Background: an optimization exercise with open tools, aiming at small area, a short achievable clock period and few clock cycles. Do not read the settings as production practice.
The RTL was checked by simulation tests, not by an equivalence proof against the original design.
Not every run is shown, and edits may drop behaviour that the tests do not exercise.

Figure 1. Routing congestion map (run 1).
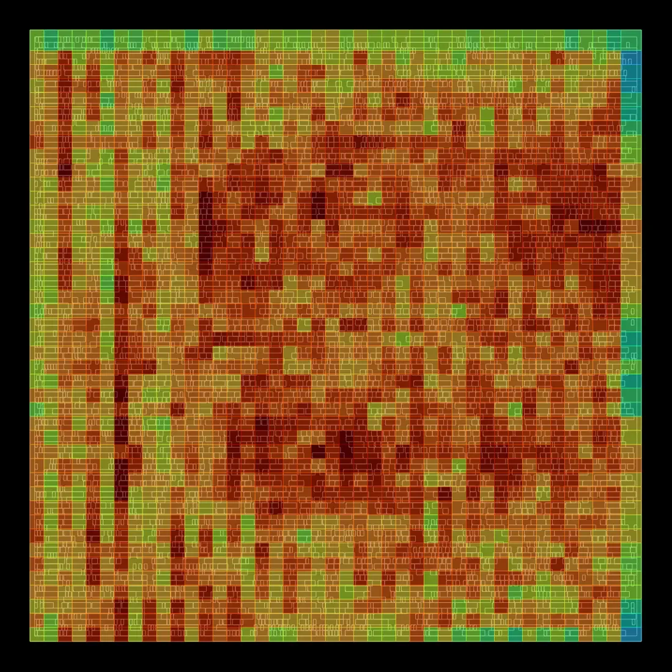
Figure 2. Signal metal coverage by tile (run 1).
Bar = 100 um. 30 x 30 tiles, from dark blue (low) to red (high), scaled to the fullest tile. Values are wire area over tile area, all layers added.
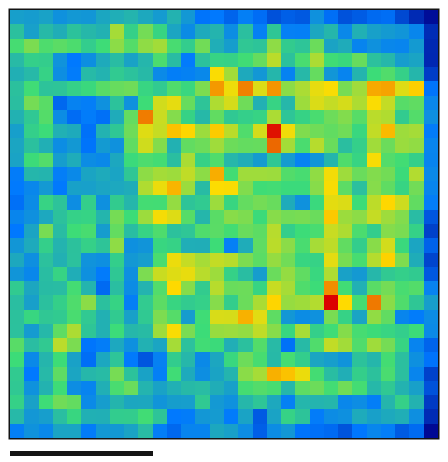
Figure 3. Pin map (run 1).
Pins as bars across the die edge, other pins in gray.
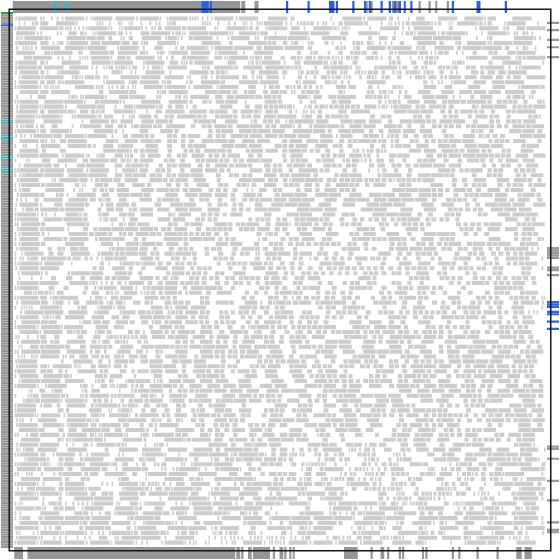
## flow/design.v in outline (module list and top-level ports)
// module csa_fa: 6 lines
// module csa_ha: 6 lines
// module gan_nu: 1417 lines
// module GAN_shared_hw: 200 lines
module GAN_shared_hw (x1, x2, x3, x4,
                     w_l1_11, w_l1_12, w_l1_13, w_l1_14, w_l1_21, w_l1_22, w_l1_23, w_l1_24, w_l1_31, w_l1_32, w_l1_33, w_l1_34, w_l1_41, w_l1_42, w_l1_43, w_l1_44, b_l1_1, b_l1_2, b_l1_3, b_l1_4,
                     w_l2_11, w_l2_12, w_l2_21, w_l2_22, w_l2_31, w_l2_32, w_l2_41, w_l2_42, b_l2_1, b_l2_2,
                     w_l3_11, w_l3_21, b_l3_1,
                     w_l4_11, b_l4_1,
                     w_l5_11, b_l5_1,
                     w_l6_11, w_l6_12, b_l6_1, b_l6_2,
                     w_l7_11, w_l7_12, w_l7_13, w_l7_14, w_l7_21, w_l7_22, w_l7_23, w_l7_24, b_l7_1, b_l7_2, b_l7_3, b_l7_4,
                     w_l8_11, w_l8_12, w_l8_13, w_l8_14, w_l8_21, w_l8_22, w_l8_23, w_l8_24, w_l8_31, w_l8_32, w_l8_33, w_l8_34, w_l8_41, w_l8_42, w_l8_43, w_l8_44, b_l8_1, b_l8_2, b_l8_3, b_l8_4,
                     f1, f2, f3, f4, Done, Start, Reset, Clock);
  // ...
==> flow/flow/run.sh <==
#!/bin/bash
# The standard layout (synthesis included), with the port buffers made
# of the smallest buffer cell.
set -euo pipefail
export BUFFER_PORTS_ARGS="-buffer_cell sky130_fd_sc_hd__buf_1"
bash standard.sh finish > standard_flow.log 2>&1
==> flow/standard.sh <==
#!/bin/bash
# synth_recipe.tcl (not shown) runs the flow's synth.tcl, then flattens the netlist and writes it again
# the make line also repeats each setting of config.mk as NAME=value (left out here)
make -C /OpenROAD-flow-scripts/flow DESIGN_CONFIG=/design/flow/config.mk WORK_HOME=/design/flow/orfs CLKGATE_MAP_FILE= SYNTH_SCRIPT=/design/flow/synth_recipe.tcl "${@:-finish}"
==> flow/config.mk <==
export PLATFORM = sky130hd
export DESIGN_NAME = GAN_shared_hw
export DESIGN_NICKNAME = GAN_shared_hw
export VERILOG_FILES = /design/flow/design.v
export SDC_FILE = /design/flow/constraint.sdc
export NUM_CORES = 4
export LEC_CHECK = 0
export CAP_MARGIN = 20
export CORE_MARGIN = 2
export CORE_UTILIZATION = 60
export CTS_BUF_LIST = sky130_fd_sc_hd__clkbuf_8
export SETUP_SLACK_MARGIN = 5
export SLEW_MARGIN = 60
export SYNTH_HIERARCHICAL = 1
==> flow/constraint.sdc <==
create_clock -name core_clock -period 12.5 [get_ports {Clock}]
set_input_delay 2.5000 -clock core_clock [delete_from_list [all_inputs] [get_ports {Clock}]]
set_output_delay 2.5000 -clock core_clock [all_outputs]
set_load 0.01 [all_outputs]
==> impl_summary.txt, run 1 <==
----------------------------------------------------
[Yosys]
  Dominant cell by count in the synthesized netlist ... a22oi_1
  Share of the synthesized area in the top cell type ... approximately 29%
  Gate count after technology mapping ... roughly 4400
  Number of enable flip-flop cells after synthesis ... roughly 510
  Fraction of registers with async set/reset ... 0%
  Mean area per synthesized cell ... about 12 um^2
  Sequential-to-total area share from yosys stat ... roughly 33%
  Synth Register Bits ... between 600 and 700
  Top cells by area, synth ... edfxtp_1 (29%), fa_1 (25%), xnor2_1 (13%)
  Library cells used by synthesis ... between 80 and 90
  Cell Area, Synth ... 0.0525 mm^2
  Warning count from the yosys run ... 7
  Cell type with the largest total area after synthesis ... edfxtp_1
  Top post-synthesis cells by count ... a22oi_1 (776), xnor2_1 (757), fa_1 (648), edfxtp_1 (508), nand2_1 (220)
  Most used flip-flop cell after synthesis ... edfxtp_1

[STA]
  Final number of hold-violating endpoints ... 0
  Unrepaired setup endpoints after global routing ... false
  Slew at the pin closest to its max-slew limit ... between 0.6 and 0.7 ns
  Number of setup violations in the final report ... 0
  Post-route setup TNS ... 0 ns
  FMAX ... between 100 and 150 MHz
  Final Critical Period ... 7.36 ns
  Share of the cycle needed by the critical path after routing ... roughly three fifths
  Min setup slack post-route ... 5.15 ns
  Max-slew headroom ... about three fifths
  Max Slew Vio Count ... 0
  Final clock skew ... 0.0531 ns

[Finish]
  Fraction of layout instances using a drive strength above 1 ... about a tenth
  Number of inserted filler cells in the final layout ... between 6000 and 7000
  Footprint of the multi-input gates ... around 0.034 mm^2
  Total Nets Final ... ~6300
  Synth-to-layout area growth ... 13.2%
  Register area ... approximately 0.017 mm^2

[Detailed routing]
  DRT iter0 DRCs ... 6010
  Wire per inst ... between 30 and 40 um
  Drt via density ... around 6.8
  Number of routed nets with antenna violations ... 0
  DRC violation count after routing ... 0
  Number of search-and-repair iterations in the first detailed-routing pass ... 12

[Status]
  Run status ... finished clean

[Critical path]
  Kind of critical path ... reg -> reg
  Data required time at the worst endpoint ... roughly 13 ns
  Series of cell instances along the critical path ... buf_4 > a22oi_1 > xnor2_1 > fa_1 > fa_1 > fa_1 > fa_1 > fa_1 > ha_1 > a21o_1 > o21bai_1 > a211oi_2 > a2bb2oi_1 > a211o_1 > o211ai_4 > buf_6 > buf_4 > nor3_1 > nand2_1 > a31oi_1
  Peak per-stage delay on the critical path ... around 0.72 ns
  Cells on worst reg2reg path ... 20
  Crit path launch type ... register
  Cell occurring most often along the worst timing path ... fa_1
  Max Fanout on Critical Path ... 32
  Critical path data arrival time ... 7.97 ns
  CP endpoint kind ... register
  Flop-to-flop setup slack ... 5.15 ns
  Cell with the biggest individual delay on the critical path ... fa_1

[Die]
  Die area ... 0.0899 mm^2
  Num rows ... around 110
  Initial core utilization ... around three fifths
  Standard cell core area ... 0.0868 mm^2
  Top-Level Pins ... ~590

[CTS]
  Sinks on the clock net ... 601
  Reg clk slew, reported paths ... roughly 0.07 ns
  Worst-Skew Late Latency ... 0.79 ns
  CTS tree ... yes
  Count of hold-fix buffers inserted at cts ... 0
  Maximum buffer depth of the clock tree ... 3
  Number of buffers created by CTS ... 100
  Number of post-CTS setup repair buffers ... 0
  # H-tree levels ... 3
  Root buffer cell ... clkbuf_8

[Hold path]
  Hold Crit Class ... reg -> reg
  Cell count of the worst hold path ... 1

[GRT]
  Number of antenna violations at the first check in global routing ... 19
  Pin count of the biggest net entering global routing ... 96
  Via count of the first global-routing pass ... about 43000
  Global-route wire length before repair ... between 200 and 300 mm
  Global route total overflow ... 0

[Placed design]
  Final HPWL from detailed placement ... about 150 mm
  Worst slack after detailed placement ... 5.43 ns
  GP Congestion ... about 0.98

[Job]
  Number of max-cap violations ... 0

----------------------------------------------------
Testbench counts for the RTL of run 1, summed over its fixed seeds: cycles 4,160.
About Figure 1:
total routing usage reported by global routing: 44.0%
highest-utilization routing layer at the global route stage: met2
GRT met1 Usage: 56.5%
Final Core Density: 68.5%
met2 track utilization from global routing: 67.8%

About Figure 2:
tiles over half the peak: 39%
nearly empty tiles: 0.10%
fullest tile: 0.85
mean over tiles: 0.39
via count: 42500
detailed-route wire length: 198 mm

About Figure 3:
[green] Clock | pins: 1 | direction: input | edge: left
[blue] f3 | pins: 32 | direction: output | edge: 24 top, 7 right, 1 left
[cyan] w_l1_24 | pins: 6 | direction: input | edge: 4 left, 2 top
Die Y: 300 um
Port Buffer Count: 591
Die W: 300 um

## run 1: per-layer routing
metal / global-route usage [%] / share of wire, % / vias up
li1: - / - / 17500
met1: 56.5 / 35 / 20900
met2: 67.8 / 46 / 3358
met3: 11.9 / 12 / 665
met4: 25.1 / 7.0 / 8
met5: 0 / 0.023 / -
## run 1: critical path: cells and delay by family, from the launching register on
family,cells,cell delay [ns]
adders and majority gates,6,3.24
and+or+nand+nor,2,0.62
DFF,1,0.31
buffers and inverters,3,0.89
xor gates and xnor gates,1,0.19
AOI/OAI and AO/OA,8,1.94
## run 1: logic make-up after synthesis
family / Yosys count / synth area share (%)
AOI/OAI and AO/OA: 1308 / 18.7
xor gates and xnor gates: 783 / 13.1
adders and majority gates: 760 / 27.4
DFF: 601 / 32.6
and+or+nand+nor: 551 / 4.76
buffers and inverters: 406 / 3.18
muxes: 15 / 0.319
other: 1 / 0.00714
## run 1: what timing repair did
item                                   CTS  global route
setup endpoints to repair                0             1
endpoints found under the hold margin    0             0
gates resized for setup                  0             1
## run 1: metrics by stage
| step | hold WS (ns) | area, um^2 | util (%) | instances |
|---|---|---|---|---|
| floorplan | 0.473 | 52500 | - | 4426 |
| global placement | 0.507 | 55700 | 64.2 | 5934 |
| detailed placement | 0.511 | 57100 | 65.8 | 6073 |
| CTS | 0.519 | 59000 | 68.0 | 6260 |
| global route | 0.531 | 59400 | 68.5 | 6294 |
| finish | 0.525 | 59400 | 68.5 | 6299 |
## run 1: area by class of cell
cell class | count | area share, %
antenna | 18 | 0.0758
clock buffer | 110 | 2.55
clock inverter | 77 | 0.718
inverter | 54 | 0.362
multi-input combinational | 3419 | 57.2
sequential | 601 | 28.9
tap | 1155 | 2.43
timing repair buffer | 865 | 7.78
## run 1: cell usage in the layout (no fill, tap or decap), types with 35 or more instances in the layout
cell type	count
nand3_1	50
edfxtp_1	508
clkbuf_8	112
dfxtp_1	67
a221oi_1	47
nor2_1	147
a22oi_1	776
inv_1	85
fa_1	648
a21o_1	79
buf_4	211
a222oi_1	35
buf_1	595
nand2_1	219
ha_1	110
a31oi_1	48
xnor2_1	756
a21oi_1	87
Figure 4. Port wiring (run 1).
Bar = 100 um.
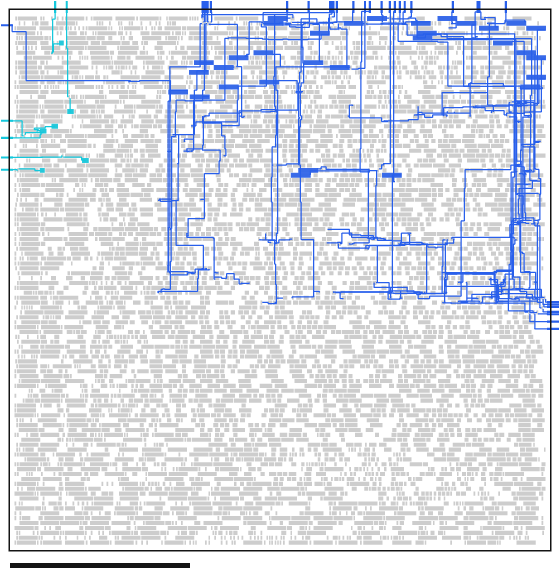

--- run 2 (diff from run 1) ---
==> flow/flow/run.sh (replaced) <==
#!/bin/bash
set -euo pipefail
export BUFFER_PORTS_ARGS="-buffer_cell sky130_fd_sc_hd__buf_1"
bash standard.sh SETUP_SLACK_MARGIN=9 finish > standard_flow.log 2>&1
--- a/flow/config.mk
+++ b/flow/config.mk
@@ -9,6 +9,5 @@
 export CORE_MARGIN = 2
 export CORE_UTILIZATION = 60
 export CTS_BUF_LIST = sky130_fd_sc_hd__clkbuf_8
-export SETUP_SLACK_MARGIN = 5
 export SLEW_MARGIN = 60
 export SYNTH_HIERARCHICAL = 1
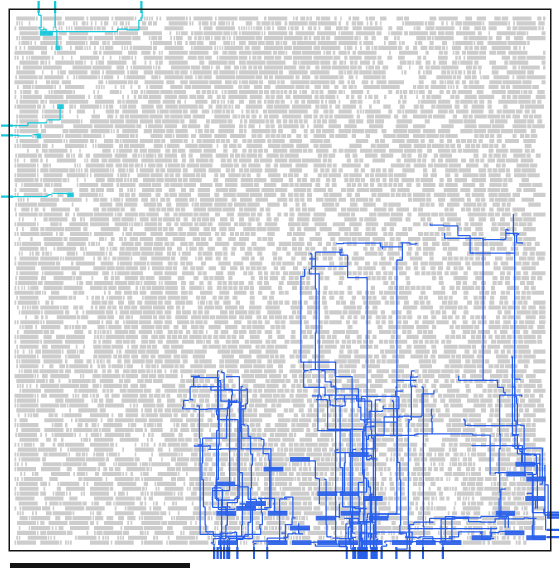
Figure 5: run 2, port wiring.
Bar = 100 um.
[blue] f3 | bits: 32 | direction: output | edge: 27 bottom, 5 right | end cells: 32 | buffers: 67 | wire: 5660 um
[cyan] w_l1_24 | bits: 6 | direction: input | edge: 3 left, 3 top | end cells: 6 | buffers: 6 | wire: 190 um
Top-Level Pins: 594

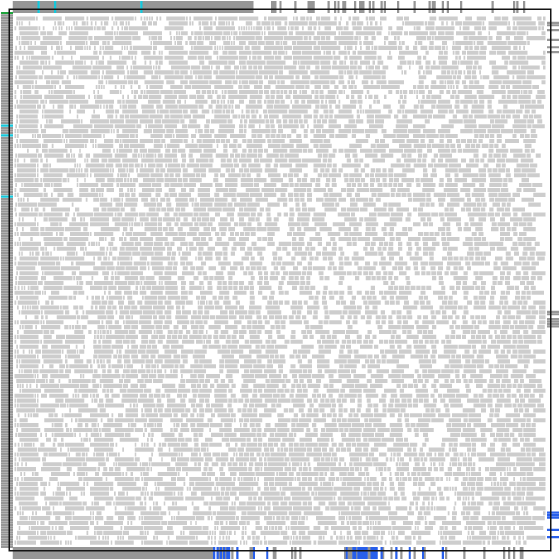
Figure 6: run 2, pin map.
Pins as bars across the die edge, other pins in gray.
[green] Clock | pins: 1 | direction: input | edge: left
[blue] f3 | pins: 32 | direction: output | edge: 27 bottom, 5 right
[cyan] w_l1_24 | pins: 6 | direction: input | edge: 3 left, 3 top

==> impl_summary.txt, run 2 <==
----------------------------------------------------
[Yosys]
  Top post-synthesis cells by count ... a22oi_1 (776), xnor2_1 (757), fa_1 (648), edfxtp_1 (508), nand2_1 (220)
  Share of the synthesized area in the top cell type ... between 20 and 30%
  Most used flip-flop cell after synthesis ... edfxtp_1
  Top cells by area, synth ... edfxtp_1 (29%), fa_1 (25%), xnor2_1 (13%)
  Synth Register Bits ... between 600 and 700
  Number of enable flip-flop cells after synthesis ... slightly above 500
  Warning count from the yosys run ... 7
  Sequential-to-total area share from yosys stat ... between 30 and 40%
  Cell Area, Synth ... roughly 0.053 mm^2
  Fraction of registers with async set/reset ... 0%
  Gate count after technology mapping ... about 4400
  Mean area per synthesized cell ... 11.9 um^2
  Library cells used by synthesis ... 81
  Dominant cell by count in the synthesized netlist ... a22oi_1
  Cell type with the largest total area after synthesis ... edfxtp_1

[STA]
  Final clock skew ... 0.0637 ns
  Final number of hold-violating endpoints ... 0
  Share of the cycle needed by the critical path after routing ... between 50% and 60%
  Unrepaired setup endpoints after global routing ... true
  Slew at the pin closest to its max-slew limit ... between 0.6 and 0.7 ns
  Max-slew headroom ... between 50 and 60%
  Number of setup violations in the final report ... 0
  Max Slew Vio Count ... 0
  Min setup slack post-route ... 6.11 ns
  FMAX ... 157 MHz
  Post-route setup TNS ... 0 ns
  Final Critical Period ... about 6.4 ns

[Hold path]
  Cell count of the worst hold path ... 2
  Hold Crit Class ... reg -> reg

[Critical path]
  Kind of critical path ... reg -> reg
  Series of cell instances along the critical path ... buf_6 > a22oi_1 > xnor2_1 > fa_1 > fa_1 > fa_2 > fa_1 > fa_2 > ha_4 > and3_4 > nand2_4 > nor3_4 > buf_6 > a2bb2oi_4 > a211o_1 > o211ai_4 > buf_12 > buf_12 > buf_16 > nor2_4 > a221oi_2 > nor2_1
  Flop-to-flop setup slack ... 6.11 ns
  CP endpoint kind ... register
  Peak per-stage delay on the critical path ... approximately 0.59 ns
  Cell with the biggest individual delay on the critical path ... fa_1
  Data required time at the worst endpoint ... roughly 13 ns
  Crit path launch type ... register
  Cells on worst reg2reg path ... 22
  Max Fanout on Critical Path ... 8
  Cell occurring most often along the worst timing path ... fa_1
  Critical path data arrival time ... a little under 7 ns

[Placed design]
  Dpl cells ... between 6000 and 7000
  Worst slack after detailed placement ... ~5.6 ns
  Port Buffer Count ... 591
  GP Congestion ... between 0.9 and 1
  Final HPWL from detailed placement ... roughly 140 mm
  Post-placement cell area ... 0.0577 mm^2

[Detailed routing]
  Drt via density ... slightly below 7
  DRC violation count after routing ... 0
  Number of routed nets with antenna violations ... 0
  DRT iter0 DRCs ... 6375
  Uppermost layer routed ... met5
  Total met3 wirelength after detailed routing ... between 20 and 25 mm
  Wire per inst ... 31.1 um
  Via count ... 45500
  Met2 layer wire length in the routed design ... 95.0 mm
  Number of search-and-repair iterations in the first detailed-routing pass ... 8
  Routed length on met1 ... 70.5 mm
  Detailed-route wire length ... just over 200 mm

[Finish]
  Highest-count cells in the layout ignoring fill and taps ... xnor2_1 (729), a22oi_1 (651), fa_1 (586)
  Final Core Density ... approximately three quarters
  Fin area ... between 0.06 and 0.07 mm^2
  Synth-to-layout area growth ... 27.1%
  Number of inserted filler cells in the final layout ... around 5700
  Fraction of layout instances using a drive strength above 1 ... 26.2%
  Register area ... 0.0172 mm^2
  Total Nets Final ... approximately 6600
  Footprint of the multi-input gates ... 0.0370 mm^2

[Die]
  Num rows ... 108
  Die W ... about 300 um
  Die area ... roughly 0.09 mm^2
  Standard cell core area ... 0.0868 mm^2
  Die Y ... around 300 um
  Initial core utilization ... roughly 60%

[CTS]
  # H-tree levels ... 3
  Number of buffers created by CTS ... 95
  Reg clk slew, reported paths ... 0.06 ns
  Root buffer cell ... clkbuf_8
  Maximum buffer depth of the clock tree ... 3
  Worst-Skew Late Latency ... roughly 0.78 ns
  Sinks on the clock net ... between 600 and 700
  CTS tree ... yes

[Status]
  Run status ... finished clean

[GRT]
  Via count of the first global-routing pass ... roughly 45000
  Global route total overflow ... 0
  Global-route wire length before repair ... between 200 and 300 mm
  Number of antenna violations at the first check in global routing ... 24
  Pin count of the biggest net entering global routing ... just under 80
  Total routing usage reported by global routing ... a little under half

[Job]
  Number of max-cap violations ... 0

----------------------------------------------------
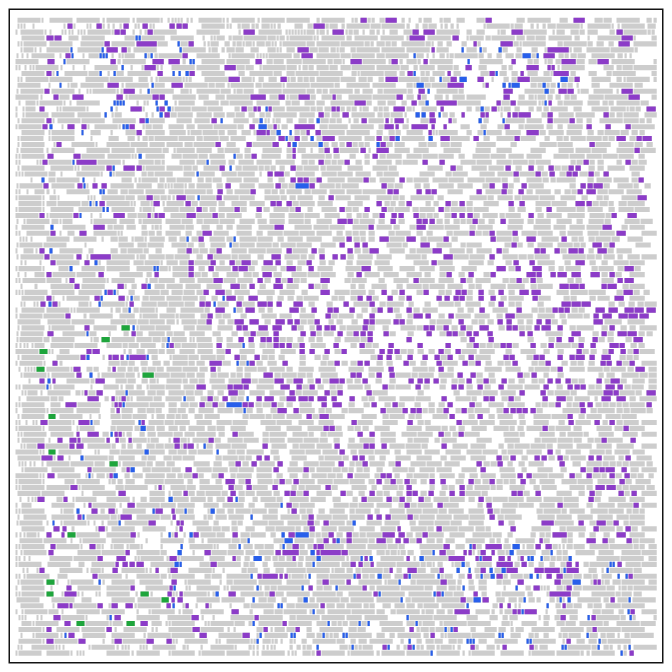
Figure 7: run 2, gate families picked out.
[purple] inverting AOI/OAI gates | cells: 1147 | where: spread over the die
[blue] NAND gates | cells: 285 | where: spread over the die
[green] multiplexers | cells: 15
number of standard cells in the final layout excluding fillers: 6643
fraction of area in multi-input gates: 55.4%
most common cell after layout, fill and taps aside: xnor2_1

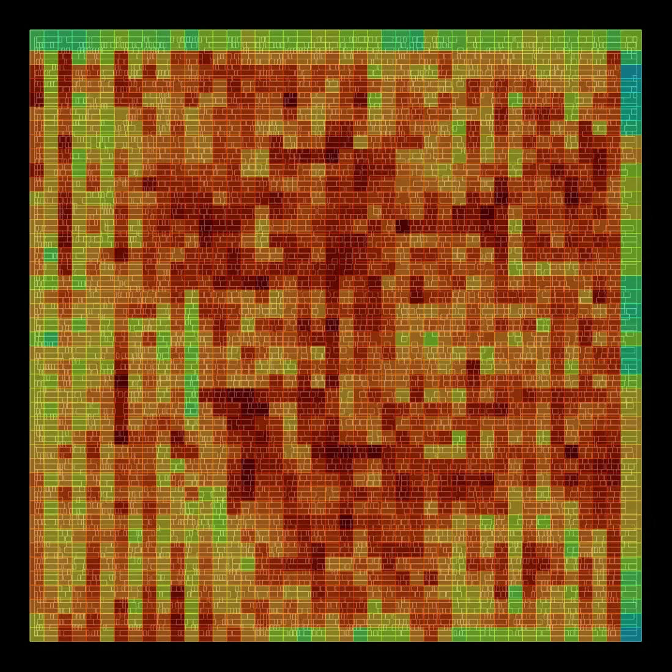
Figure 8: run 2, routing congestion map.
Global Route met3 Usage: 8.52%
GRT met1 Usage: 57.8%

## run 2: cell count changes in the layout (fill, tap and decap cells not counted), moves of 37 or more
cell,previous run,this run
a22oi_1,776,651
a22oi_2,0,125
buf_1,595,483
buf_4,211,332
buf_6,29,243
clkbuf_2,0,63
fa_1,648,586
fa_2,0,62
ha_1,110,53
ha_4,0,55
nor2_1,147,110
## run 2: worst max-delay path: cells and delay by family, from the launching register on
family,cells,cell delay [ns]
AO/OA/AOI/OAI,5,1.08
AND/OR/NAND/NOR,5,0.65
adder cells (fa/ha/maj),6,2.95
flip-flops,1,0.48
buffers and inverters,5,0.74
XOR/XNOR,1,0.19
## run 2: per-layer routing
layer,global-route usage (%),vias to the layer above
met4,30.8,10
met2,69.9,3868
li1,-,18300
met1,57.8,22400
met3,8.52,925
met5,0,-
## run 2: stage by stage
step	hold slack, ns
4_1_cts	0.535
3_5_place_dp	0.500
6_report	0.543
2_1_floorplan	0.473
5_1_grt	0.582
3_3_place_gp	0.531
## run 2: area by class of cell
class                   instances  share of cell area, %
clock inverters                74                  0.716
diodes                         23                 0.0862
flip-flops and latches        601                   25.7
clock buffers                 102                   2.10
multi-input cells            3419                   55.4
inverters                      54                  0.351
repair buffers               1215                   13.5
well taps                    1155                   2.16
## run 2: cells by family (layout without fill, tap and decap cells)
group	count (synthesis)	in the layout	share of synthesized area (%)
compound gates	1308	1308	18.7
xor+xnor	783	783	13.1
fa+ha+maj	760	760	27.4
flops	601	601	32.6
simple gates	551	551	4.76
buf+inv	406	1445	3.18
mux	15	15	0.319
other cells	1	25	0.00714
## run 2: repair_timing
item,in CTS,in global routing
endpoints found under the setup margin,565,415
cloned,7,1
endpoints found under the hold margin,0,0
hold buffers,0,0
pin swaps,265,142
gates resized for setup,687,256
buffers inserted,272,88
Figure 9. Signal metal coverage by tile (run 2).
Bar = 100 um. 30 x 30 tiles, from dark blue (low) to red (high), scaled to the fullest tile. Values are wire area over tile area, all layers added.
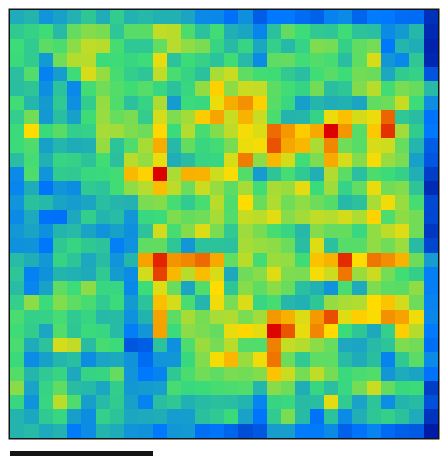

--- run 3 (diff from run 2) ---
==> flow/flow/run.sh (replaced) <==
#!/bin/bash
set -euo pipefail
export BUFFER_PORTS_ARGS="-buffer_cell sky130_fd_sc_hd__buf_1"
bash standard.sh SETUP_SLACK_MARGIN=7 finish > standard_flow.log 2>&1
--- a/flow/config.mk
+++ b/flow/config.mk
@@ -5,6 +5,7 @@
 export SDC_FILE = /design/flow/constraint.sdc
 export NUM_CORES = 4
 export LEC_CHECK = 0
+export ABC_AREA = 1
 export CAP_MARGIN = 20
 export CORE_MARGIN = 2
 export CORE_UTILIZATION = 60
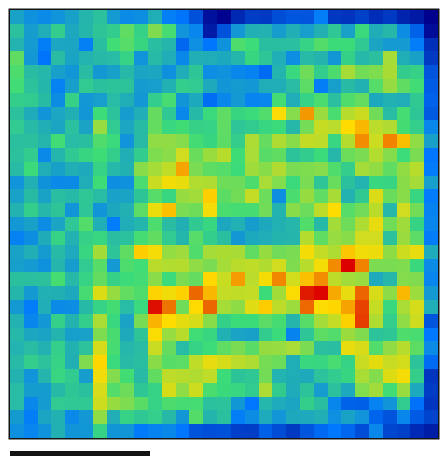
Figure 10: run 3, signal metal coverage by tile.
Bar = 100 um. 31 x 31 tiles, from dark blue (low) to red (high), scaled to the fullest tile. Values are wire area over tile area, all layers added.
nearly empty tiles: 0.20%
mean over tiles: 0.43
fullest tile: 0.91
tiles over half the peak: 40%
total routing usage reported by global routing: 46.7%
wire per inst: 28.5 um
via count: 48700
detailed-route wire length: 222 mm

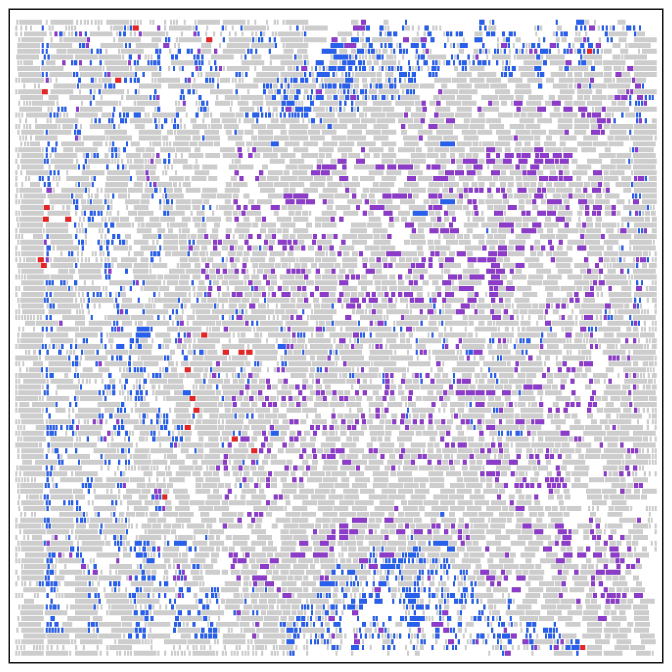
Figure 11: run 3, gate families picked out.
[blue] NAND gates | cells: 1363 | where: spread over the die
[red] AND-OR and OR-AND gates | cells: 22
[purple] inverting AOI/OAI gates | cells: 916
number of standard cells in the final layout excluding fillers: 7785
fraction of area in multi-input gates: 56.2%

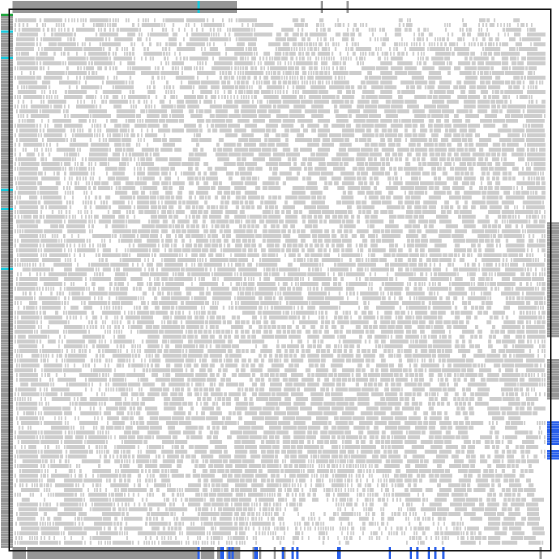
Figure 12: run 3, pin map.
Pins as bars across the die edge, other pins in gray.
[cyan] w_l1_24 | pins: 6 | direction: input | edge: 5 left, 1 top
[green] Clock | pins: 1 | direction: input | edge: left
[blue] f3 | pins: 32 | direction: output | edge: 18 bottom, 14 right
Die W: 306 um
Die Y: 306 um

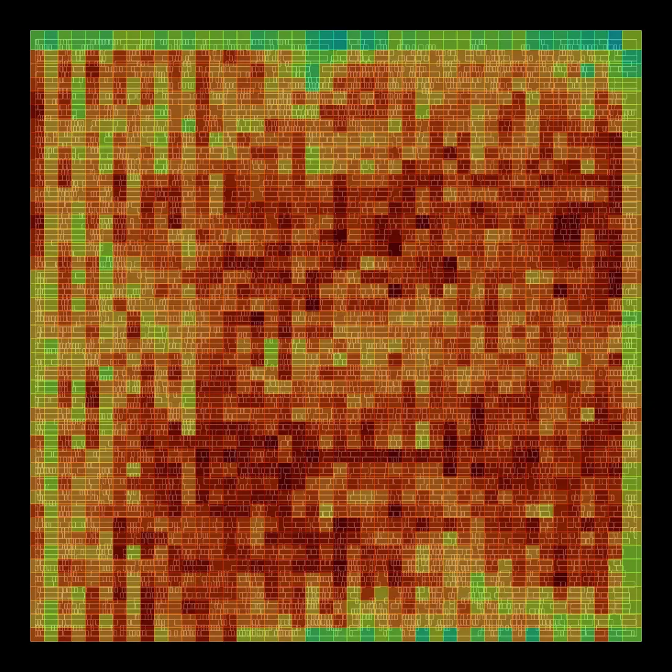
Figure 13: run 3, routing congestion map.
GRT met1 Usage: 56.2%
Global Route met3 Usage: 12.8%
met2 track utilization from global routing: 70.0%
Final Core Density: 75.1%

==> impl_summary.txt, run 3 <==
----------------------------------------------------
[Status]
  Run status ... finished clean

[Critical path]
  Cell occurring most often along the worst timing path ... fa_1
  Cell with the biggest individual delay on the critical path ... fa_1
  Critical path data arrival time ... 6.38 ns
  Flop-to-flop setup slack ... approximately 6.6 ns
  CP endpoint kind ... register
  Max Fanout on Critical Path ... 7
  Kind of critical path ... reg -> reg
  Peak per-stage delay on the critical path ... 0.58 ns
  Cells on worst reg2reg path ... 23
  Data required time at the worst endpoint ... 12.95 ns
  Series of cell instances along the critical path ... buf_12 > clkinvlp_4 > o22ai_2 > xor2_1 > fa_1 > fa_1 > fa_1 > fa_1 > fa_1 > ha_4 > nand2_4 > inv_1 > nand2_1 > nand2_2 > nand2_1 > nand2_2 > a21oi_4 > nand3_4 > buf_12 > nand2_8 > nor2_4 > o21ai_1 > o21ai_1
  Crit path launch type ... register

[Yosys]
  Number of enable flip-flop cells after synthesis ... 508
  Fraction of the mapped netlist area in compound gates ... around 10%
  Cell type with the largest total area after synthesis ... edfxtp_1
  Gate count after technology mapping ... around 5800
  Top post-synthesis cells by count ... nand2_1 (1105), xor2_1 (710), o22ai_1 (688), inv_1 (653), fa_1 (648)
  Dominant combinational cell family by area after synthesis ... adder cells
  Synth Register Bits ... between 600 and 700
  Mean area per synthesized cell ... 9.53 um^2
  Adder and majority gate portion of the synthesized area ... 26.2%
  Library cells used by synthesis ... 41
  Share of synthesized cell area in and, or, nand and nor gates ... between 10 and 15%
  Warning count from the yosys run ... 7
  Top cells by area, synth ... edfxtp_1 (28%), fa_1 (24%), xor2_1 (11%)
  Sequential-to-total area share from yosys stat ... between 30% and 40%
  Share of the synthesized area in the top cell type ... around 28%
  Multiplexer area fraction after synthesis ... 0%
  Dominant cell by count in the synthesized netlist ... nand2_1
  XOR/XNOR share of the synthesized area ... between 10 and 15%
  Most used flip-flop cell after synthesis ... edfxtp_1
  Fraction of registers with async set/reset ... 0%
  Cell Area, Synth ... ~0.055 mm^2

[GRT]
  Global-route wire length before repair ... around 320 mm
  Global route total overflow ... 0
  Number of antenna violations at the first check in global routing ... 34
  Via count of the first global-routing pass ... ~48000
  Pin count of the biggest net entering global routing ... 125

[STA]
  Max-slew headroom ... 59.4%
  Unrepaired setup endpoints after global routing ... true
  Final clock skew ... between 0.07 and 0.08 ns
  Final number of hold-violating endpoints ... 0
  FMAX ... approximately 170 MHz
  Min setup slack post-route ... about 6.6 ns
  Max Slew Vio Count ... 0
  Post-route worst hold slack ... ~0.55 ns
  Final Critical Period ... about 6 ns
  Post-route setup TNS ... 0 ns
  Share of the cycle needed by the critical path after routing ... a little under half
  Slew at the pin closest to its max-slew limit ... around 0.6 ns
  Number of setup violations in the final report ... 0

[Die]
  Top-Level Pins ... approximately 590
  Standard cell core area ... approximately 0.09 mm^2
  Die area ... approximately 0.094 mm^2
  Initial core utilization ... between 60% and 70%
  Num rows ... between 100 and 150

[Detailed routing]
  Drt via density ... ~6.3
  Number of routed nets with antenna violations ... 0
  Number of search-and-repair iterations in the first detailed-routing pass ... 8
  Routed length on met1 ... approximately 74 mm
  Met2 layer wire length in the routed design ... between 90 and 100 mm
  Uppermost layer routed ... met4
  DRT iter0 DRCs ... between 6000 and 7000
  DRC violation count after routing ... 0
  Total met3 wirelength after detailed routing ... 26.0 mm

[CTS]
  Worst-Skew Late Latency ... 0.79 ns
  Reg clk slew, reported paths ... 0.06 ns
  # H-tree levels ... 3
  CTS tree ... yes
  Sinks on the clock net ... approximately 600
  Maximum buffer depth of the clock tree ... 3
  Count of hold-fix buffers inserted at cts ... 0
  Number of buffers created by CTS ... 98
  Root buffer cell ... clkbuf_8

[Finish]
  Register area ... between 0.015 and 0.02 mm^2
  Highest-count cells in the layout ignoring fill and taps ... nand2_1 (979), xor2_1 (652), fa_1 (593)
  Most common cell after layout, fill and taps aside ... nand2_1
  Synth-to-layout area growth ... 23.6%
  Total Nets Final ... between 7000 and 8000
  Footprint of the multi-input gates ... approximately 0.038 mm^2
  Number of inserted filler cells in the final layout ... 6502
  Fraction of layout instances using a drive strength above 1 ... between 20% and 30%

[Placed design]
  Port Buffer Count ... between 500 and 600
  Worst slack after detailed placement ... a little under 6 ns
  Final HPWL from detailed placement ... between 150 and 200 mm
  Dpl cells ... around 7300
  GP Congestion ... about 1.0

[Hold path]
  Cell count of the worst hold path ... 2
  Hold Crit Class ... reg -> reg

[Job]
  Number of max-cap violations ... 0

----------------------------------------------------
[run 3: changes by cell type in the layout (fill, tap and decap cells not counted), moves of 166 or more]
cell     before  now
a22oi_1     651    1
inv_1        74  524
nand2_1     204  979
o22ai_1      13  501
o22ai_2       0  166
xnor2_1     729   48
xor2_1       25  652
[run 3: metal layers]
metal,vias up,global-route usage (%)
met5,-,0
met4,0,39.6
met3,929,12.8
met2,3762,70.0
met1,23500,56.2
li1,20600,-
[run 3: repair_timing]
| item | 4_1_cts | 5_1_grt |
|---|---|---|
| buffers inserted | 202 | 62 |
| setup endpoints to repair | 191 | 192 |
| resized for setup | 835 | 360 |
| gates cloned | 20 | 0 |
| pin swaps | 346 | 227 |
[run 3: cells by family (layout without fill, tap and decap cells)]
family,Yosys count,in the layout
buffers and inverters,983,1803
flip-flops,601,601
other,1,31
AND/OR/NAND/NOR,1697,1703
adder cells (fa/ha/maj),760,760
AO/OA/AOI/OAI,938,938
XOR/XNOR,773,773
[run 3: per-stage QoR]
stage               instance area [um^2]  utilization [%]
floorplan                          54900                -
global placement                   57800             64.0
detailed placement                 58000             64.2
CTS                                65500             72.6
global route                       67800             75.1
finish                             67800             75.1
[run 3: worst max-delay path, delay by kind of cell (launching register included)]
family                     cells  cell delay, ns
AOI/OAI and AO/OA              4            0.63
xor gates and xnor gates       1            0.22
adders and majority gates      6            2.81
buffers and inverters          4            0.62
DFF                            1            0.48
and+or+nand+nor                8            0.87
[run 3: final cells by class]
| cell class | count | share of cell area (%) |
|---|---|---|
| inverters | 681 | 4.30 |
| clock buffers | 105 | 2.13 |
| diodes | 29 | 0.107 |
| flip-flops and latches | 601 | 25.4 |
| repair buffers | 933 | 8.79 |
| multi-input cells | 4176 | 56.2 |
| well taps | 1176 | 2.17 |
| repair inverters | 11 | 0.157 |
| clock inverters | 73 | 0.744 |
Figure 14. Port wiring (run 3).
Bar = 100 um.
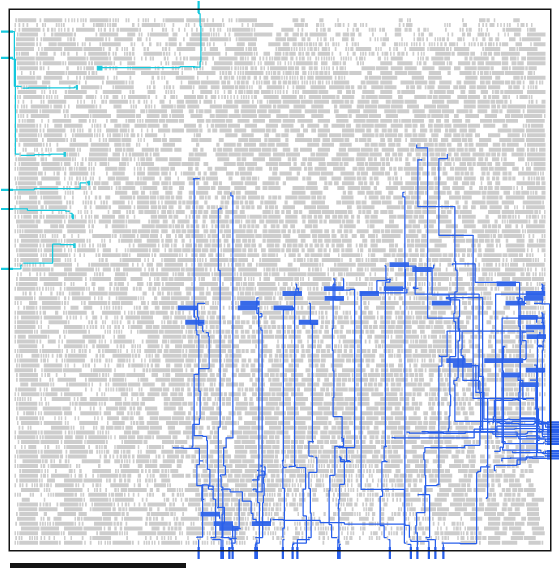

--- run 4 (diff from run 3) ---
--- a/flow/config.mk
+++ b/flow/config.mk
@@ -5,7 +5,6 @@
 export SDC_FILE = /design/flow/constraint.sdc
 export NUM_CORES = 4
 export LEC_CHECK = 0
-export ABC_AREA = 1
 export CAP_MARGIN = 20
 export CORE_MARGIN = 2
 export CORE_UTILIZATION = 60
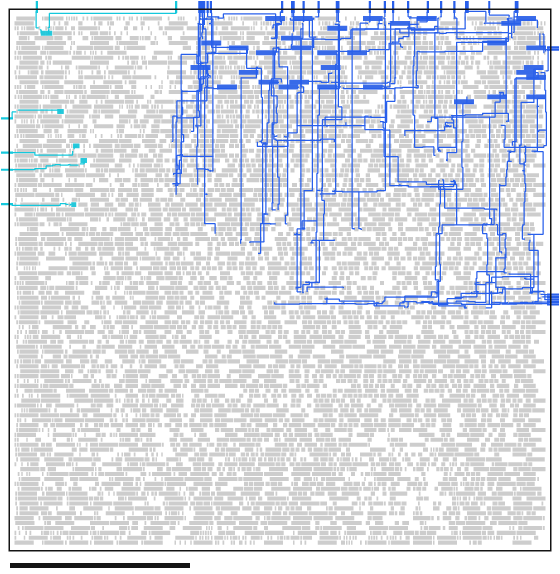
Figure 15: run 4, port wiring.
Bar = 100 um.
[cyan] w_l1_24 | bits: 6 | direction: input | edge: 4 left, 2 top | end cells: 6 | buffers: 6 | wire: 251 um
[blue] f3 | bits: 32 | direction: output | edge: 25 top, 7 right | end cells: 32 | buffers: 60 | wire: 6260 um

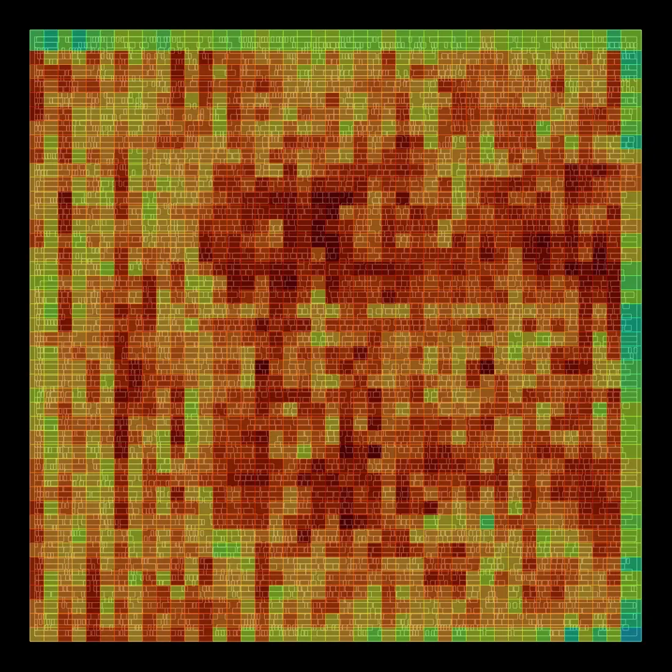
Figure 16: run 4, routing congestion map.
Global Route met3 Usage: 8.61%
Final Core Density: 73.9%

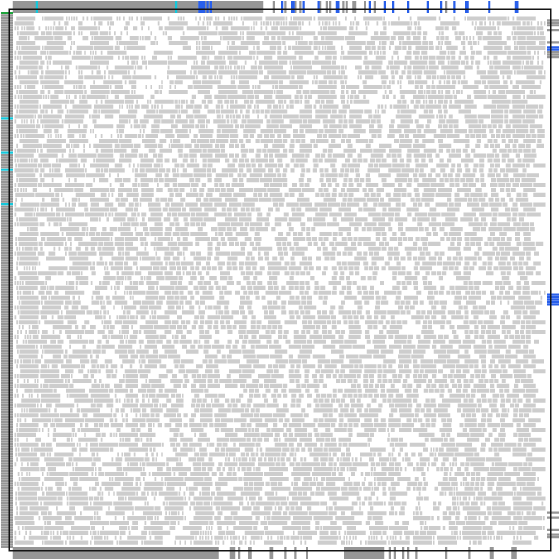
Figure 17: run 4, pin map.
Pins as bars across the die edge, other pins in gray.
[blue] f3 | pins: 32 | direction: output | edge: 25 top, 7 right
[green] Clock | pins: 1 | direction: input | edge: left
[cyan] w_l1_24 | pins: 6 | direction: input | edge: 4 left, 2 top
Die Y: 300 um
Die W: 300 um

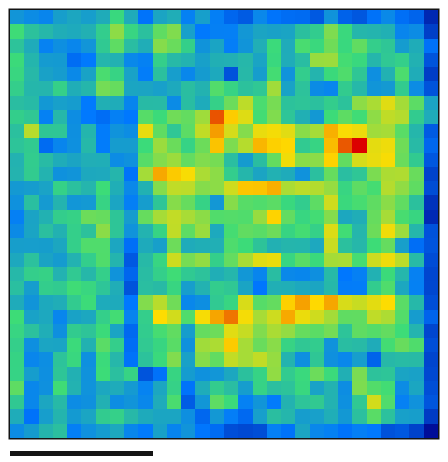
Figure 18: run 4, signal metal coverage by tile.
Bar = 100 um. 30 x 30 tiles, from dark blue (low) to red (high), scaled to the fullest tile. Values are wire area over tile area, all layers added.
fullest tile: 0.91
tiles over half the peak: 31%
densest ninth of the die: middle
detailed-route wire length: 205 mm
wire per inst: 31.4 um
via count: 44500
total routing usage reported by global routing: 45.1%

==> impl_summary.txt, run 4 <==
----------------------------------------------------
[Status]
  Run status ... finished clean

[Yosys]
  Most used flip-flop cell after synthesis ... edfxtp_1
  Dominant cell by count in the synthesized netlist ... a22oi_1
  Library cells used by synthesis ... around 80
  Top cells by area, synth ... edfxtp_1 (29%), fa_1 (25%), xnor2_1 (13%)
  Cell Area, Synth ... about 0.053 mm^2
  Fraction of registers with async set/reset ... 0%
  Cell type with the largest total area after synthesis ... edfxtp_1
  Mean area per synthesized cell ... about 12 um^2
  Gate count after technology mapping ... roughly 4400
  Number of enable flip-flop cells after synthesis ... roughly 510
  Sequential-to-total area share from yosys stat ... between 30% and 40%
  Warning count from the yosys run ... 7
  Share of the synthesized area in the top cell type ... between 20% and 30%
  Synth Register Bits ... 601
  Top post-synthesis cells by count ... a22oi_1 (776), xnor2_1 (757), fa_1 (648), edfxtp_1 (508), nand2_1 (220)

[Die]
  Die area ... 0.0899 mm^2
  Initial core utilization ... about 60%
  Top-Level Pins ... 594
  Num rows ... about 110
  Standard cell core area ... slightly below 0.09 mm^2

[Critical path]
  Data required time at the worst endpoint ... approximately 13 ns
  Series of cell instances along the critical path ... buf_6 > a22oi_2 > xnor2_1 > fa_1 > fa_1 > fa_2 > fa_1 > fa_1 > ha_4 > nand2_4 > nor4bb_4 > or2_1 > o211ai_1 > a211o_1 > o211ai_4 > buf_12 > buf_16 > nor2_4 > a221oi_2 > nor2_1
  Crit path launch type ... register
  Critical path data arrival time ... between 6 and 7 ns
  Kind of critical path ... reg -> reg
  CP endpoint kind ... register
  Cells on worst reg2reg path ... 20
  Max Fanout on Critical Path ... 8
  Flop-to-flop setup slack ... ~6.1 ns
  Cell occurring most often along the worst timing path ... fa_1
  Cell count along the critical path ... 20
  Cell type group with the largest total delay on the critical path ... adder cells
  Cell with the biggest individual delay on the critical path ... fa_1
  Peak per-stage delay on the critical path ... between 0.5 and 0.6 ns
  Count of buffering cells on the critical path with inverters included ... 3

[Hold path]
  Hold Crit Class ... reg -> reg
  Cell count of the worst hold path ... 2

[Finish]
  Fraction of layout instances using a drive strength above 1 ... 20.8%
  Total Nets Final ... around 6500
  Synth-to-layout area growth ... 22.2%
  Most common cell after layout, fill and taps aside ... xnor2_1
  Highest-count cells in the layout ignoring fill and taps ... xnor2_1 (744), a22oi_1 (677), fa_1 (600)

[STA]
  Min setup slack post-route ... 6.12 ns
  Share of the cycle needed by the critical path after routing ... between 50% and 60%
  Number of setup violations in the final report ... 0
  Max Slew Vio Count ... 0
  Final number of hold-violating endpoints ... 0
  Unrepaired setup endpoints after global routing ... true
  FMAX ... roughly 160 MHz
  Max-slew headroom ... between 60% and 70%
  Post-route setup TNS ... 0 ns
  Final Critical Period ... between 6 and 7 ns
  Final clock skew ... 0.0603 ns
  Slew at the pin closest to its max-slew limit ... 0.598 ns

[Detailed routing]
  Drt via density ... around 6.8
  Number of search-and-repair iterations in the first detailed-routing pass ... 10
  Number of routed nets with antenna violations ... 0
  DRT iter0 DRCs ... roughly 6300
  DRC violation count after routing ... 0

[GRT]
  Pin count of the biggest net entering global routing ... 90
  Via count of the first global-routing pass ... between 40000 and 50000
  Global route total overflow ... 0
  Number of antenna violations at the first check in global routing ... 17
  Global-route wire length before repair ... between 200 and 300 mm

[Placed design]
  Worst slack after detailed placement ... 5.50 ns
  Port Buffer Count ... between 500 and 600
  Final HPWL from detailed placement ... 147 mm
  GP Congestion ... 0.967

[CTS]
  # H-tree levels ... 3
  Number of buffers created by CTS ... 98
  Maximum buffer depth of the clock tree ... 3
  Sinks on the clock net ... approximately 600
  Worst-Skew Late Latency ... 0.78 ns
  CTS tree ... yes
  Reg clk slew, reported paths ... 0.07 ns
  Root buffer cell ... clkbuf_8

[Job]
  Number of max-cap violations ... 0

----------------------------------------------------
==> run 4: cell types whose count changed in the layout (fill, tap and decap cells not counted), moves of 139 or more <==
cell	change
nand2_1	-768
a22oi_1	+676
o22ai_1	-488
inv_1	-444
buf_4	+139
o22ai_2	-166
xnor2_1	+696
xor2_1	-628
==> run 4: per-stage QoR <==
step / hold WS, ns / instances / instance area [um^2]
6_report: 0.547 / 6514 / 64100
5_1_grt: 0.572 / 6511 / 64100
4_1_cts: 0.545 / 6438 / 63100
3_5_place_dp: 0.535 / 6071 / 58200
3_3_place_gp: 0.528 / 5937 / 56900
2_1_floorplan: 0.473 / 4426 / 54200
==> run 4: what timing repair did <==
action                                  in CTS  in global routing
pin swaps                                  222                108
gates resized for setup                    290                 90
buffers inserted                           184                 46
hold buffers                                 0                  0
cloned                                       6                  3
endpoints found under the setup margin     191                189
==> run 4: final cells by class <==
cell class / count / area [um^2]
multi-input cells: 3419 / 36400
fillers: 6104 / 22600
flip-flops and latches: 601 / 17200
repair buffers: 1089 / 6940
clock buffers: 109 / 1500
well taps: 1155 / 1450
clock inverters: 68 / 397
inverters: 54 / 215
diodes: 19 / 47.5
==> run 4: metal layers <==
layer  global-route usage, %  routed length [um]  vias to the layer above  share of wire, %
met4                    28.5               16600                        0               8.1
met2                    70.8               95000                     3724                46
met3                    8.61               22500                      794                11
li1                        -                   -                    18000                 -
met1                    58.0               70600                    22000                34
met5                       0                   0                        -                 0
==> run 4: kinds of logic (layout without fill, tap and decap cells) <==
| group | count (synthesis) | after routing | share of synthesized area, % |
|---|---|---|---|
| AO/OA/AOI/OAI | 1308 | 1308 | 18.7 |
| XOR/XNOR | 783 | 783 | 13.1 |
| adder cells (fa/ha/maj) | 760 | 760 | 27.4 |
| flip-flops | 601 | 601 | 32.6 |
| AND/OR/NAND/NOR | 551 | 551 | 4.76 |
| buffers and inverters | 406 | 1320 | 3.18 |
| multiplexers | 15 | 15 | 0.319 |
| other | 1 | 21 | 0.00714 |
==> run 4: worst register-to-register path: stages, from the launching register on <==
cell and delay, ns:
edfxtp_1 0.53, buf_6 0.21, a22oi_2 0.18, xnor2_1 0.18, fa_1 0.53, fa_1 0.58
fa_2 0.48, fa_1 0.54, fa_1 0.47, ha_4 0.32, nand2_4 0.06, nor4bb_4 0.42
or2_1 0.23, o211ai_1 0.16, a211o_1 0.36, o211ai_4 0.12, buf_12 0.16, buf_16 0.17
nor2_4 0.07, a221oi_2 0.26, nor2_1 0.07
Figure 19. Gate families picked out (run 4).
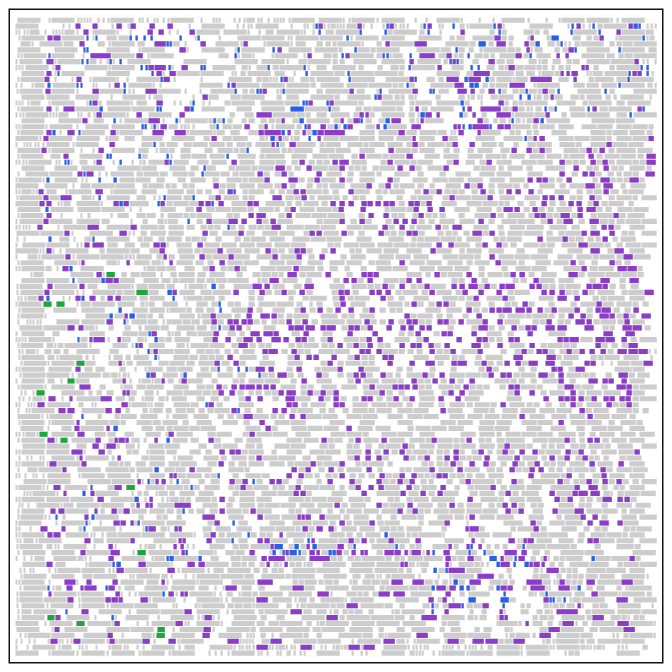

--- run 5 (diff from run 4) ---
==> flow/flow/run.sh (replaced) <==
#!/bin/bash
set -euo pipefail
export BUFFER_PORTS_ARGS="-buffer_cell sky130_fd_sc_hd__buf_1"
bash standard.sh SETUP_SLACK_MARGIN=6 finish > standard_flow.log 2>&1
--- a/flow/config.mk
+++ b/flow/config.mk
@@ -9,5 +9,5 @@
 export CORE_MARGIN = 2
 export CORE_UTILIZATION = 60
 export CTS_BUF_LIST = sky130_fd_sc_hd__clkbuf_8
-export SLEW_MARGIN = 60
+export SLEW_MARGIN = 30
 export SYNTH_HIERARCHICAL = 1
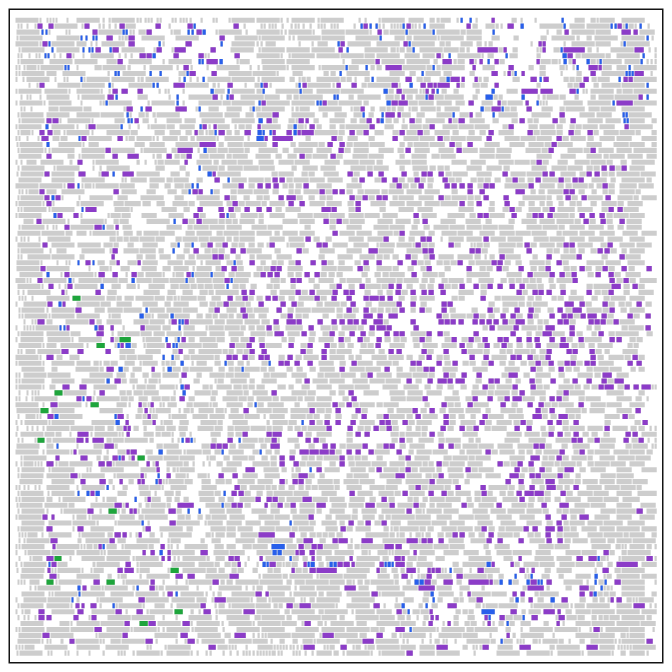
Figure 20: run 5, gate families picked out.
[green] multiplexers | cells: 15
[purple] inverting AOI/OAI gates | cells: 1147 | where: spread over the die
[blue] NAND gates | cells: 285 | where: spread over the die
fraction of area in multi-input gates: 56.0%
number of standard cells in the final layout excluding fillers: 6463

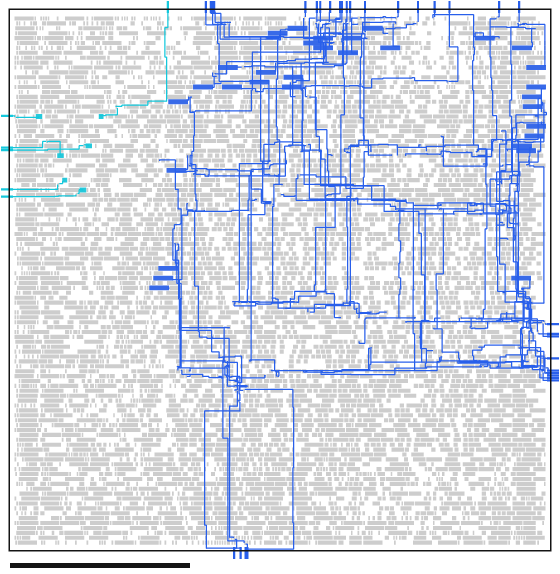
Figure 21: run 5, port wiring.
Bar = 100 um.
[cyan] w_l1_24 | bits: 6 | direction: input | edge: 5 left, 1 top | end cells: 6 | buffers: 6 | wire: 272 um
[blue] f3 | bits: 32 | direction: output | edge: 19 top, 9 right, 4 bottom | end cells: 32 | buffers: 70 | wire: 8670 um

==> impl_summary.txt, run 5 <==
----------------------------------------------------
[STA]
  Max Slew Vio Count ... 0
  Max-slew headroom ... about 27%
  Unrepaired setup endpoints after global routing ... true
  Final number of hold-violating endpoints ... 0
  Min setup slack post-route ... just over 6 ns
  Slew at the pin closest to its max-slew limit ... approximately 1.1 ns
  FMAX ... between 150 and 200 MHz
  Number of setup violations in the final report ... 0
  Post-route setup TNS ... 0 ns
  Share of the cycle needed by the critical path after routing ... between 50 and 60%
  Final Critical Period ... approximately 6.5 ns
  Final clock skew ... just under 0.08 ns

[Die]
  Initial core utilization ... 60.5%
  Standard cell core area ... around 0.087 mm^2
  Top-Level Pins ... about 600
  Die Y ... 300 um
  Die W ... between 200 and 300 um
  Die area ... 0.0899 mm^2
  Num rows ... around 110

[Critical path]
  Crit path launch type ... register
  Flop-to-flop setup slack ... between 6 and 7 ns
  Critical path data arrival time ... 6.98 ns
  Series of cell instances along the critical path ... buf_4 > buf_12 > a22oi_1 > xnor2_1 > fa_1 > fa_1 > fa_1 > fa_2 > fa_1 > ha_4 > and3_4 > nand2_1 > nor3_4 > buf_4 > a2bb2oi_4 > a211o_1 > o211ai_4 > buf_12 > clkbuf_16 > a2111oi_4 > a221oi_1 > nor2_1
  Kind of critical path ... reg -> reg
  Max Fanout on Critical Path ... 7
  Cells on worst reg2reg path ... 22
  Count of buffering cells on the critical path with inverters included ... 5
  Peak per-stage delay on the critical path ... between 0.6 and 0.7 ns
  Cell with the biggest individual delay on the critical path ... fa_1
  Cell count along the critical path ... 22
  Cell occurring most often along the worst timing path ... fa_1
  CP endpoint kind ... register
  Cell type group with the largest total delay on the critical path ... adder cells
  Data required time at the worst endpoint ... approximately 13 ns

[Status]
  Run status ... finished clean

[CTS]
  Sinks on the clock net ... 601
  Worst-Skew Late Latency ... a little over 0.8 ns
  # H-tree levels ... 3
  Reg clk slew, reported paths ... roughly 0.08 ns
  Root buffer cell ... clkbuf_8
  CTS tree ... yes
  Maximum buffer depth of the clock tree ... 3
  Number of buffers created by CTS ... 98

[Placed design]
  Worst slack after detailed placement ... just under 5 ns
  Final HPWL from detailed placement ... 147 mm
  Port Buffer Count ... around 600
  GP Congestion ... 0.966

[Detailed routing]
  Number of search-and-repair iterations in the first detailed-routing pass ... 8
  Number of routed nets with antenna violations ... 0
  Drt via density ... 6.93
  DRC violation count after routing ... 0
  DRT iter0 DRCs ... 6859

[Yosys]
  Fraction of registers with async set/reset ... 0%
  Gate count after technology mapping ... roughly 4400
  Cell Area, Synth ... 0.0525 mm^2
  Most used flip-flop cell after synthesis ... edfxtp_1
  Library cells used by synthesis ... 81
  Mean area per synthesized cell ... roughly 12 um^2
  Cell type with the largest total area after synthesis ... edfxtp_1
  Number of enable flip-flop cells after synthesis ... around 500
  Sequential-to-total area share from yosys stat ... 32.6%
  Share of the synthesized area in the top cell type ... 29.1%
  Synth Register Bits ... roughly 600
  Warning count from the yosys run ... 7
  Dominant cell by count in the synthesized netlist ... a22oi_1
  Top post-synthesis cells by count ... a22oi_1 (776), xnor2_1 (757), fa_1 (648), edfxtp_1 (508), nand2_1 (220)
  Top cells by area, synth ... edfxtp_1 (29%), fa_1 (25%), xnor2_1 (13%)

[GRT]
  Pin count of the biggest net entering global routing ... roughly 120
  Number of antenna violations at the first check in global routing ... 14
  Via count of the first global-routing pass ... 43400
  Global-route wire length before repair ... approximately 300 mm
  Global route total overflow ... 0

[Finish]
  Number of inserted filler cells in the final layout ... roughly 6300
  Fraction of layout instances using a drive strength above 1 ... between 10% and 20%
  Synth-to-layout area growth ... 20.4%
  Most common cell after layout, fill and taps aside ... xnor2_1
  Total Nets Final ... about 6400
  Highest-count cells in the layout ignoring fill and taps ... xnor2_1 (743), a22oi_1 (721), fa_1 (622)

[Job]
  Number of max-cap violations ... 0

[Hold path]
  Cell count of the worst hold path ... 1
  Hold Crit Class ... reg -> reg

----------------------------------------------------
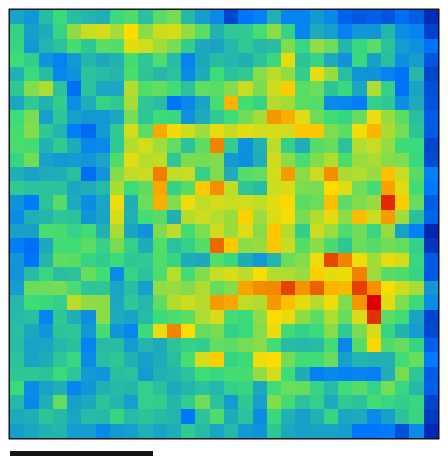
Figure 22: run 5, signal metal coverage by tile.
Bar = 100 um. 30 x 30 tiles, from dark blue (low) to red (high), scaled to the fullest tile. Values are wire area over tile area, all layers added.
fullest tile: 0.87
mean over tiles: 0.43
tiles over half the peak: 44%
via count: 44800
detailed-route wire length: 212 mm
wire per inst: 32.8 um
total routing usage reported by global routing: 46.0%

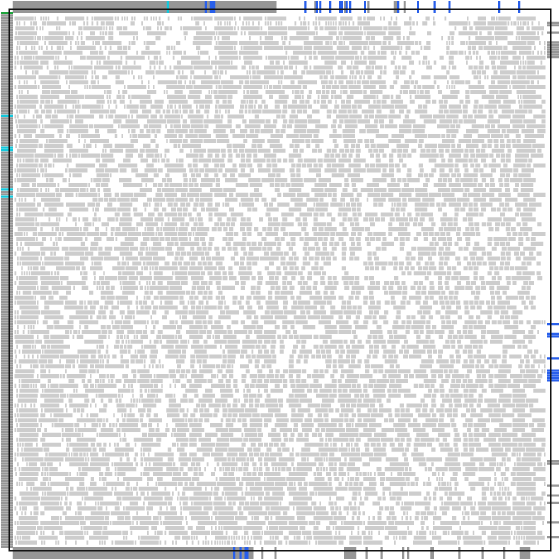
Figure 23: run 5, pin map.
Pins as bars across the die edge, other pins in gray.
[green] Clock | pins: 1 | direction: input | edge: left
[blue] f3 | pins: 32 | direction: output | edge: 19 top, 9 right, 4 bottom
[cyan] w_l1_24 | pins: 6 | direction: input | edge: 5 left, 1 top
all pins by edge: 219 left, 180 top, 169 bottom, 26 right

[run 5: cell counts after synthesis]
Identical to the previous run, type by type.
[run 5: kinds of logic (layout without fill, tap and decap cells)]
family / after synthesis / count (layout) / synth area share, %
compound gates: 1308 / 1308 / 18.7
other cells: 1 / 18 / 0.00714
buf+inv: 406 / 1272 / 3.18
flops: 601 / 601 / 32.6
simple gates: 551 / 551 / 4.76
xor+xnor: 783 / 783 / 13.1
fa+ha+maj: 760 / 760 / 27.4
mux: 15 / 15 / 0.319
[run 5: cell type report]
type	instances	area [um^2]	area share (%)
Sequential cell	601	17200	27.2
Multi-Input combinational cell	3419	35400	56.0
Inverter	54	210	0.333
Clock inverter	75	463	0.733
Timing Repair Buffer	1036	7000	11.1
Clock buffer	107	1470	2.33
Tap cell	1155	1450	2.29
Antenna cell	16	40.0	0.0634
[run 5: routing by layer]
layer,share of wire [%],vias to the layer above,GRT usage [%]
met3,12,908,10.4
met2,45,3912,70.1
met5,0,-,0
met4,9.7,0,33.1
met1,34,22100,58.4
li1,-,17900,-
[run 5: timing repair]
item | in CTS | in global routing
endpoints found under the setup margin | 186 | 168
cloned | 0 | 7
pin swaps | 6 | 126
gates resized for setup | 77 | 324
setup buffers | 248 | 60
hold buffers | 0 | 0
[run 5: per-stage QoR]
stage / hold slack (ns) / cell area [um^2] / utilization [%] / std cells
floorplan: 0.473 / 52500 / - / 4426
global placement: 0.511 / 55700 / 64.3 / 5945
detailed placement: 0.511 / 55800 / 64.3 / 5950
CTS: 0.543 / 60900 / 70.2 / 6380
global route: 0.575 / 63200 / 72.8 / 6458
finish: 0.546 / 63200 / 72.8 / 6463
[run 5: worst register-to-register path, stage by stage (launching register included)]
cell and delay (ns):
edfxtp_1 0.48, buf_4 0.20, buf_12 0.13, a22oi_1 0.21, xnor2_1 0.11, fa_1 0.51
fa_1 0.63, fa_1 0.49, fa_2 0.64, fa_1 0.48, ha_4 0.33, and3_4 0.20
nand2_1 0.11, nor3_4 0.19, buf_4 0.16, a2bb2oi_4 0.07, a211o_1 0.34, o211ai_4 0.12
buf_12 0.18, clkbuf_16 0.16, a2111oi_4 0.05, a221oi_1 0.33, nor2_1 0.08
Figure 24. Routing congestion map (run 5).
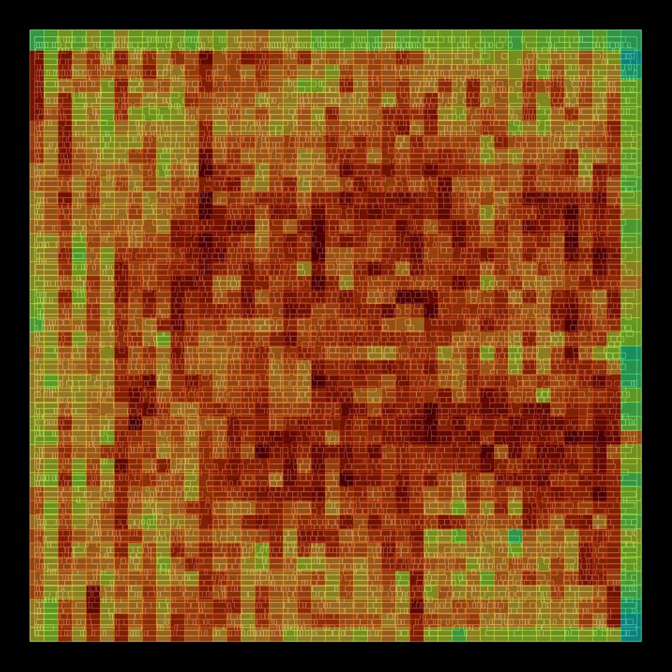

--- run 6 (diff from run 5) ---
--- a/flow/config.mk
+++ b/flow/config.mk
@@ -9,5 +9,5 @@
 export CORE_MARGIN = 2
 export CORE_UTILIZATION = 60
 export CTS_BUF_LIST = sky130_fd_sc_hd__clkbuf_8
-export SLEW_MARGIN = 30
+export SLEW_MARGIN = 60
 export SYNTH_HIERARCHICAL = 1
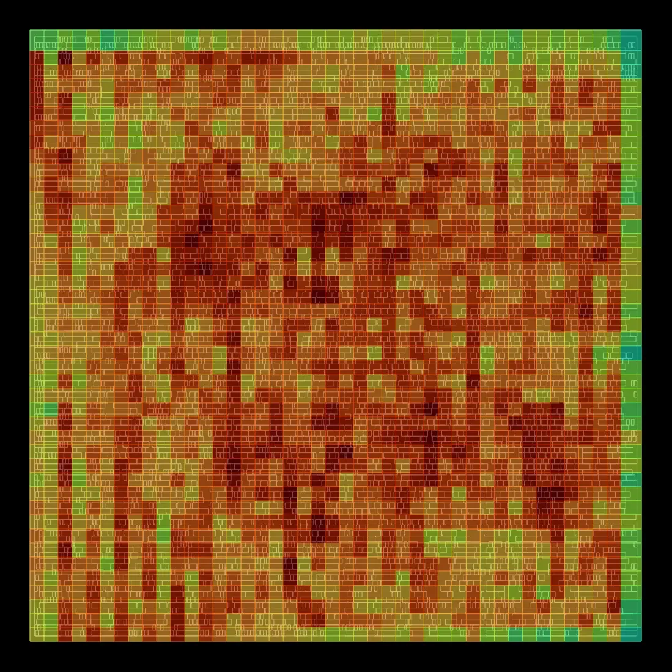
Figure 25: run 6, routing congestion map.
wire per inst: 32.1 um
total routing usage reported by global routing: 45.0%

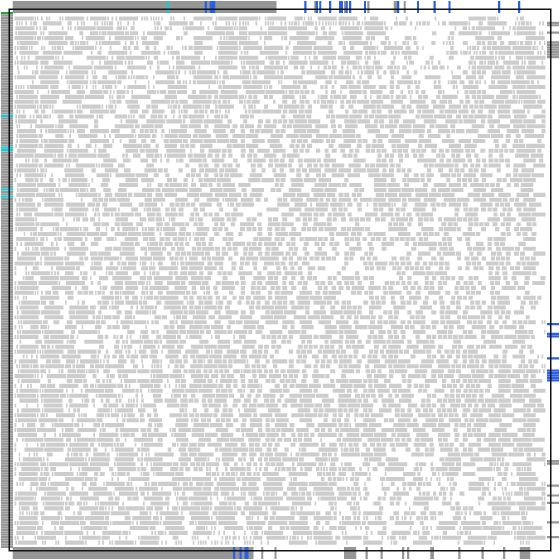
Figure 26: run 6, pin map.
Pins as bars across the die edge, other pins in gray.
[blue] f3 | pins: 32 | direction: output | edge: 19 top, 9 right, 4 bottom
[cyan] w_l1_24 | pins: 6 | direction: input | edge: 5 left, 1 top
[green] Clock | pins: 1 | direction: input | edge: left

==> impl_summary.txt, run 6 <==
----------------------------------------------------
[Yosys]
  Most used flip-flop cell after synthesis ... edfxtp_1
  Share of synthesized cell area in and, or, nand and nor gates ... 4.76%
  Share of the synthesized area in the top cell type ... approximately 29%
  Gate count after technology mapping ... roughly 4400
  Dominant cell by count in the synthesized netlist ... a22oi_1
  Cell type with the largest total area after synthesis ... edfxtp_1
  Fraction of the mapped netlist area in compound gates ... 18.7%
  Multiplexer area fraction after synthesis ... 0.319%
  Library cells used by synthesis ... between 80 and 90
  Synth Register Bits ... approximately 600
  Fraction of registers with async set/reset ... 0%
  Adder and majority gate portion of the synthesized area ... a little over a quarter
  Number of enable flip-flop cells after synthesis ... approximately 510
  Warning count from the yosys run ... 7
  Cell Area, Synth ... about 0.053 mm^2
  Mean area per synthesized cell ... ~12 um^2
  XOR/XNOR share of the synthesized area ... a little over an eighth
  Dominant combinational cell family by area after synthesis ... adder cells
  Top post-synthesis cells by count ... a22oi_1 (776), xnor2_1 (757), fa_1 (648), edfxtp_1 (508), nand2_1 (220)
  Sequential-to-total area share from yosys stat ... 32.6%
  Top cells by area, synth ... edfxtp_1 (29%), fa_1 (25%), xnor2_1 (13%)

[Critical path]
  CP endpoint kind ... register
  Flop-to-flop setup slack ... 6.05 ns
  Critical path data arrival time ... ~7.0 ns
  Kind of critical path ... reg -> reg
  Max Fanout on Critical Path ... 8
  Crit path launch type ... register
  Cells on worst reg2reg path ... 21
  Data required time at the worst endpoint ... approximately 13 ns

[Die]
  Die area ... 0.0899 mm^2
  Die Y ... 300 um
  Initial core utilization ... approximately three fifths
  Die W ... between 200 and 300 um
  Top-Level Pins ... 594
  Num rows ... roughly 110
  Standard cell core area ... approximately 0.087 mm^2

[Hold path]
  Cell count of the worst hold path ... 1
  Hold Crit Class ... reg -> reg

[Finish]
  Fin area ... 0.0619 mm^2
  Footprint of the multi-input gates ... about 0.035 mm^2
  Number of inserted filler cells in the final layout ... about 6400
  Highest-count cells in the layout ignoring fill and taps ... xnor2_1 (747), a22oi_1 (737), fa_1 (631)
  Register area ... ~0.017 mm^2
  Most common cell after layout, fill and taps aside ... xnor2_1
  Fraction of layout instances using a drive strength above 1 ... between 10% and 20%
  Total Nets Final ... 6377
  Synth-to-layout area growth ... 17.9%

[Detailed routing]
  Number of search-and-repair iterations in the first detailed-routing pass ... 7
  Drt via density ... between 6 and 7
  Number of routed nets with antenna violations ... 0
  DRT iter0 DRCs ... about 6600
  DRC violation count after routing ... 0

[CTS]
  Root buffer cell ... clkbuf_8
  Worst-Skew Late Latency ... around 0.8 ns
  CTS tree ... yes
  Number of buffers created by CTS ... 99
  Maximum buffer depth of the clock tree ... 3
  Reg clk slew, reported paths ... about 0.070 ns
  Sinks on the clock net ... 601
  # H-tree levels ... 3
  Count of hold-fix buffers inserted at cts ... 0

[Status]
  Run status ... finished clean

[Placed design]
  Post-placement cell area ... about 0.057 mm^2
  Final HPWL from detailed placement ... between 150 and 200 mm
  GP Congestion ... 0.966
  Port Buffer Count ... 591

[GRT]
  Global-route wire length before repair ... roughly 300 mm
  Global route total overflow ... 0
  Number of antenna violations at the first check in global routing ... 14
  Via count of the first global-routing pass ... roughly 42000
  Pin count of the biggest net entering global routing ... between 100 and 150

[STA]
  Post-route worst hold slack ... ~0.53 ns
  FMAX ... between 150 and 200 MHz
  Final Critical Period ... between 6 and 7 ns
  Post-route setup TNS ... 0 ns
  Slew at the pin closest to its max-slew limit ... just over 0.6 ns
  Unrepaired setup endpoints after global routing ... true
  Max Slew Vio Count ... 0
  Final clock skew ... 0.0665 ns
  Max-slew headroom ... ~60%
  Share of the cycle needed by the critical path after routing ... about half
  Number of setup violations in the final report ... 0
  Final number of hold-violating endpoints ... 0

[Job]
  Number of max-cap violations ... 0

----------------------------------------------------
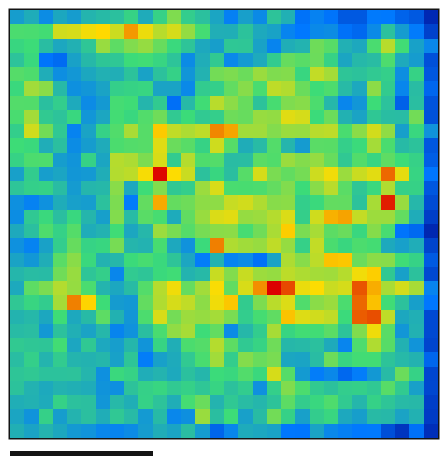
Figure 27: run 6, signal metal coverage by tile.
Bar = 100 um. 30 x 30 tiles, from dark blue (low) to red (high), scaled to the fullest tile. Values are wire area over tile area, all layers added.
tiles over half the peak: 40%
fullest tile: 0.86
mean over tiles: 0.41
detailed-route wire length: 205 mm
via count: 43900

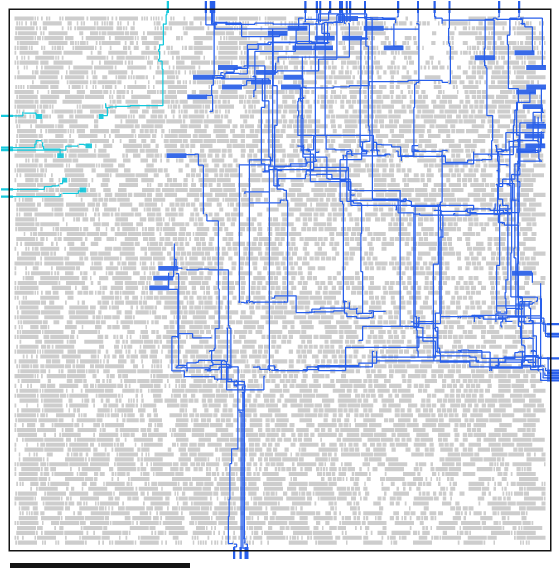
Figure 28: run 6, port wiring.
Bar = 100 um.
[cyan] w_l1_24 | bits: 6 | direction: input | edge: 5 left, 1 top | end cells: 6 | buffers: 6 | wire: 281 um
[blue] f3 | bits: 32 | direction: output | edge: 19 top, 9 right, 4 bottom | end cells: 32 | buffers: 58 | wire: 7860 um

[run 6: changes by cell type in the layout (fill, tap and decap cells not counted), sizes merged]
| cell | before | now |
|---|---|---|
| inv | 83 | 87 |
| dlymetal6s2s | 0 | 1 |
| bufinv | 3 | 6 |
| clkinv | 40 | 21 |
| buf | 1031 | 972 |
| clkbuf | 112 | 118 |
[run 6: final cells by class]
type                       count  share of cell area, %
inverter                      54                  0.354
tap                         1155                   2.33
clock buffer                 114                   2.54
antenna                       16                 0.0647
clock inverter                63                  0.760
timing repair buffer         977                   9.32
multi-input combinational   3419                   56.9
sequential                   601                   27.7
[run 6: what timing repair did]
action | CTS | global route
pin swaps | 10 | 89
buffers inserted | 96 | 64
resized for setup | 79 | 222
cloned | 1 | 2
setup endpoints to repair | 169 | 161
[run 6: worst max-delay path, stage by stage, from the launching register on]
cell and delay [ns]:
edfxtp_1 0.48, buf_4 0.19, buf_4 0.13, a22oi_1 0.19, xnor2_1 0.14, fa_2 0.61, fa_1 0.44, fa_1 0.51
fa_1 0.53, fa_2 0.48, ha_4 0.32, nand3_1 0.08, a21oi_1 0.39, or2_1 0.21, o211ai_1 0.17, a211o_1 0.37
o211ai_4 0.17, buf_8 0.17, buf_6 0.15, nor2_1 0.09, a221oi_2 0.31, nor2_1 0.06
[run 6: metrics by stage]
stage / utilization [%] / instances / setup WS (ns)
after detailed placement: 65.5 / 6036 / 5.31
after global routing: 71.3 / 6392 / 5.89
after CTS: 69.2 / 6310 / 6.00
after floorplan: - / 4426 / 6.21
after global placement: 64.3 / 5945 / 4.85
final: 71.3 / 6399 / 6.05
[run 6: cell families after synthesis]
kind of cell / Yosys count
xor gates and xnor gates: 783
other: 1
AOI/OAI and AO/OA: 1308
buffers and inverters: 406
adders and majority gates: 760
and+or+nand+nor: 551
DFF: 601
muxes: 15
[run 6: layer usage]
metal	vias to the layer above	routed length, um	global-route usage [%]
met5	-	31	0
met4	4	16600	26.7
met3	737	23800	9.34
met2	3669	94000	70.3
met1	21700	71100	58.4
li1	17800	-	-
Figure 29. Gate families picked out (run 6).
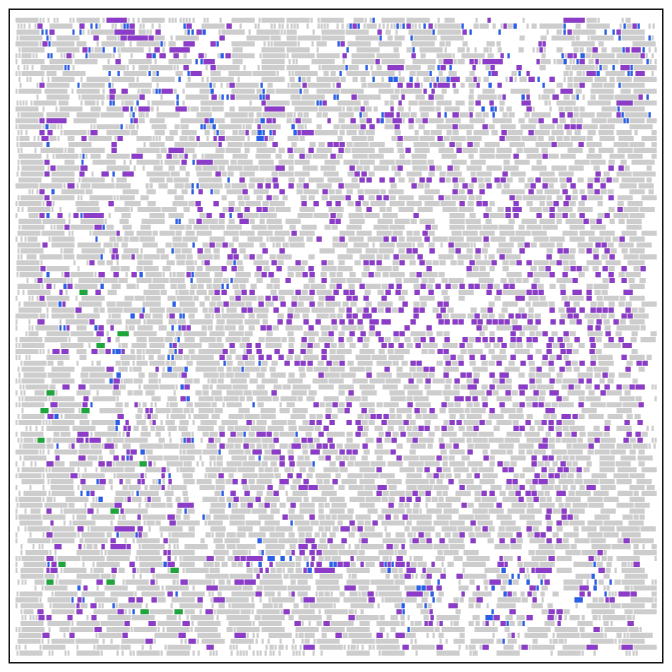

--- run 7 (diff from run 6) ---
--- a/flow/config.mk
+++ b/flow/config.mk
@@ -5,6 +5,7 @@
 export SDC_FILE = /design/flow/constraint.sdc
 export NUM_CORES = 4
 export LEC_CHECK = 0
+export ABC_AREA = 1
 export CAP_MARGIN = 20
 export CORE_MARGIN = 2
 export CORE_UTILIZATION = 60
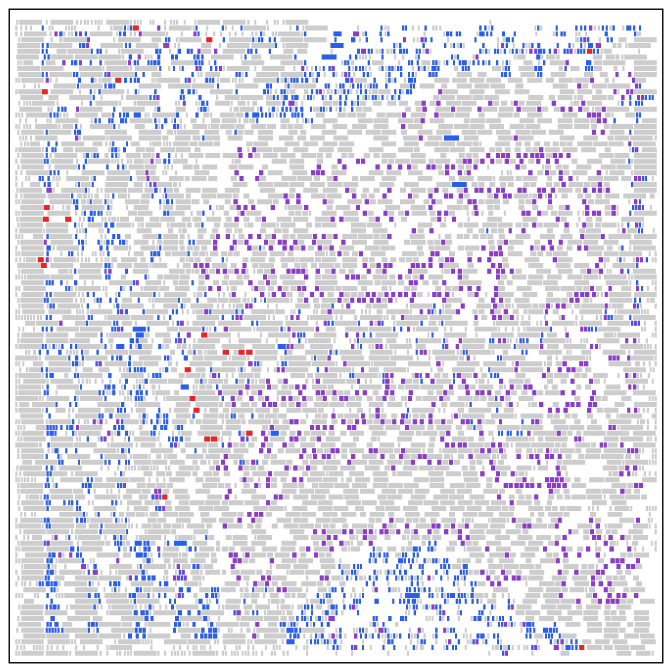
Figure 30: run 7, gate families picked out.
[blue] NAND gates | cells: 1359 | where: spread over the die
[purple] inverting AOI/OAI gates | cells: 916
[red] AND-OR and OR-AND gates | cells: 22
most common cell after layout, fill and taps aside: nand2_1
number of standard cells in the final layout excluding fillers: 7540

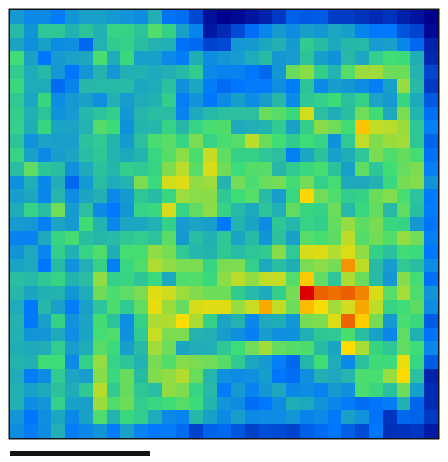
Figure 31: run 7, signal metal coverage by tile.
Bar = 100 um. 31 x 31 tiles, from dark blue (low) to red (high), scaled to the fullest tile. Values are wire area over tile area, all layers added.
fullest tile: 0.95
nearly empty tiles: 0.40%
mean over tiles: 0.40
total routing usage reported by global routing: 44.2%
detailed-route wire length: 208 mm

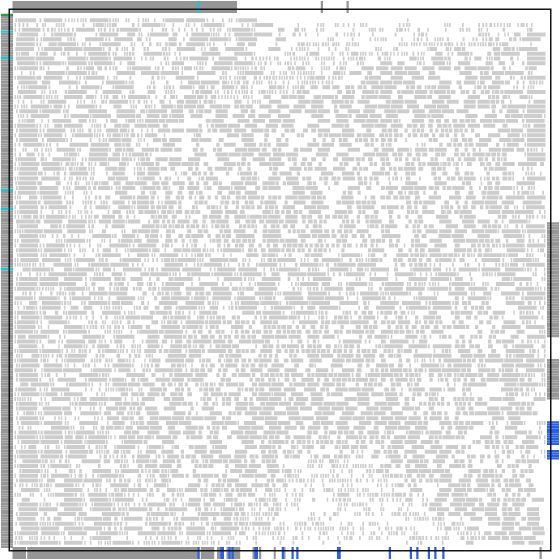
Figure 32: run 7, pin map.
Pins as bars across the die edge, other pins in gray.
[cyan] w_l1_24 | pins: 6 | direction: input | edge: 5 left, 1 top
[green] Clock | pins: 1 | direction: input | edge: left
[blue] f3 | pins: 32 | direction: output | edge: 18 bottom, 14 right
Die W: 306 um
Die Y: 306 um

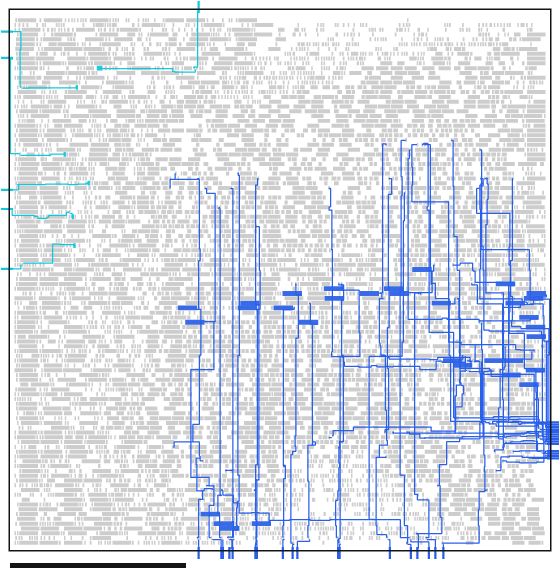
Figure 33: run 7, port wiring.
Bar = 100 um.
[cyan] w_l1_24 | bits: 6 | direction: input | edge: 5 left, 1 top | end cells: 6 | buffers: 6 | wire: 393 um
[blue] f3 | bits: 32 | direction: output | edge: 18 bottom, 14 right | end cells: 32 | buffers: 48 | wire: 7480 um

==> impl_summary.txt, run 7 <==
----------------------------------------------------
[Placed design]
  Post-placement cell area ... 0.0580 mm^2
  Final HPWL from detailed placement ... 165 mm
  Dpl cells ... 7291
  GP Congestion ... about 1.0
  Port Buffer Count ... 591

[Critical path]
  Flop-to-flop setup slack ... 6.11 ns
  Cell occurring most often along the worst timing path ... fa_1
  Max Fanout on Critical Path ... 31
  CP endpoint kind ... register
  Cells on worst reg2reg path ... 20
  Crit path launch type ... register
  Cell with the biggest individual delay on the critical path ... fa_1
  Peak per-stage delay on the critical path ... roughly 0.6 ns
  Kind of critical path ... reg -> reg

[Yosys]
  Library cells used by synthesis ... 41
  Dominant cell by count in the synthesized netlist ... nand2_1
  Fraction of registers with async set/reset ... 0%
  Top cells by area, synth ... edfxtp_1 (28%), fa_1 (24%), xor2_1 (11%)
  Synth Register Bits ... around 600
  Mean area per synthesized cell ... around 9.5 um^2
  Most used flip-flop cell after synthesis ... edfxtp_1
  Share of the synthesized area in the top cell type ... approximately 28%
  Gate count after technology mapping ... ~5800
  Top post-synthesis cells by count ... nand2_1 (1105), xor2_1 (710), o22ai_1 (688), inv_1 (653), fa_1 (648)
  Warning count from the yosys run ... 7
  Sequential-to-total area share from yosys stat ... 31.2%

[STA]
  Unrepaired setup endpoints after global routing ... true
  Slew at the pin closest to its max-slew limit ... 0.618 ns
  Share of the cycle needed by the critical path after routing ... between 50 and 60%
  Number of setup violations in the final report ... 0
  Final clock skew ... 0.0634 ns
  Post-route setup TNS ... 0 ns
  Max Slew Vio Count ... 0
  FMAX ... 157 MHz
  Max-slew headroom ... between 50% and 60%
  Final Critical Period ... 6.39 ns
  Min setup slack post-route ... between 6 and 7 ns

[Job]
  Number of max-cap violations ... 0

[Finish]
  Total Nets Final ... around 7500
  Synth-to-layout area growth ... 10.7%
  Number of inserted filler cells in the final layout ... 7472
  Fin area ... approximately 0.06 mm^2
  Highest-count cells in the layout ignoring fill and taps ... nand2_1 (1097), xor2_1 (709), o22ai_1 (688)
  Fraction of layout instances using a drive strength above 1 ... 6.20%

[Hold path]
  Hold Crit Class ... reg -> reg

[Die]
  Standard cell core area ... 0.0903 mm^2
  Initial core utilization ... around three fifths
  Num rows ... between 100 and 150

[GRT]
  Via count of the first global-routing pass ... ~45000
  Number of antenna violations at the first check in global routing ... 35
  Pin count of the biggest net entering global routing ... 125
  Global-route wire length before repair ... 301 mm

[CTS]
  CTS tree ... yes
  Worst-Skew Late Latency ... approximately 0.77 ns
  Sinks on the clock net ... 601
  # H-tree levels ... 3
  Maximum buffer depth of the clock tree ... 3
  Reg clk slew, reported paths ... ~0.060 ns

[Status]
  Run status ... finished clean

[Detailed routing]
  Via count ... ~46000
  Number of search-and-repair iterations in the first detailed-routing pass ... 6
  DRT iter0 DRCs ... approximately 6000
  Wire per inst ... 27.6 um

----------------------------------------------------
[run 7: changes by cell type after synthesis, moves of 603 or more]
cell / delta
nand2_1: +885
a22oi_1: -775
xnor2_1: -694
xor2_1: +684
o22ai_1: +675
inv_1: +603
[run 7: worst max-delay path, delay by kind of cell (launching register included)]
kind | cells | cell delay [ns]
DFF | 1 | 0.32
and+or+nand+nor | 7 | 1.34
AOI/OAI and AO/OA | 5 | 0.94
adders and majority gates | 6 | 2.99
xor gates and xnor gates | 1 | 0.22
buffers and inverters | 1 | 0.36
[run 7: repair_timing]
item	in CTS	in global routing
gates resized for setup	1	46
cloned	0	2
pin swaps	0	1
endpoints found under the setup margin	7	140
setup buffers	1	28
[run 7: per-layer routing]
metal | part of all wire (%) | up-vias | GRT usage, % | routed length (um)
met4 | 10 | 4 | 36.7 | 21100
met2 | 45 | 3391 | 67.0 | 92800
met1 | 35 | 22200 | 53.7 | 72100
li1 | - | 20100 | - | -
met5 | 0.0096 | - | 0 | 20
met3 | 11 | 771 | 10.7 | 22300
[run 7: logic make-up after synthesis]
group           after synthesis  synth area share [%]
compound gates              938                  10.3
xor+xnor                    773                  12.3
fa+ha+maj                   760                  26.2
buf+inv                     983                  7.12
flops                       601                  31.2
other cells                   1               0.00684
simple gates               1697                  12.8
[run 7: area by class of cell]
type	count	area [um^2]	area share, %
Antenna cell	29	72.6	0.120
Clock buffer	105	1450	2.38
Clock inverter	73	504	0.830
Inverter	681	2630	4.33
Multi-Input combinational cell	4172	34100	56.2
Sequential cell	601	17100	28.2
Tap cell	1176	1470	2.42
Timing Repair Buffer	703	3350	5.51
[run 7: per-stage QoR]
step / hold slack (ns)
after CTS: 0.559
final: 0.557
after global routing: 0.595
after detailed placement: 0.558
after floorplan: 0.442
after global placement: 0.522
Figure 34. Routing congestion map (run 7).
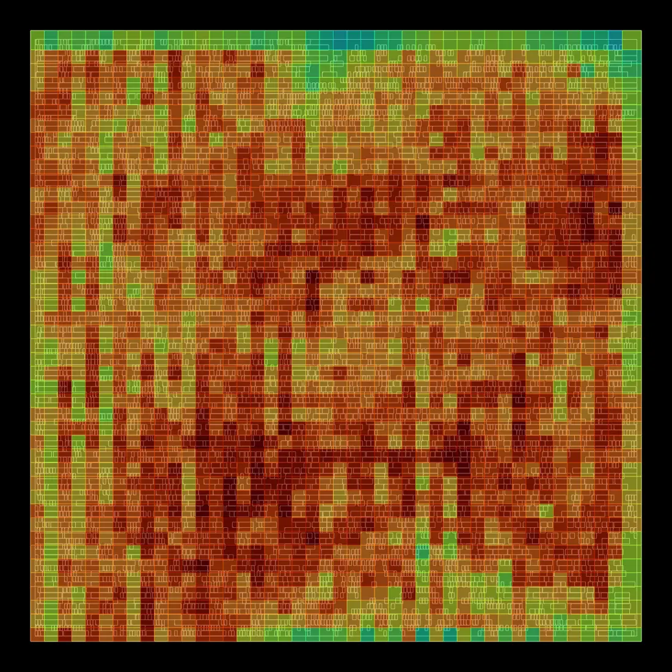

--- run 8 (diff from run 7) ---
--- a/flow/config.mk
+++ b/flow/config.mk
@@ -5,10 +5,9 @@
 export SDC_FILE = /design/flow/constraint.sdc
 export NUM_CORES = 4
 export LEC_CHECK = 0
-export ABC_AREA = 1
 export CAP_MARGIN = 20
 export CORE_MARGIN = 2
-export CORE_UTILIZATION = 60
+export CORE_UTILIZATION = 70
 export CTS_BUF_LIST = sky130_fd_sc_hd__clkbuf_8
 export SLEW_MARGIN = 60
 export SYNTH_HIERARCHICAL = 1
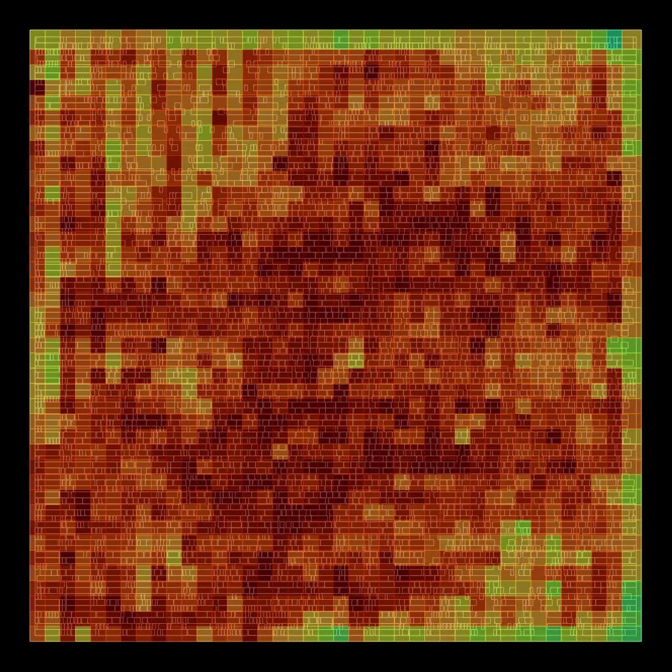
Figure 35: run 8, routing congestion map.
met2 track utilization from global routing: 77.5%
wire per inst: 35.5 um

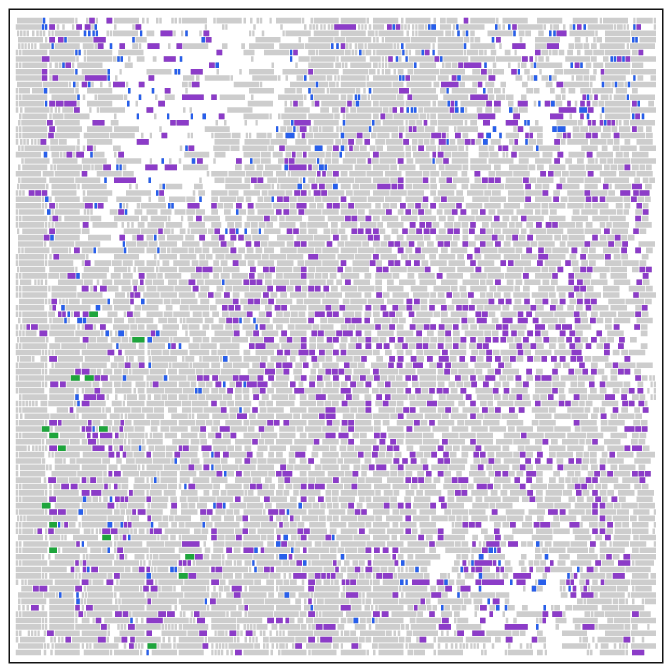
Figure 36: run 8, gate families picked out.
[green] multiplexers | cells: 15
[purple] inverting AOI/OAI gates | cells: 1147 | where: spread over the die
[blue] NAND gates | cells: 285 | where: spread over the die
fraction of area in multi-input gates: 57.2%
most common cell after layout, fill and taps aside: xnor2_1
number of standard cells in the final layout excluding fillers: 6240

==> impl_summary.txt, run 8 <==
----------------------------------------------------
[Finish]
  Total Nets Final ... about 6400
  Footprint of the multi-input gates ... 0.0354 mm^2
  Number of inserted filler cells in the final layout ... approximately 3800
  Synth-to-layout area growth ... 17.8%
  Register area ... around 0.017 mm^2
  Fin area ... between 0.06 and 0.07 mm^2
  Final Core Density ... between 80% and 90%

[Yosys]
  Library cells used by synthesis ... 81
  Fraction of registers with async set/reset ... 0%
  Sequential-to-total area share from yosys stat ... between 30% and 40%
  Mean area per synthesized cell ... 11.9 um^2
  Share of the synthesized area in the top cell type ... a little under 30%
  Cell type with the largest total area after synthesis ... edfxtp_1
  Multiplexer area fraction after synthesis ... less than 1%
  Gate count after technology mapping ... 4425
  Adder and majority gate portion of the synthesized area ... a little over a quarter
  Number of enable flip-flop cells after synthesis ... 508
  Dominant combinational cell family by area after synthesis ... adder cells
  Most used flip-flop cell after synthesis ... edfxtp_1
  Share of synthesized cell area in and, or, nand and nor gates ... around 4.8%
  Top cells by area, synth ... edfxtp_1 (29%), fa_1 (25%), xnor2_1 (13%)
  Dominant cell by count in the synthesized netlist ... a22oi_1
  Fraction of the mapped netlist area in compound gates ... a little under a fifth
  Cell Area, Synth ... roughly 0.053 mm^2

[CTS]
  Count of hold-fix buffers inserted at cts ... 0
  Worst-Skew Late Latency ... just over 0.8 ns
  Root buffer cell ... clkbuf_8
  # H-tree levels ... 3
  CTS tree ... yes
  Number of buffers created by CTS ... 95
  Maximum buffer depth of the clock tree ... 3
  Reg clk slew, reported paths ... 0.07 ns
  Sinks on the clock net ... about 600

[Placed design]
  Final HPWL from detailed placement ... about 150 mm
  GP Congestion ... about 1
  Dpl cells ... 5863

[Critical path]
  Flop-to-flop setup slack ... 4.88 ns
  Kind of critical path ... reg -> reg
  Peak per-stage delay on the critical path ... ~1.2 ns
  Crit path launch type ... register
  Cell with the biggest individual delay on the critical path ... xnor2_1
  Data required time at the worst endpoint ... roughly 13 ns
  Cells on worst reg2reg path ... 20
  CP endpoint kind ... register
  Cell occurring most often along the worst timing path ... fa_1
  Critical path data arrival time ... 8.13 ns

[Die]
  Initial core utilization ... between 70% and 80%
  Num rows ... 100
  Die area ... between 0.07 and 0.08 mm^2

[STA]
  Share of the cycle needed by the critical path after routing ... approximately three fifths
  Final Critical Period ... 7.62 ns
  Number of setup violations in the final report ... 0
  Final clock skew ... around 0.076 ns
  Unrepaired setup endpoints after global routing ... true

[Job]
  Number of max-cap violations ... 0

[GRT]
  Pin count of the biggest net entering global routing ... ~120
  Number of antenna violations at the first check in global routing ... 28
  Global route total overflow ... 0
  Total routing usage reported by global routing ... 52.8%

[Detailed routing]
  DRC violation count after routing ... 0
  Number of search-and-repair iterations in the first detailed-routing pass ... 21
  Detailed-route wire length ... between 200 and 250 mm
  DRT iter0 DRCs ... between 10000 and 15000
  Number of routed nets with antenna violations ... 0

[Hold path]
  Hold Crit Class ... reg -> reg
  Cell count of the worst hold path ... 1

[Status]
  Run status ... finished clean

----------------------------------------------------
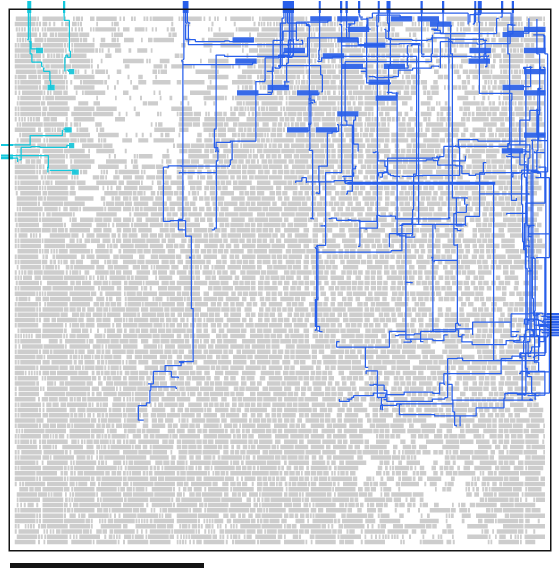
Figure 37: run 8, port wiring.
Bar = 100 um.
[blue] f3 | bits: 32 | direction: output | edge: 23 top, 9 right | end cells: 32 | buffers: 63 | wire: 6850 um
[cyan] w_l1_24 | bits: 6 | direction: input | edge: 3 left, 3 top | end cells: 6 | buffers: 6 | wire: 235 um

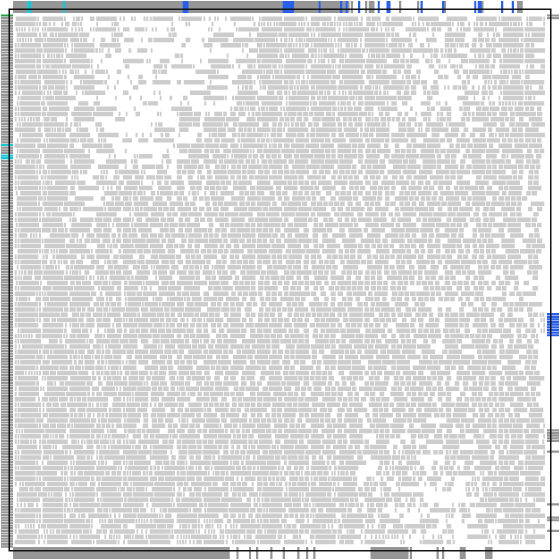
Figure 38: run 8, pin map.
Pins as bars across the die edge, other pins in gray.
[green] Clock | pins: 1 | direction: input | edge: left
[cyan] w_l1_24 | pins: 6 | direction: input | edge: 3 left, 3 top
[blue] f3 | pins: 32 | direction: output | edge: 23 top, 9 right
Die W: 278 um
Die Y: 278 um

## run 8: cell type report
class / instances / area share, %
Timing Repair Buffer: 993 / 9.55
Sequential cell: 601 / 27.7
Inverter: 54 / 0.354
Tap cell: 969 / 1.96
Clock inverter: 77 / 0.869
Multi-Input combinational cell: 3419 / 57.2
Clock buffer: 99 / 2.20
Antenna cell: 28 / 0.113
## run 8: worst max-delay path, delay by kind of cell, from the launching register on
| family | cells | cell delay (ns) |
|---|---|---|
| AOI/OAI and AO/OA | 5 | 1.07 |
| xor gates and xnor gates | 1 | 1.16 |
| adders and majority gates | 6 | 3.16 |
| buffers and inverters | 3 | 0.62 |
| DFF | 1 | 0.34 |
| and+or+nand+nor | 5 | 0.97 |
## run 8: cell families after synthesis
family                   count (synthesis)
buffers and inverters                  406
multiplexers                            15
flip-flops                             601
XOR/XNOR                               783
AND/OR/NAND/NOR                        551
other                                    1
adder cells (fa/ha/maj)                760
AO/OA/AOI/OAI                         1308
## run 8: per-layer routing
metal	share of wire (%)	global-route usage (%)
met5	0.089	0
met4	13	42.3
met3	16	16.3
met2	42	77.5
met1	29	64.9
## run 8: repair_timing
| item | CTS | global route |
|---|---|---|
| buffers inserted | 32 | 123 |
| gates cloned | 0 | 1 |
| pin swaps | 4 | 130 |
| gates resized for setup | 51 | 295 |
| setup endpoints to repair | 151 | 157 |
Figure 39. Signal metal coverage by tile (run 8).
Bar = 100 um. 28 x 28 tiles, from dark blue (low) to red (high), scaled to the fullest tile. Values are wire area over tile area, all layers added.
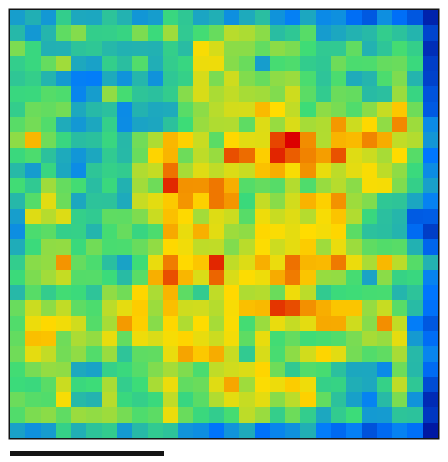

--- run 9 (diff from run 8) ---
==> flow/flow/run.sh (replaced) <==
#!/bin/bash
set -euo pipefail
export BUFFER_PORTS_ARGS="-buffer_cell sky130_fd_sc_hd__buf_1"
bash standard.sh SETUP_SLACK_MARGIN=6.5 finish > standard_flow.log 2>&1
--- a/flow/config.mk
+++ b/flow/config.mk
@@ -5,9 +5,10 @@
 export SDC_FILE = /design/flow/constraint.sdc
 export NUM_CORES = 4
 export LEC_CHECK = 0
+export ABC_AREA = 1
 export CAP_MARGIN = 20
 export CORE_MARGIN = 2
-export CORE_UTILIZATION = 70
+export CORE_UTILIZATION = 60
 export CTS_BUF_LIST = sky130_fd_sc_hd__clkbuf_8
 export SLEW_MARGIN = 60
 export SYNTH_HIERARCHICAL = 1
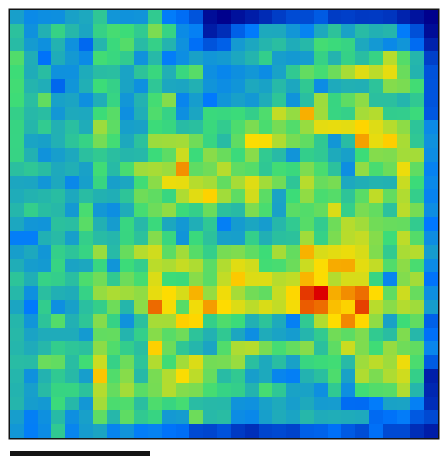
Figure 40: run 9, signal metal coverage by tile.
Bar = 100 um. 31 x 31 tiles, from dark blue (low) to red (high), scaled to the fullest tile. Values are wire area over tile area, all layers added.
fullest tile: 0.91
mean over tiles: 0.42
nearly empty tiles: 0.20%
detailed-route wire length: 216 mm
total routing usage reported by global routing: 44.8%
via count: 47800
wire per inst: 28.2 um

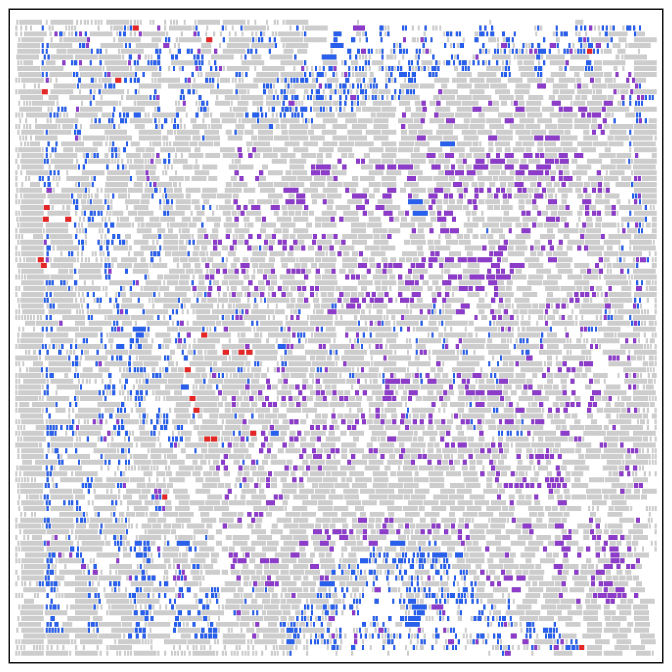
Figure 41: run 9, gate families picked out.
[blue] NAND gates | cells: 1363 | where: spread over the die
[red] AND-OR and OR-AND gates | cells: 22
[purple] inverting AOI/OAI gates | cells: 916
number of standard cells in the final layout excluding fillers: 7682
fraction of area in multi-input gates: 56.5%

==> impl_summary.txt, run 9 <==
----------------------------------------------------
[STA]
  Final number of hold-violating endpoints ... 0
  Post-route worst hold slack ... ~0.54 ns
  Share of the cycle needed by the critical path after routing ... 47.9%
  Unrepaired setup endpoints after global routing ... true
  Final clock skew ... between 0.08 and 0.09 ns
  Max-slew headroom ... between 50% and 60%
  Final Critical Period ... about 6 ns
  Slew at the pin closest to its max-slew limit ... around 0.64 ns
  Max Slew Vio Count ... 0
  Number of setup violations in the final report ... 0
  Post-route setup TNS ... 0 ns
  FMAX ... between 150 and 200 MHz

[CTS]
  Maximum buffer depth of the clock tree ... 3
  Worst-Skew Late Latency ... roughly 0.8 ns
  Root buffer cell ... clkbuf_8
  # H-tree levels ... 3
  Reg clk slew, reported paths ... 0.06 ns
  Sinks on the clock net ... about 600
  CTS tree ... yes
  Number of buffers created by CTS ... between 90 and 100
  Count of hold-fix buffers inserted at cts ... 0

[Critical path]
  Cell type group with the largest total delay on the critical path ... adder cells
  Cells on worst reg2reg path ... 20
  CP endpoint kind ... register
  Flop-to-flop setup slack ... roughly 6.5 ns
  Max Fanout on Critical Path ... 8
  Kind of critical path ... reg -> reg
  Series of cell instances along the critical path ... buf_4 > clkinvlp_4 > o22ai_2 > xor2_1 > fa_2 > fa_1 > fa_1 > fa_1 > fa_1 > ha_4 > nand2_1 > nor2_2 > nand2_1 > nor2_2 > nand2_4 > nand3_4 > nand2_8 > nor2_4 > o21ai_0 > o21ai_0
  Cell occurring most often along the worst timing path ... fa_1
  Peak per-stage delay on the critical path ... approximately 0.6 ns
  Count of buffering cells on the critical path with inverters included ... 2
  Data required time at the worst endpoint ... 13.06 ns
  Critical path data arrival time ... around 6.6 ns
  Cell count along the critical path ... 20
  Crit path launch type ... register
  Cell with the biggest individual delay on the critical path ... fa_1

[Yosys]
  Top post-synthesis cells by count ... nand2_1 (1105), xor2_1 (710), o22ai_1 (688), inv_1 (653), fa_1 (648)
  Cell type with the largest total area after synthesis ... edfxtp_1
  Gate count after technology mapping ... 5753
  Synth Register Bits ... around 600
  Top cells by area, synth ... edfxtp_1 (28%), fa_1 (24%), xor2_1 (11%)
  Dominant cell by count in the synthesized netlist ... nand2_1
  Mean area per synthesized cell ... 9.53 um^2
  Sequential-to-total area share from yosys stat ... between 30 and 40%
  Library cells used by synthesis ... 41
  Fraction of registers with async set/reset ... 0%
  Cell Area, Synth ... between 0.05 and 0.06 mm^2
  Most used flip-flop cell after synthesis ... edfxtp_1
  Number of enable flip-flop cells after synthesis ... around 510
  Share of the synthesized area in the top cell type ... about 28%
  Warning count from the yosys run ... 7

[Detailed routing]
  DRC violation count after routing ... 0
  Number of routed nets with antenna violations ... 0
  Drt via density ... between 6 and 7
  Number of search-and-repair iterations in the first detailed-routing pass ... 8
  DRT iter0 DRCs ... roughly 6600

[Hold path]
  Cell count of the worst hold path ... 2
  Hold Crit Class ... reg -> reg

[Finish]
  Most common cell after layout, fill and taps aside ... nand2_1
  Synth-to-layout area growth ... 19.3%
  Fraction of layout instances using a drive strength above 1 ... 16.1%
  Total Nets Final ... about 7600
  Number of inserted filler cells in the final layout ... roughly 6900
  Highest-count cells in the layout ignoring fill and taps ... nand2_1 (1053), xor2_1 (655), fa_1 (610)

[Die]
  Num rows ... 110
  Top-Level Pins ... 594
  Die Y ... just over 300 um
  Initial core utilization ... between 60% and 70%
  Die W ... 306 um
  Die area ... roughly 0.094 mm^2
  Standard cell core area ... 0.0903 mm^2

[Job]
  Number of max-cap violations ... 0

[Status]
  Run status ... finished clean

[GRT]
  Global route total overflow ... 0
  Global-route wire length before repair ... about 300 mm
  Via count of the first global-routing pass ... approximately 46000
  Pin count of the biggest net entering global routing ... ~130
  Number of antenna violations at the first check in global routing ... 35

[Placed design]
  Port Buffer Count ... ~590
  Final HPWL from detailed placement ... between 150 and 200 mm
  GP Congestion ... approximately 1.0

----------------------------------------------------
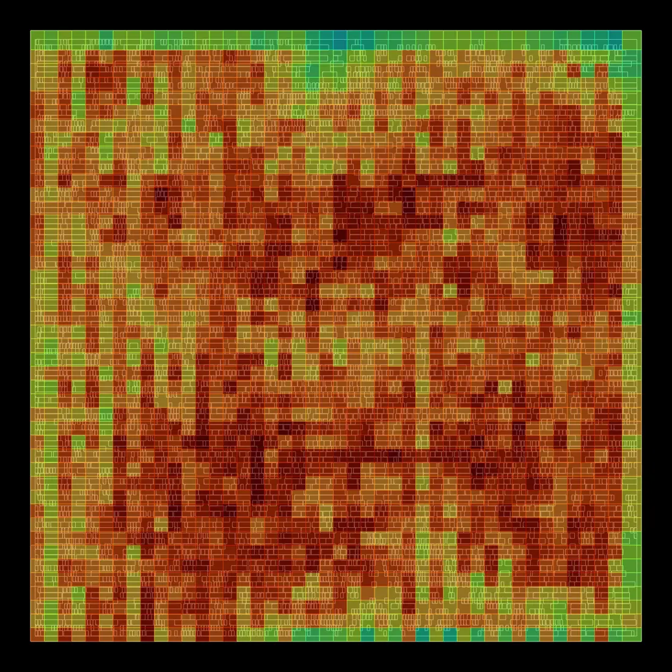
Figure 42: run 9, routing congestion map.
met2 track utilization from global routing: 67.9%
Global Route met3 Usage: 10.9%
GRT met1 Usage: 54.3%
Final Core Density: 72.5%

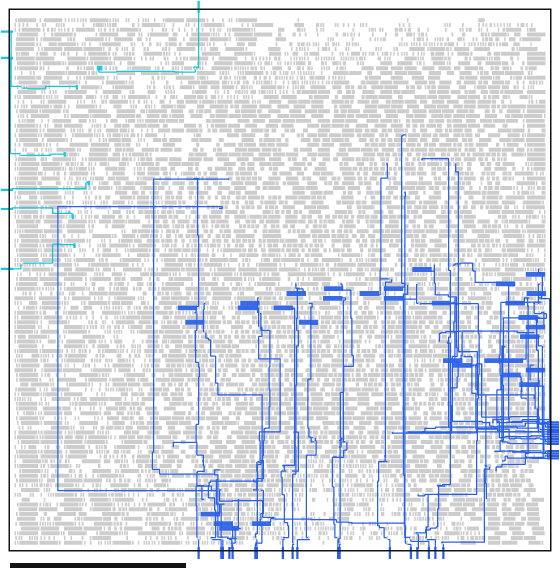
Figure 43: run 9, port wiring.
Bar = 100 um.
[cyan] w_l1_24 | bits: 6 | direction: input | edge: 5 left, 1 top | end cells: 6 | buffers: 6 | wire: 391 um
[blue] f3 | bits: 32 | direction: output | edge: 18 bottom, 14 right | end cells: 32 | buffers: 71 | wire: 6080 um

run 9: cell count changes after synthesis, moves of 80 or more:
cell	delta
nand2_1	+885
a22oi_1	-775
xnor2_1	-694
xor2_1	+684
o22ai_1	+675
inv_1	+603
nor2_1	+127
nand3_1	+123
o21ai_0	+80
run 9: timing repair:
item,CTS,global route
setup buffers,94,69
resized for setup,168,591
gates cloned,5,7
pin swaps,25,227
setup endpoints to repair,186,152
run 9: cell type report:
| type | instances | area [um^2] | area share (%) |
|---|---|---|---|
| diodes | 29 | 72.6 | 0.111 |
| clock buffers | 105 | 1450 | 2.21 |
| clock inverters | 73 | 504 | 0.771 |
| inverters | 681 | 2920 | 4.46 |
| multi-input cells | 4176 | 37000 | 56.5 |
| flip-flops and latches | 601 | 17200 | 26.2 |
| well taps | 1176 | 1470 | 2.25 |
| repair buffers | 835 | 4810 | 7.36 |
| repair inverters | 6 | 36.3 | 0.0555 |
run 9: stage by stage:
stage	instance area, um^2	worst slack [ns]	std cells
floorplan	54900	7.06	5754
global placement	57800	5.35	7288
detailed placement	58000	5.82	7291
CTS	61600	6.50	7568
global route	65400	6.32	7678
finish	65400	6.51	7682
run 9: cell families (layout without fill, tap and decap cells):
logic type / after synthesis / count (layout) / synth area share, %
flip-flops: 601 / 601 / 31.2
AO/OA/AOI/OAI: 938 / 938 / 10.3
other: 1 / 31 / 0.00684
buffers and inverters: 983 / 1700 / 7.12
XOR/XNOR: 773 / 773 / 12.3
AND/OR/NAND/NOR: 1697 / 1703 / 12.8
adder cells (fa/ha/maj): 760 / 760 / 26.2
run 9: tightest hold or removal path, cell delays in order, from the launching register on:
cell and delay (ns):
edfxtp_1 0.33, nand2_1 0.05, nand4_1 0.15
run 9: metal layers:
metal / share of wire (%) / wire length (um) / GRT usage [%] / vias up
met1: 33 / 72500 / 54.3 / 23000
met3: 12 / 25900 / 10.9 / 872
met2: 44 / 95500 / 67.9 / 3660
met5: 0.0051 / 11 / 0 / -
li1: - / - / - / 20300
met4: 10 / 22500 / 37.5 / 2
Figure 44. Pin map (run 9).
Pins as bars across the die edge, other pins in gray.
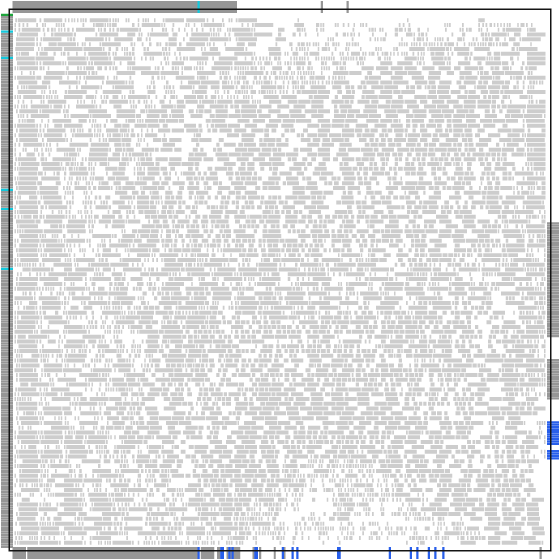

--- run 10 (diff from run 9) ---
==> flow/flow/run.sh (replaced) <==
#!/bin/bash
set -euo pipefail
export BUFFER_PORTS_ARGS="-buffer_cell sky130_fd_sc_hd__buf_1"
bash standard.sh SETUP_SLACK_MARGIN=5.5 finish > standard_flow.log 2>&1
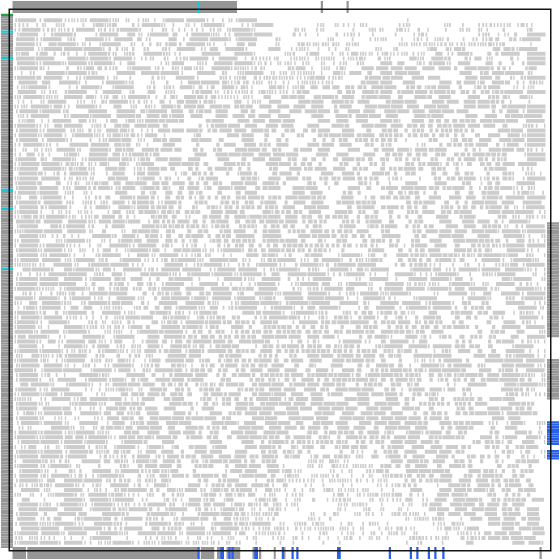
Figure 45: run 10, pin map.
Pins as bars across the die edge, other pins in gray.
[blue] f3 | pins: 32 | direction: output | edge: 18 bottom, 14 right
[cyan] w_l1_24 | pins: 6 | direction: input | edge: 5 left, 1 top
[green] Clock | pins: 1 | direction: input | edge: left
all pins by edge: 223 left, 152 bottom, 140 top, 79 right
Die Y: 306 um
Die W: 306 um

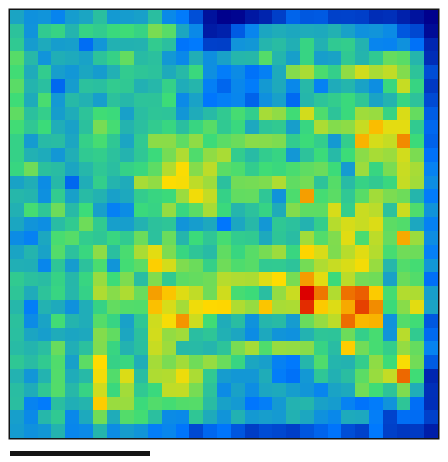
Figure 46: run 10, signal metal coverage by tile.
Bar = 100 um. 31 x 31 tiles, from dark blue (low) to red (high), scaled to the fullest tile. Values are wire area over tile area, all layers added.
tiles over half the peak: 34%
emptiest ninth of the die: top middle
nearly empty tiles: 0.30%
fullest tile: 0.88
mean over tiles: 0.40
total routing usage reported by global routing: 44.2%
detailed-route wire length: 207 mm

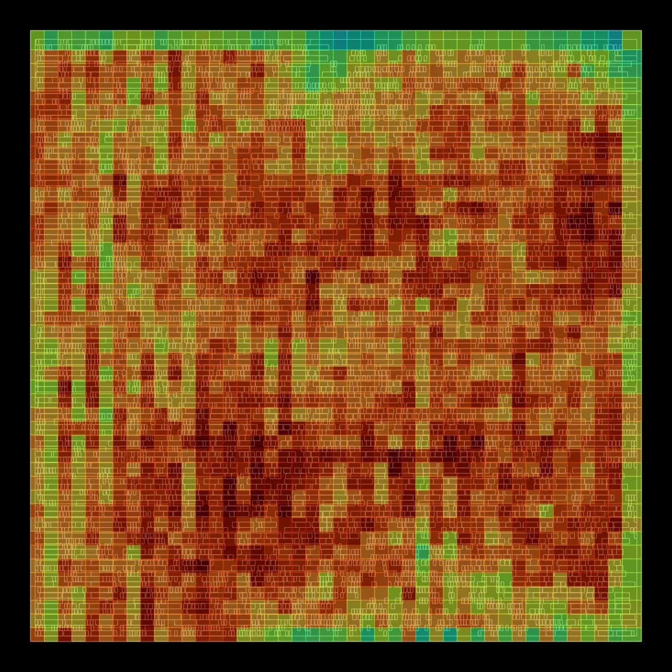
Figure 47: run 10, routing congestion map.
met2 track utilization from global routing: 66.9%
GRT met1 Usage: 53.7%
wire per inst: 27.6 um
Final Core Density: 66.8%
Global Route met3 Usage: 10.6%

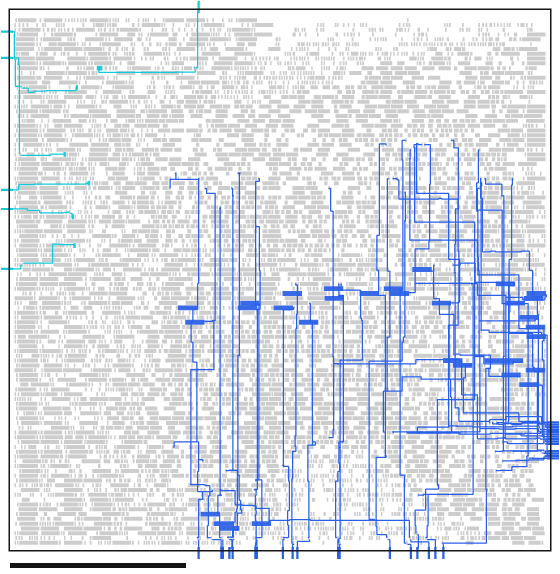
Figure 48: run 10, port wiring.
Bar = 100 um.
[cyan] w_l1_24 | bits: 6 | direction: input | edge: 5 left, 1 top | end cells: 6 | buffers: 6 | wire: 388 um
[blue] f3 | bits: 32 | direction: output | edge: 18 bottom, 14 right | end cells: 32 | buffers: 32 | wire: 7500 um

==> impl_summary.txt, run 10 <==
----------------------------------------------------
[Hold path]
  Hold Crit Class ... reg -> reg

[Yosys]
  Fraction of registers with async set/reset ... 0%
  XOR/XNOR share of the synthesized area ... approximately an eighth
  Top post-synthesis cells by count ... nand2_1 (1105), xor2_1 (710), o22ai_1 (688), inv_1 (653), fa_1 (648)
  Fraction of the mapped netlist area in compound gates ... between 10% and 20%
  Library cells used by synthesis ... 41
  Multiplexer area fraction after synthesis ... 0%
  Cell Area, Synth ... approximately 0.055 mm^2
  Cell type with the largest total area after synthesis ... edfxtp_1
  Gate count after technology mapping ... roughly 5800
  Synth Register Bits ... around 600
  Sequential-to-total area share from yosys stat ... 31.2%
  Mean area per synthesized cell ... 9.53 um^2
  Number of enable flip-flop cells after synthesis ... approximately 500
  Top cells by area, synth ... edfxtp_1 (28%), fa_1 (24%), xor2_1 (11%)

[CTS]
  Count of hold-fix buffers inserted at cts ... 0
  Root buffer cell ... clkbuf_8
  Sinks on the clock net ... between 600 and 700
  Reg clk slew, reported paths ... approximately 0.070 ns
  CTS tree ... yes
  Maximum buffer depth of the clock tree ... 3
  Number of buffers created by CTS ... between 90 and 100
  Number of post-CTS setup repair buffers ... 0

[Placed design]
  Final HPWL from detailed placement ... between 150 and 200 mm
  Post-placement cell area ... between 0.05 and 0.06 mm^2
  GP Congestion ... 1.05

[Die]
  Top-Level Pins ... between 500 and 600
  Standard cell core area ... 0.0903 mm^2
  Num rows ... 110
  Initial core utilization ... between 60% and 70%

[Detailed routing]
  DRT iter0 DRCs ... 6367
  Number of search-and-repair iterations in the first detailed-routing pass ... 9
  Drt via density ... 6.16
  DRC violation count after routing ... 0

[Finish]
  Total Nets Final ... about 7500
  Fraction of layout instances using a drive strength above 1 ... around 5.5%
  Footprint of the multi-input gates ... roughly 0.034 mm^2
  Highest-count cells in the layout ignoring fill and taps ... nand2_1 (1099), xor2_1 (709), o22ai_1 (688)

[Critical path]
  Cell occurring most often along the worst timing path ... fa_1
  Cells on worst reg2reg path ... 19
  Kind of critical path ... reg -> reg
  Data required time at the worst endpoint ... about 13 ns
  Cell with the biggest individual delay on the critical path ... fa_1
  Critical path data arrival time ... around 7.4 ns
  Crit path launch type ... register

[STA]
  Share of the cycle needed by the critical path after routing ... about 54%
  Unrepaired setup endpoints after global routing ... false
  Slew at the pin closest to its max-slew limit ... between 0.6 and 0.7 ns
  Number of setup violations in the final report ... 0

[GRT]
  Global route total overflow ... 0
  Number of antenna violations at the first check in global routing ... 34

[Status]
  Run status ... finished clean

----------------------------------------------------
run 10: cells by family after synthesis:
group,after synthesis
other cells,1
fa+ha+maj,760
xor+xnor,773
compound gates,938
buf+inv,983
simple gates,1697
flops,601
run 10: cell type report:
cell class | count | share of cell area [%]
antenna | 30 | 0.125
clock buffer | 105 | 2.40
clock inverter | 73 | 0.837
inverter | 681 | 4.33
multi-input combinational | 4170 | 56.4
sequential | 601 | 28.4
tap | 1176 | 2.44
timing repair buffer | 673 | 5.05
run 10: critical path, delay by kind of cell, from the launching register on:
kind                     cells  cell delay [ns]
AO/OA/AOI/OAI                5             1.14
XOR/XNOR                     1             0.26
adder cells (fa/ha/maj)      6             2.95
buffers and inverters        1             0.42
flip-flops                   1             0.37
AND/OR/NAND/NOR              6             1.40
run 10: per-stage QoR:
stage / std cells / util [%] / worst slack, ns
finish: 7509 / 66.8 / 5.70
global route: 7503 / 66.7 / 5.53
CTS: 7469 / 66.4 / 5.78
detailed placement: 7291 / 64.2 / 5.82
global placement: 7288 / 64.0 / 5.35
floorplan: 5754 / - / 7.06
run 10: layer usage:
metal,track usage [%],wire length (um),share of wire (%),vias up
met5,0,12,0.0058,-
met4,36.9,21800,10,2
met3,10.6,22400,11,802
met2,66.9,91600,44,3300
met1,53.7,71500,34,22100
li1,-,-,-,20000

-- afterwards: timing with drivers on the ports --
No port has a modelled driver above. Below, the same layouts with a new extraction and two added sets of constraints. Step 1 (the two cells are an assumption about what drives the block):
set clk [get_ports {Clock}]
set_driving_cell -lib_cell sky130_fd_sc_hd__clkbuf_16 $clk
set_driving_cell -lib_cell sky130_fd_sc_hd__buf_2 [delete_from_list [all_inputs] $clk]
Step 2 times the ports against the registers' clock, not the clock port: input delays grow and output delays shrink by t, the midpoint of the rising clock arrivals with the driver on. a / b / c = no drivers / after step 1 / after step 2; a / b = the first two.
run	t, ns	setup slack, ns	cell pins on the clock port's net
run 1	0.833	5.145 / 5.145 / 5.145	1
run 2	0.828	6.113 / 6.113 / 6.113	1
run 3	0.821	6.567 / 6.567 / 6.567	1
run 4	0.829	6.118 / 6.118 / 6.118	1
run 5	0.841	6.035 / 6.035 / 6.035	1
run 6	0.852	6.052 / 6.052 / 5.980	1
run 7	0.817	6.112 / 6.112 / 6.112	1
run 8	0.848	4.881 / 4.881 / 4.881	1
run 9	0.824	6.511 / 6.511 / 6.487	1
run 10	0.821	5.702 / 5.702 / 5.702	1
After both steps setup and hold are still met in every run listed. The setup slack of run 6, which loses most, moves by 0.000 ns with the drivers and by -0.072 ns with both steps.
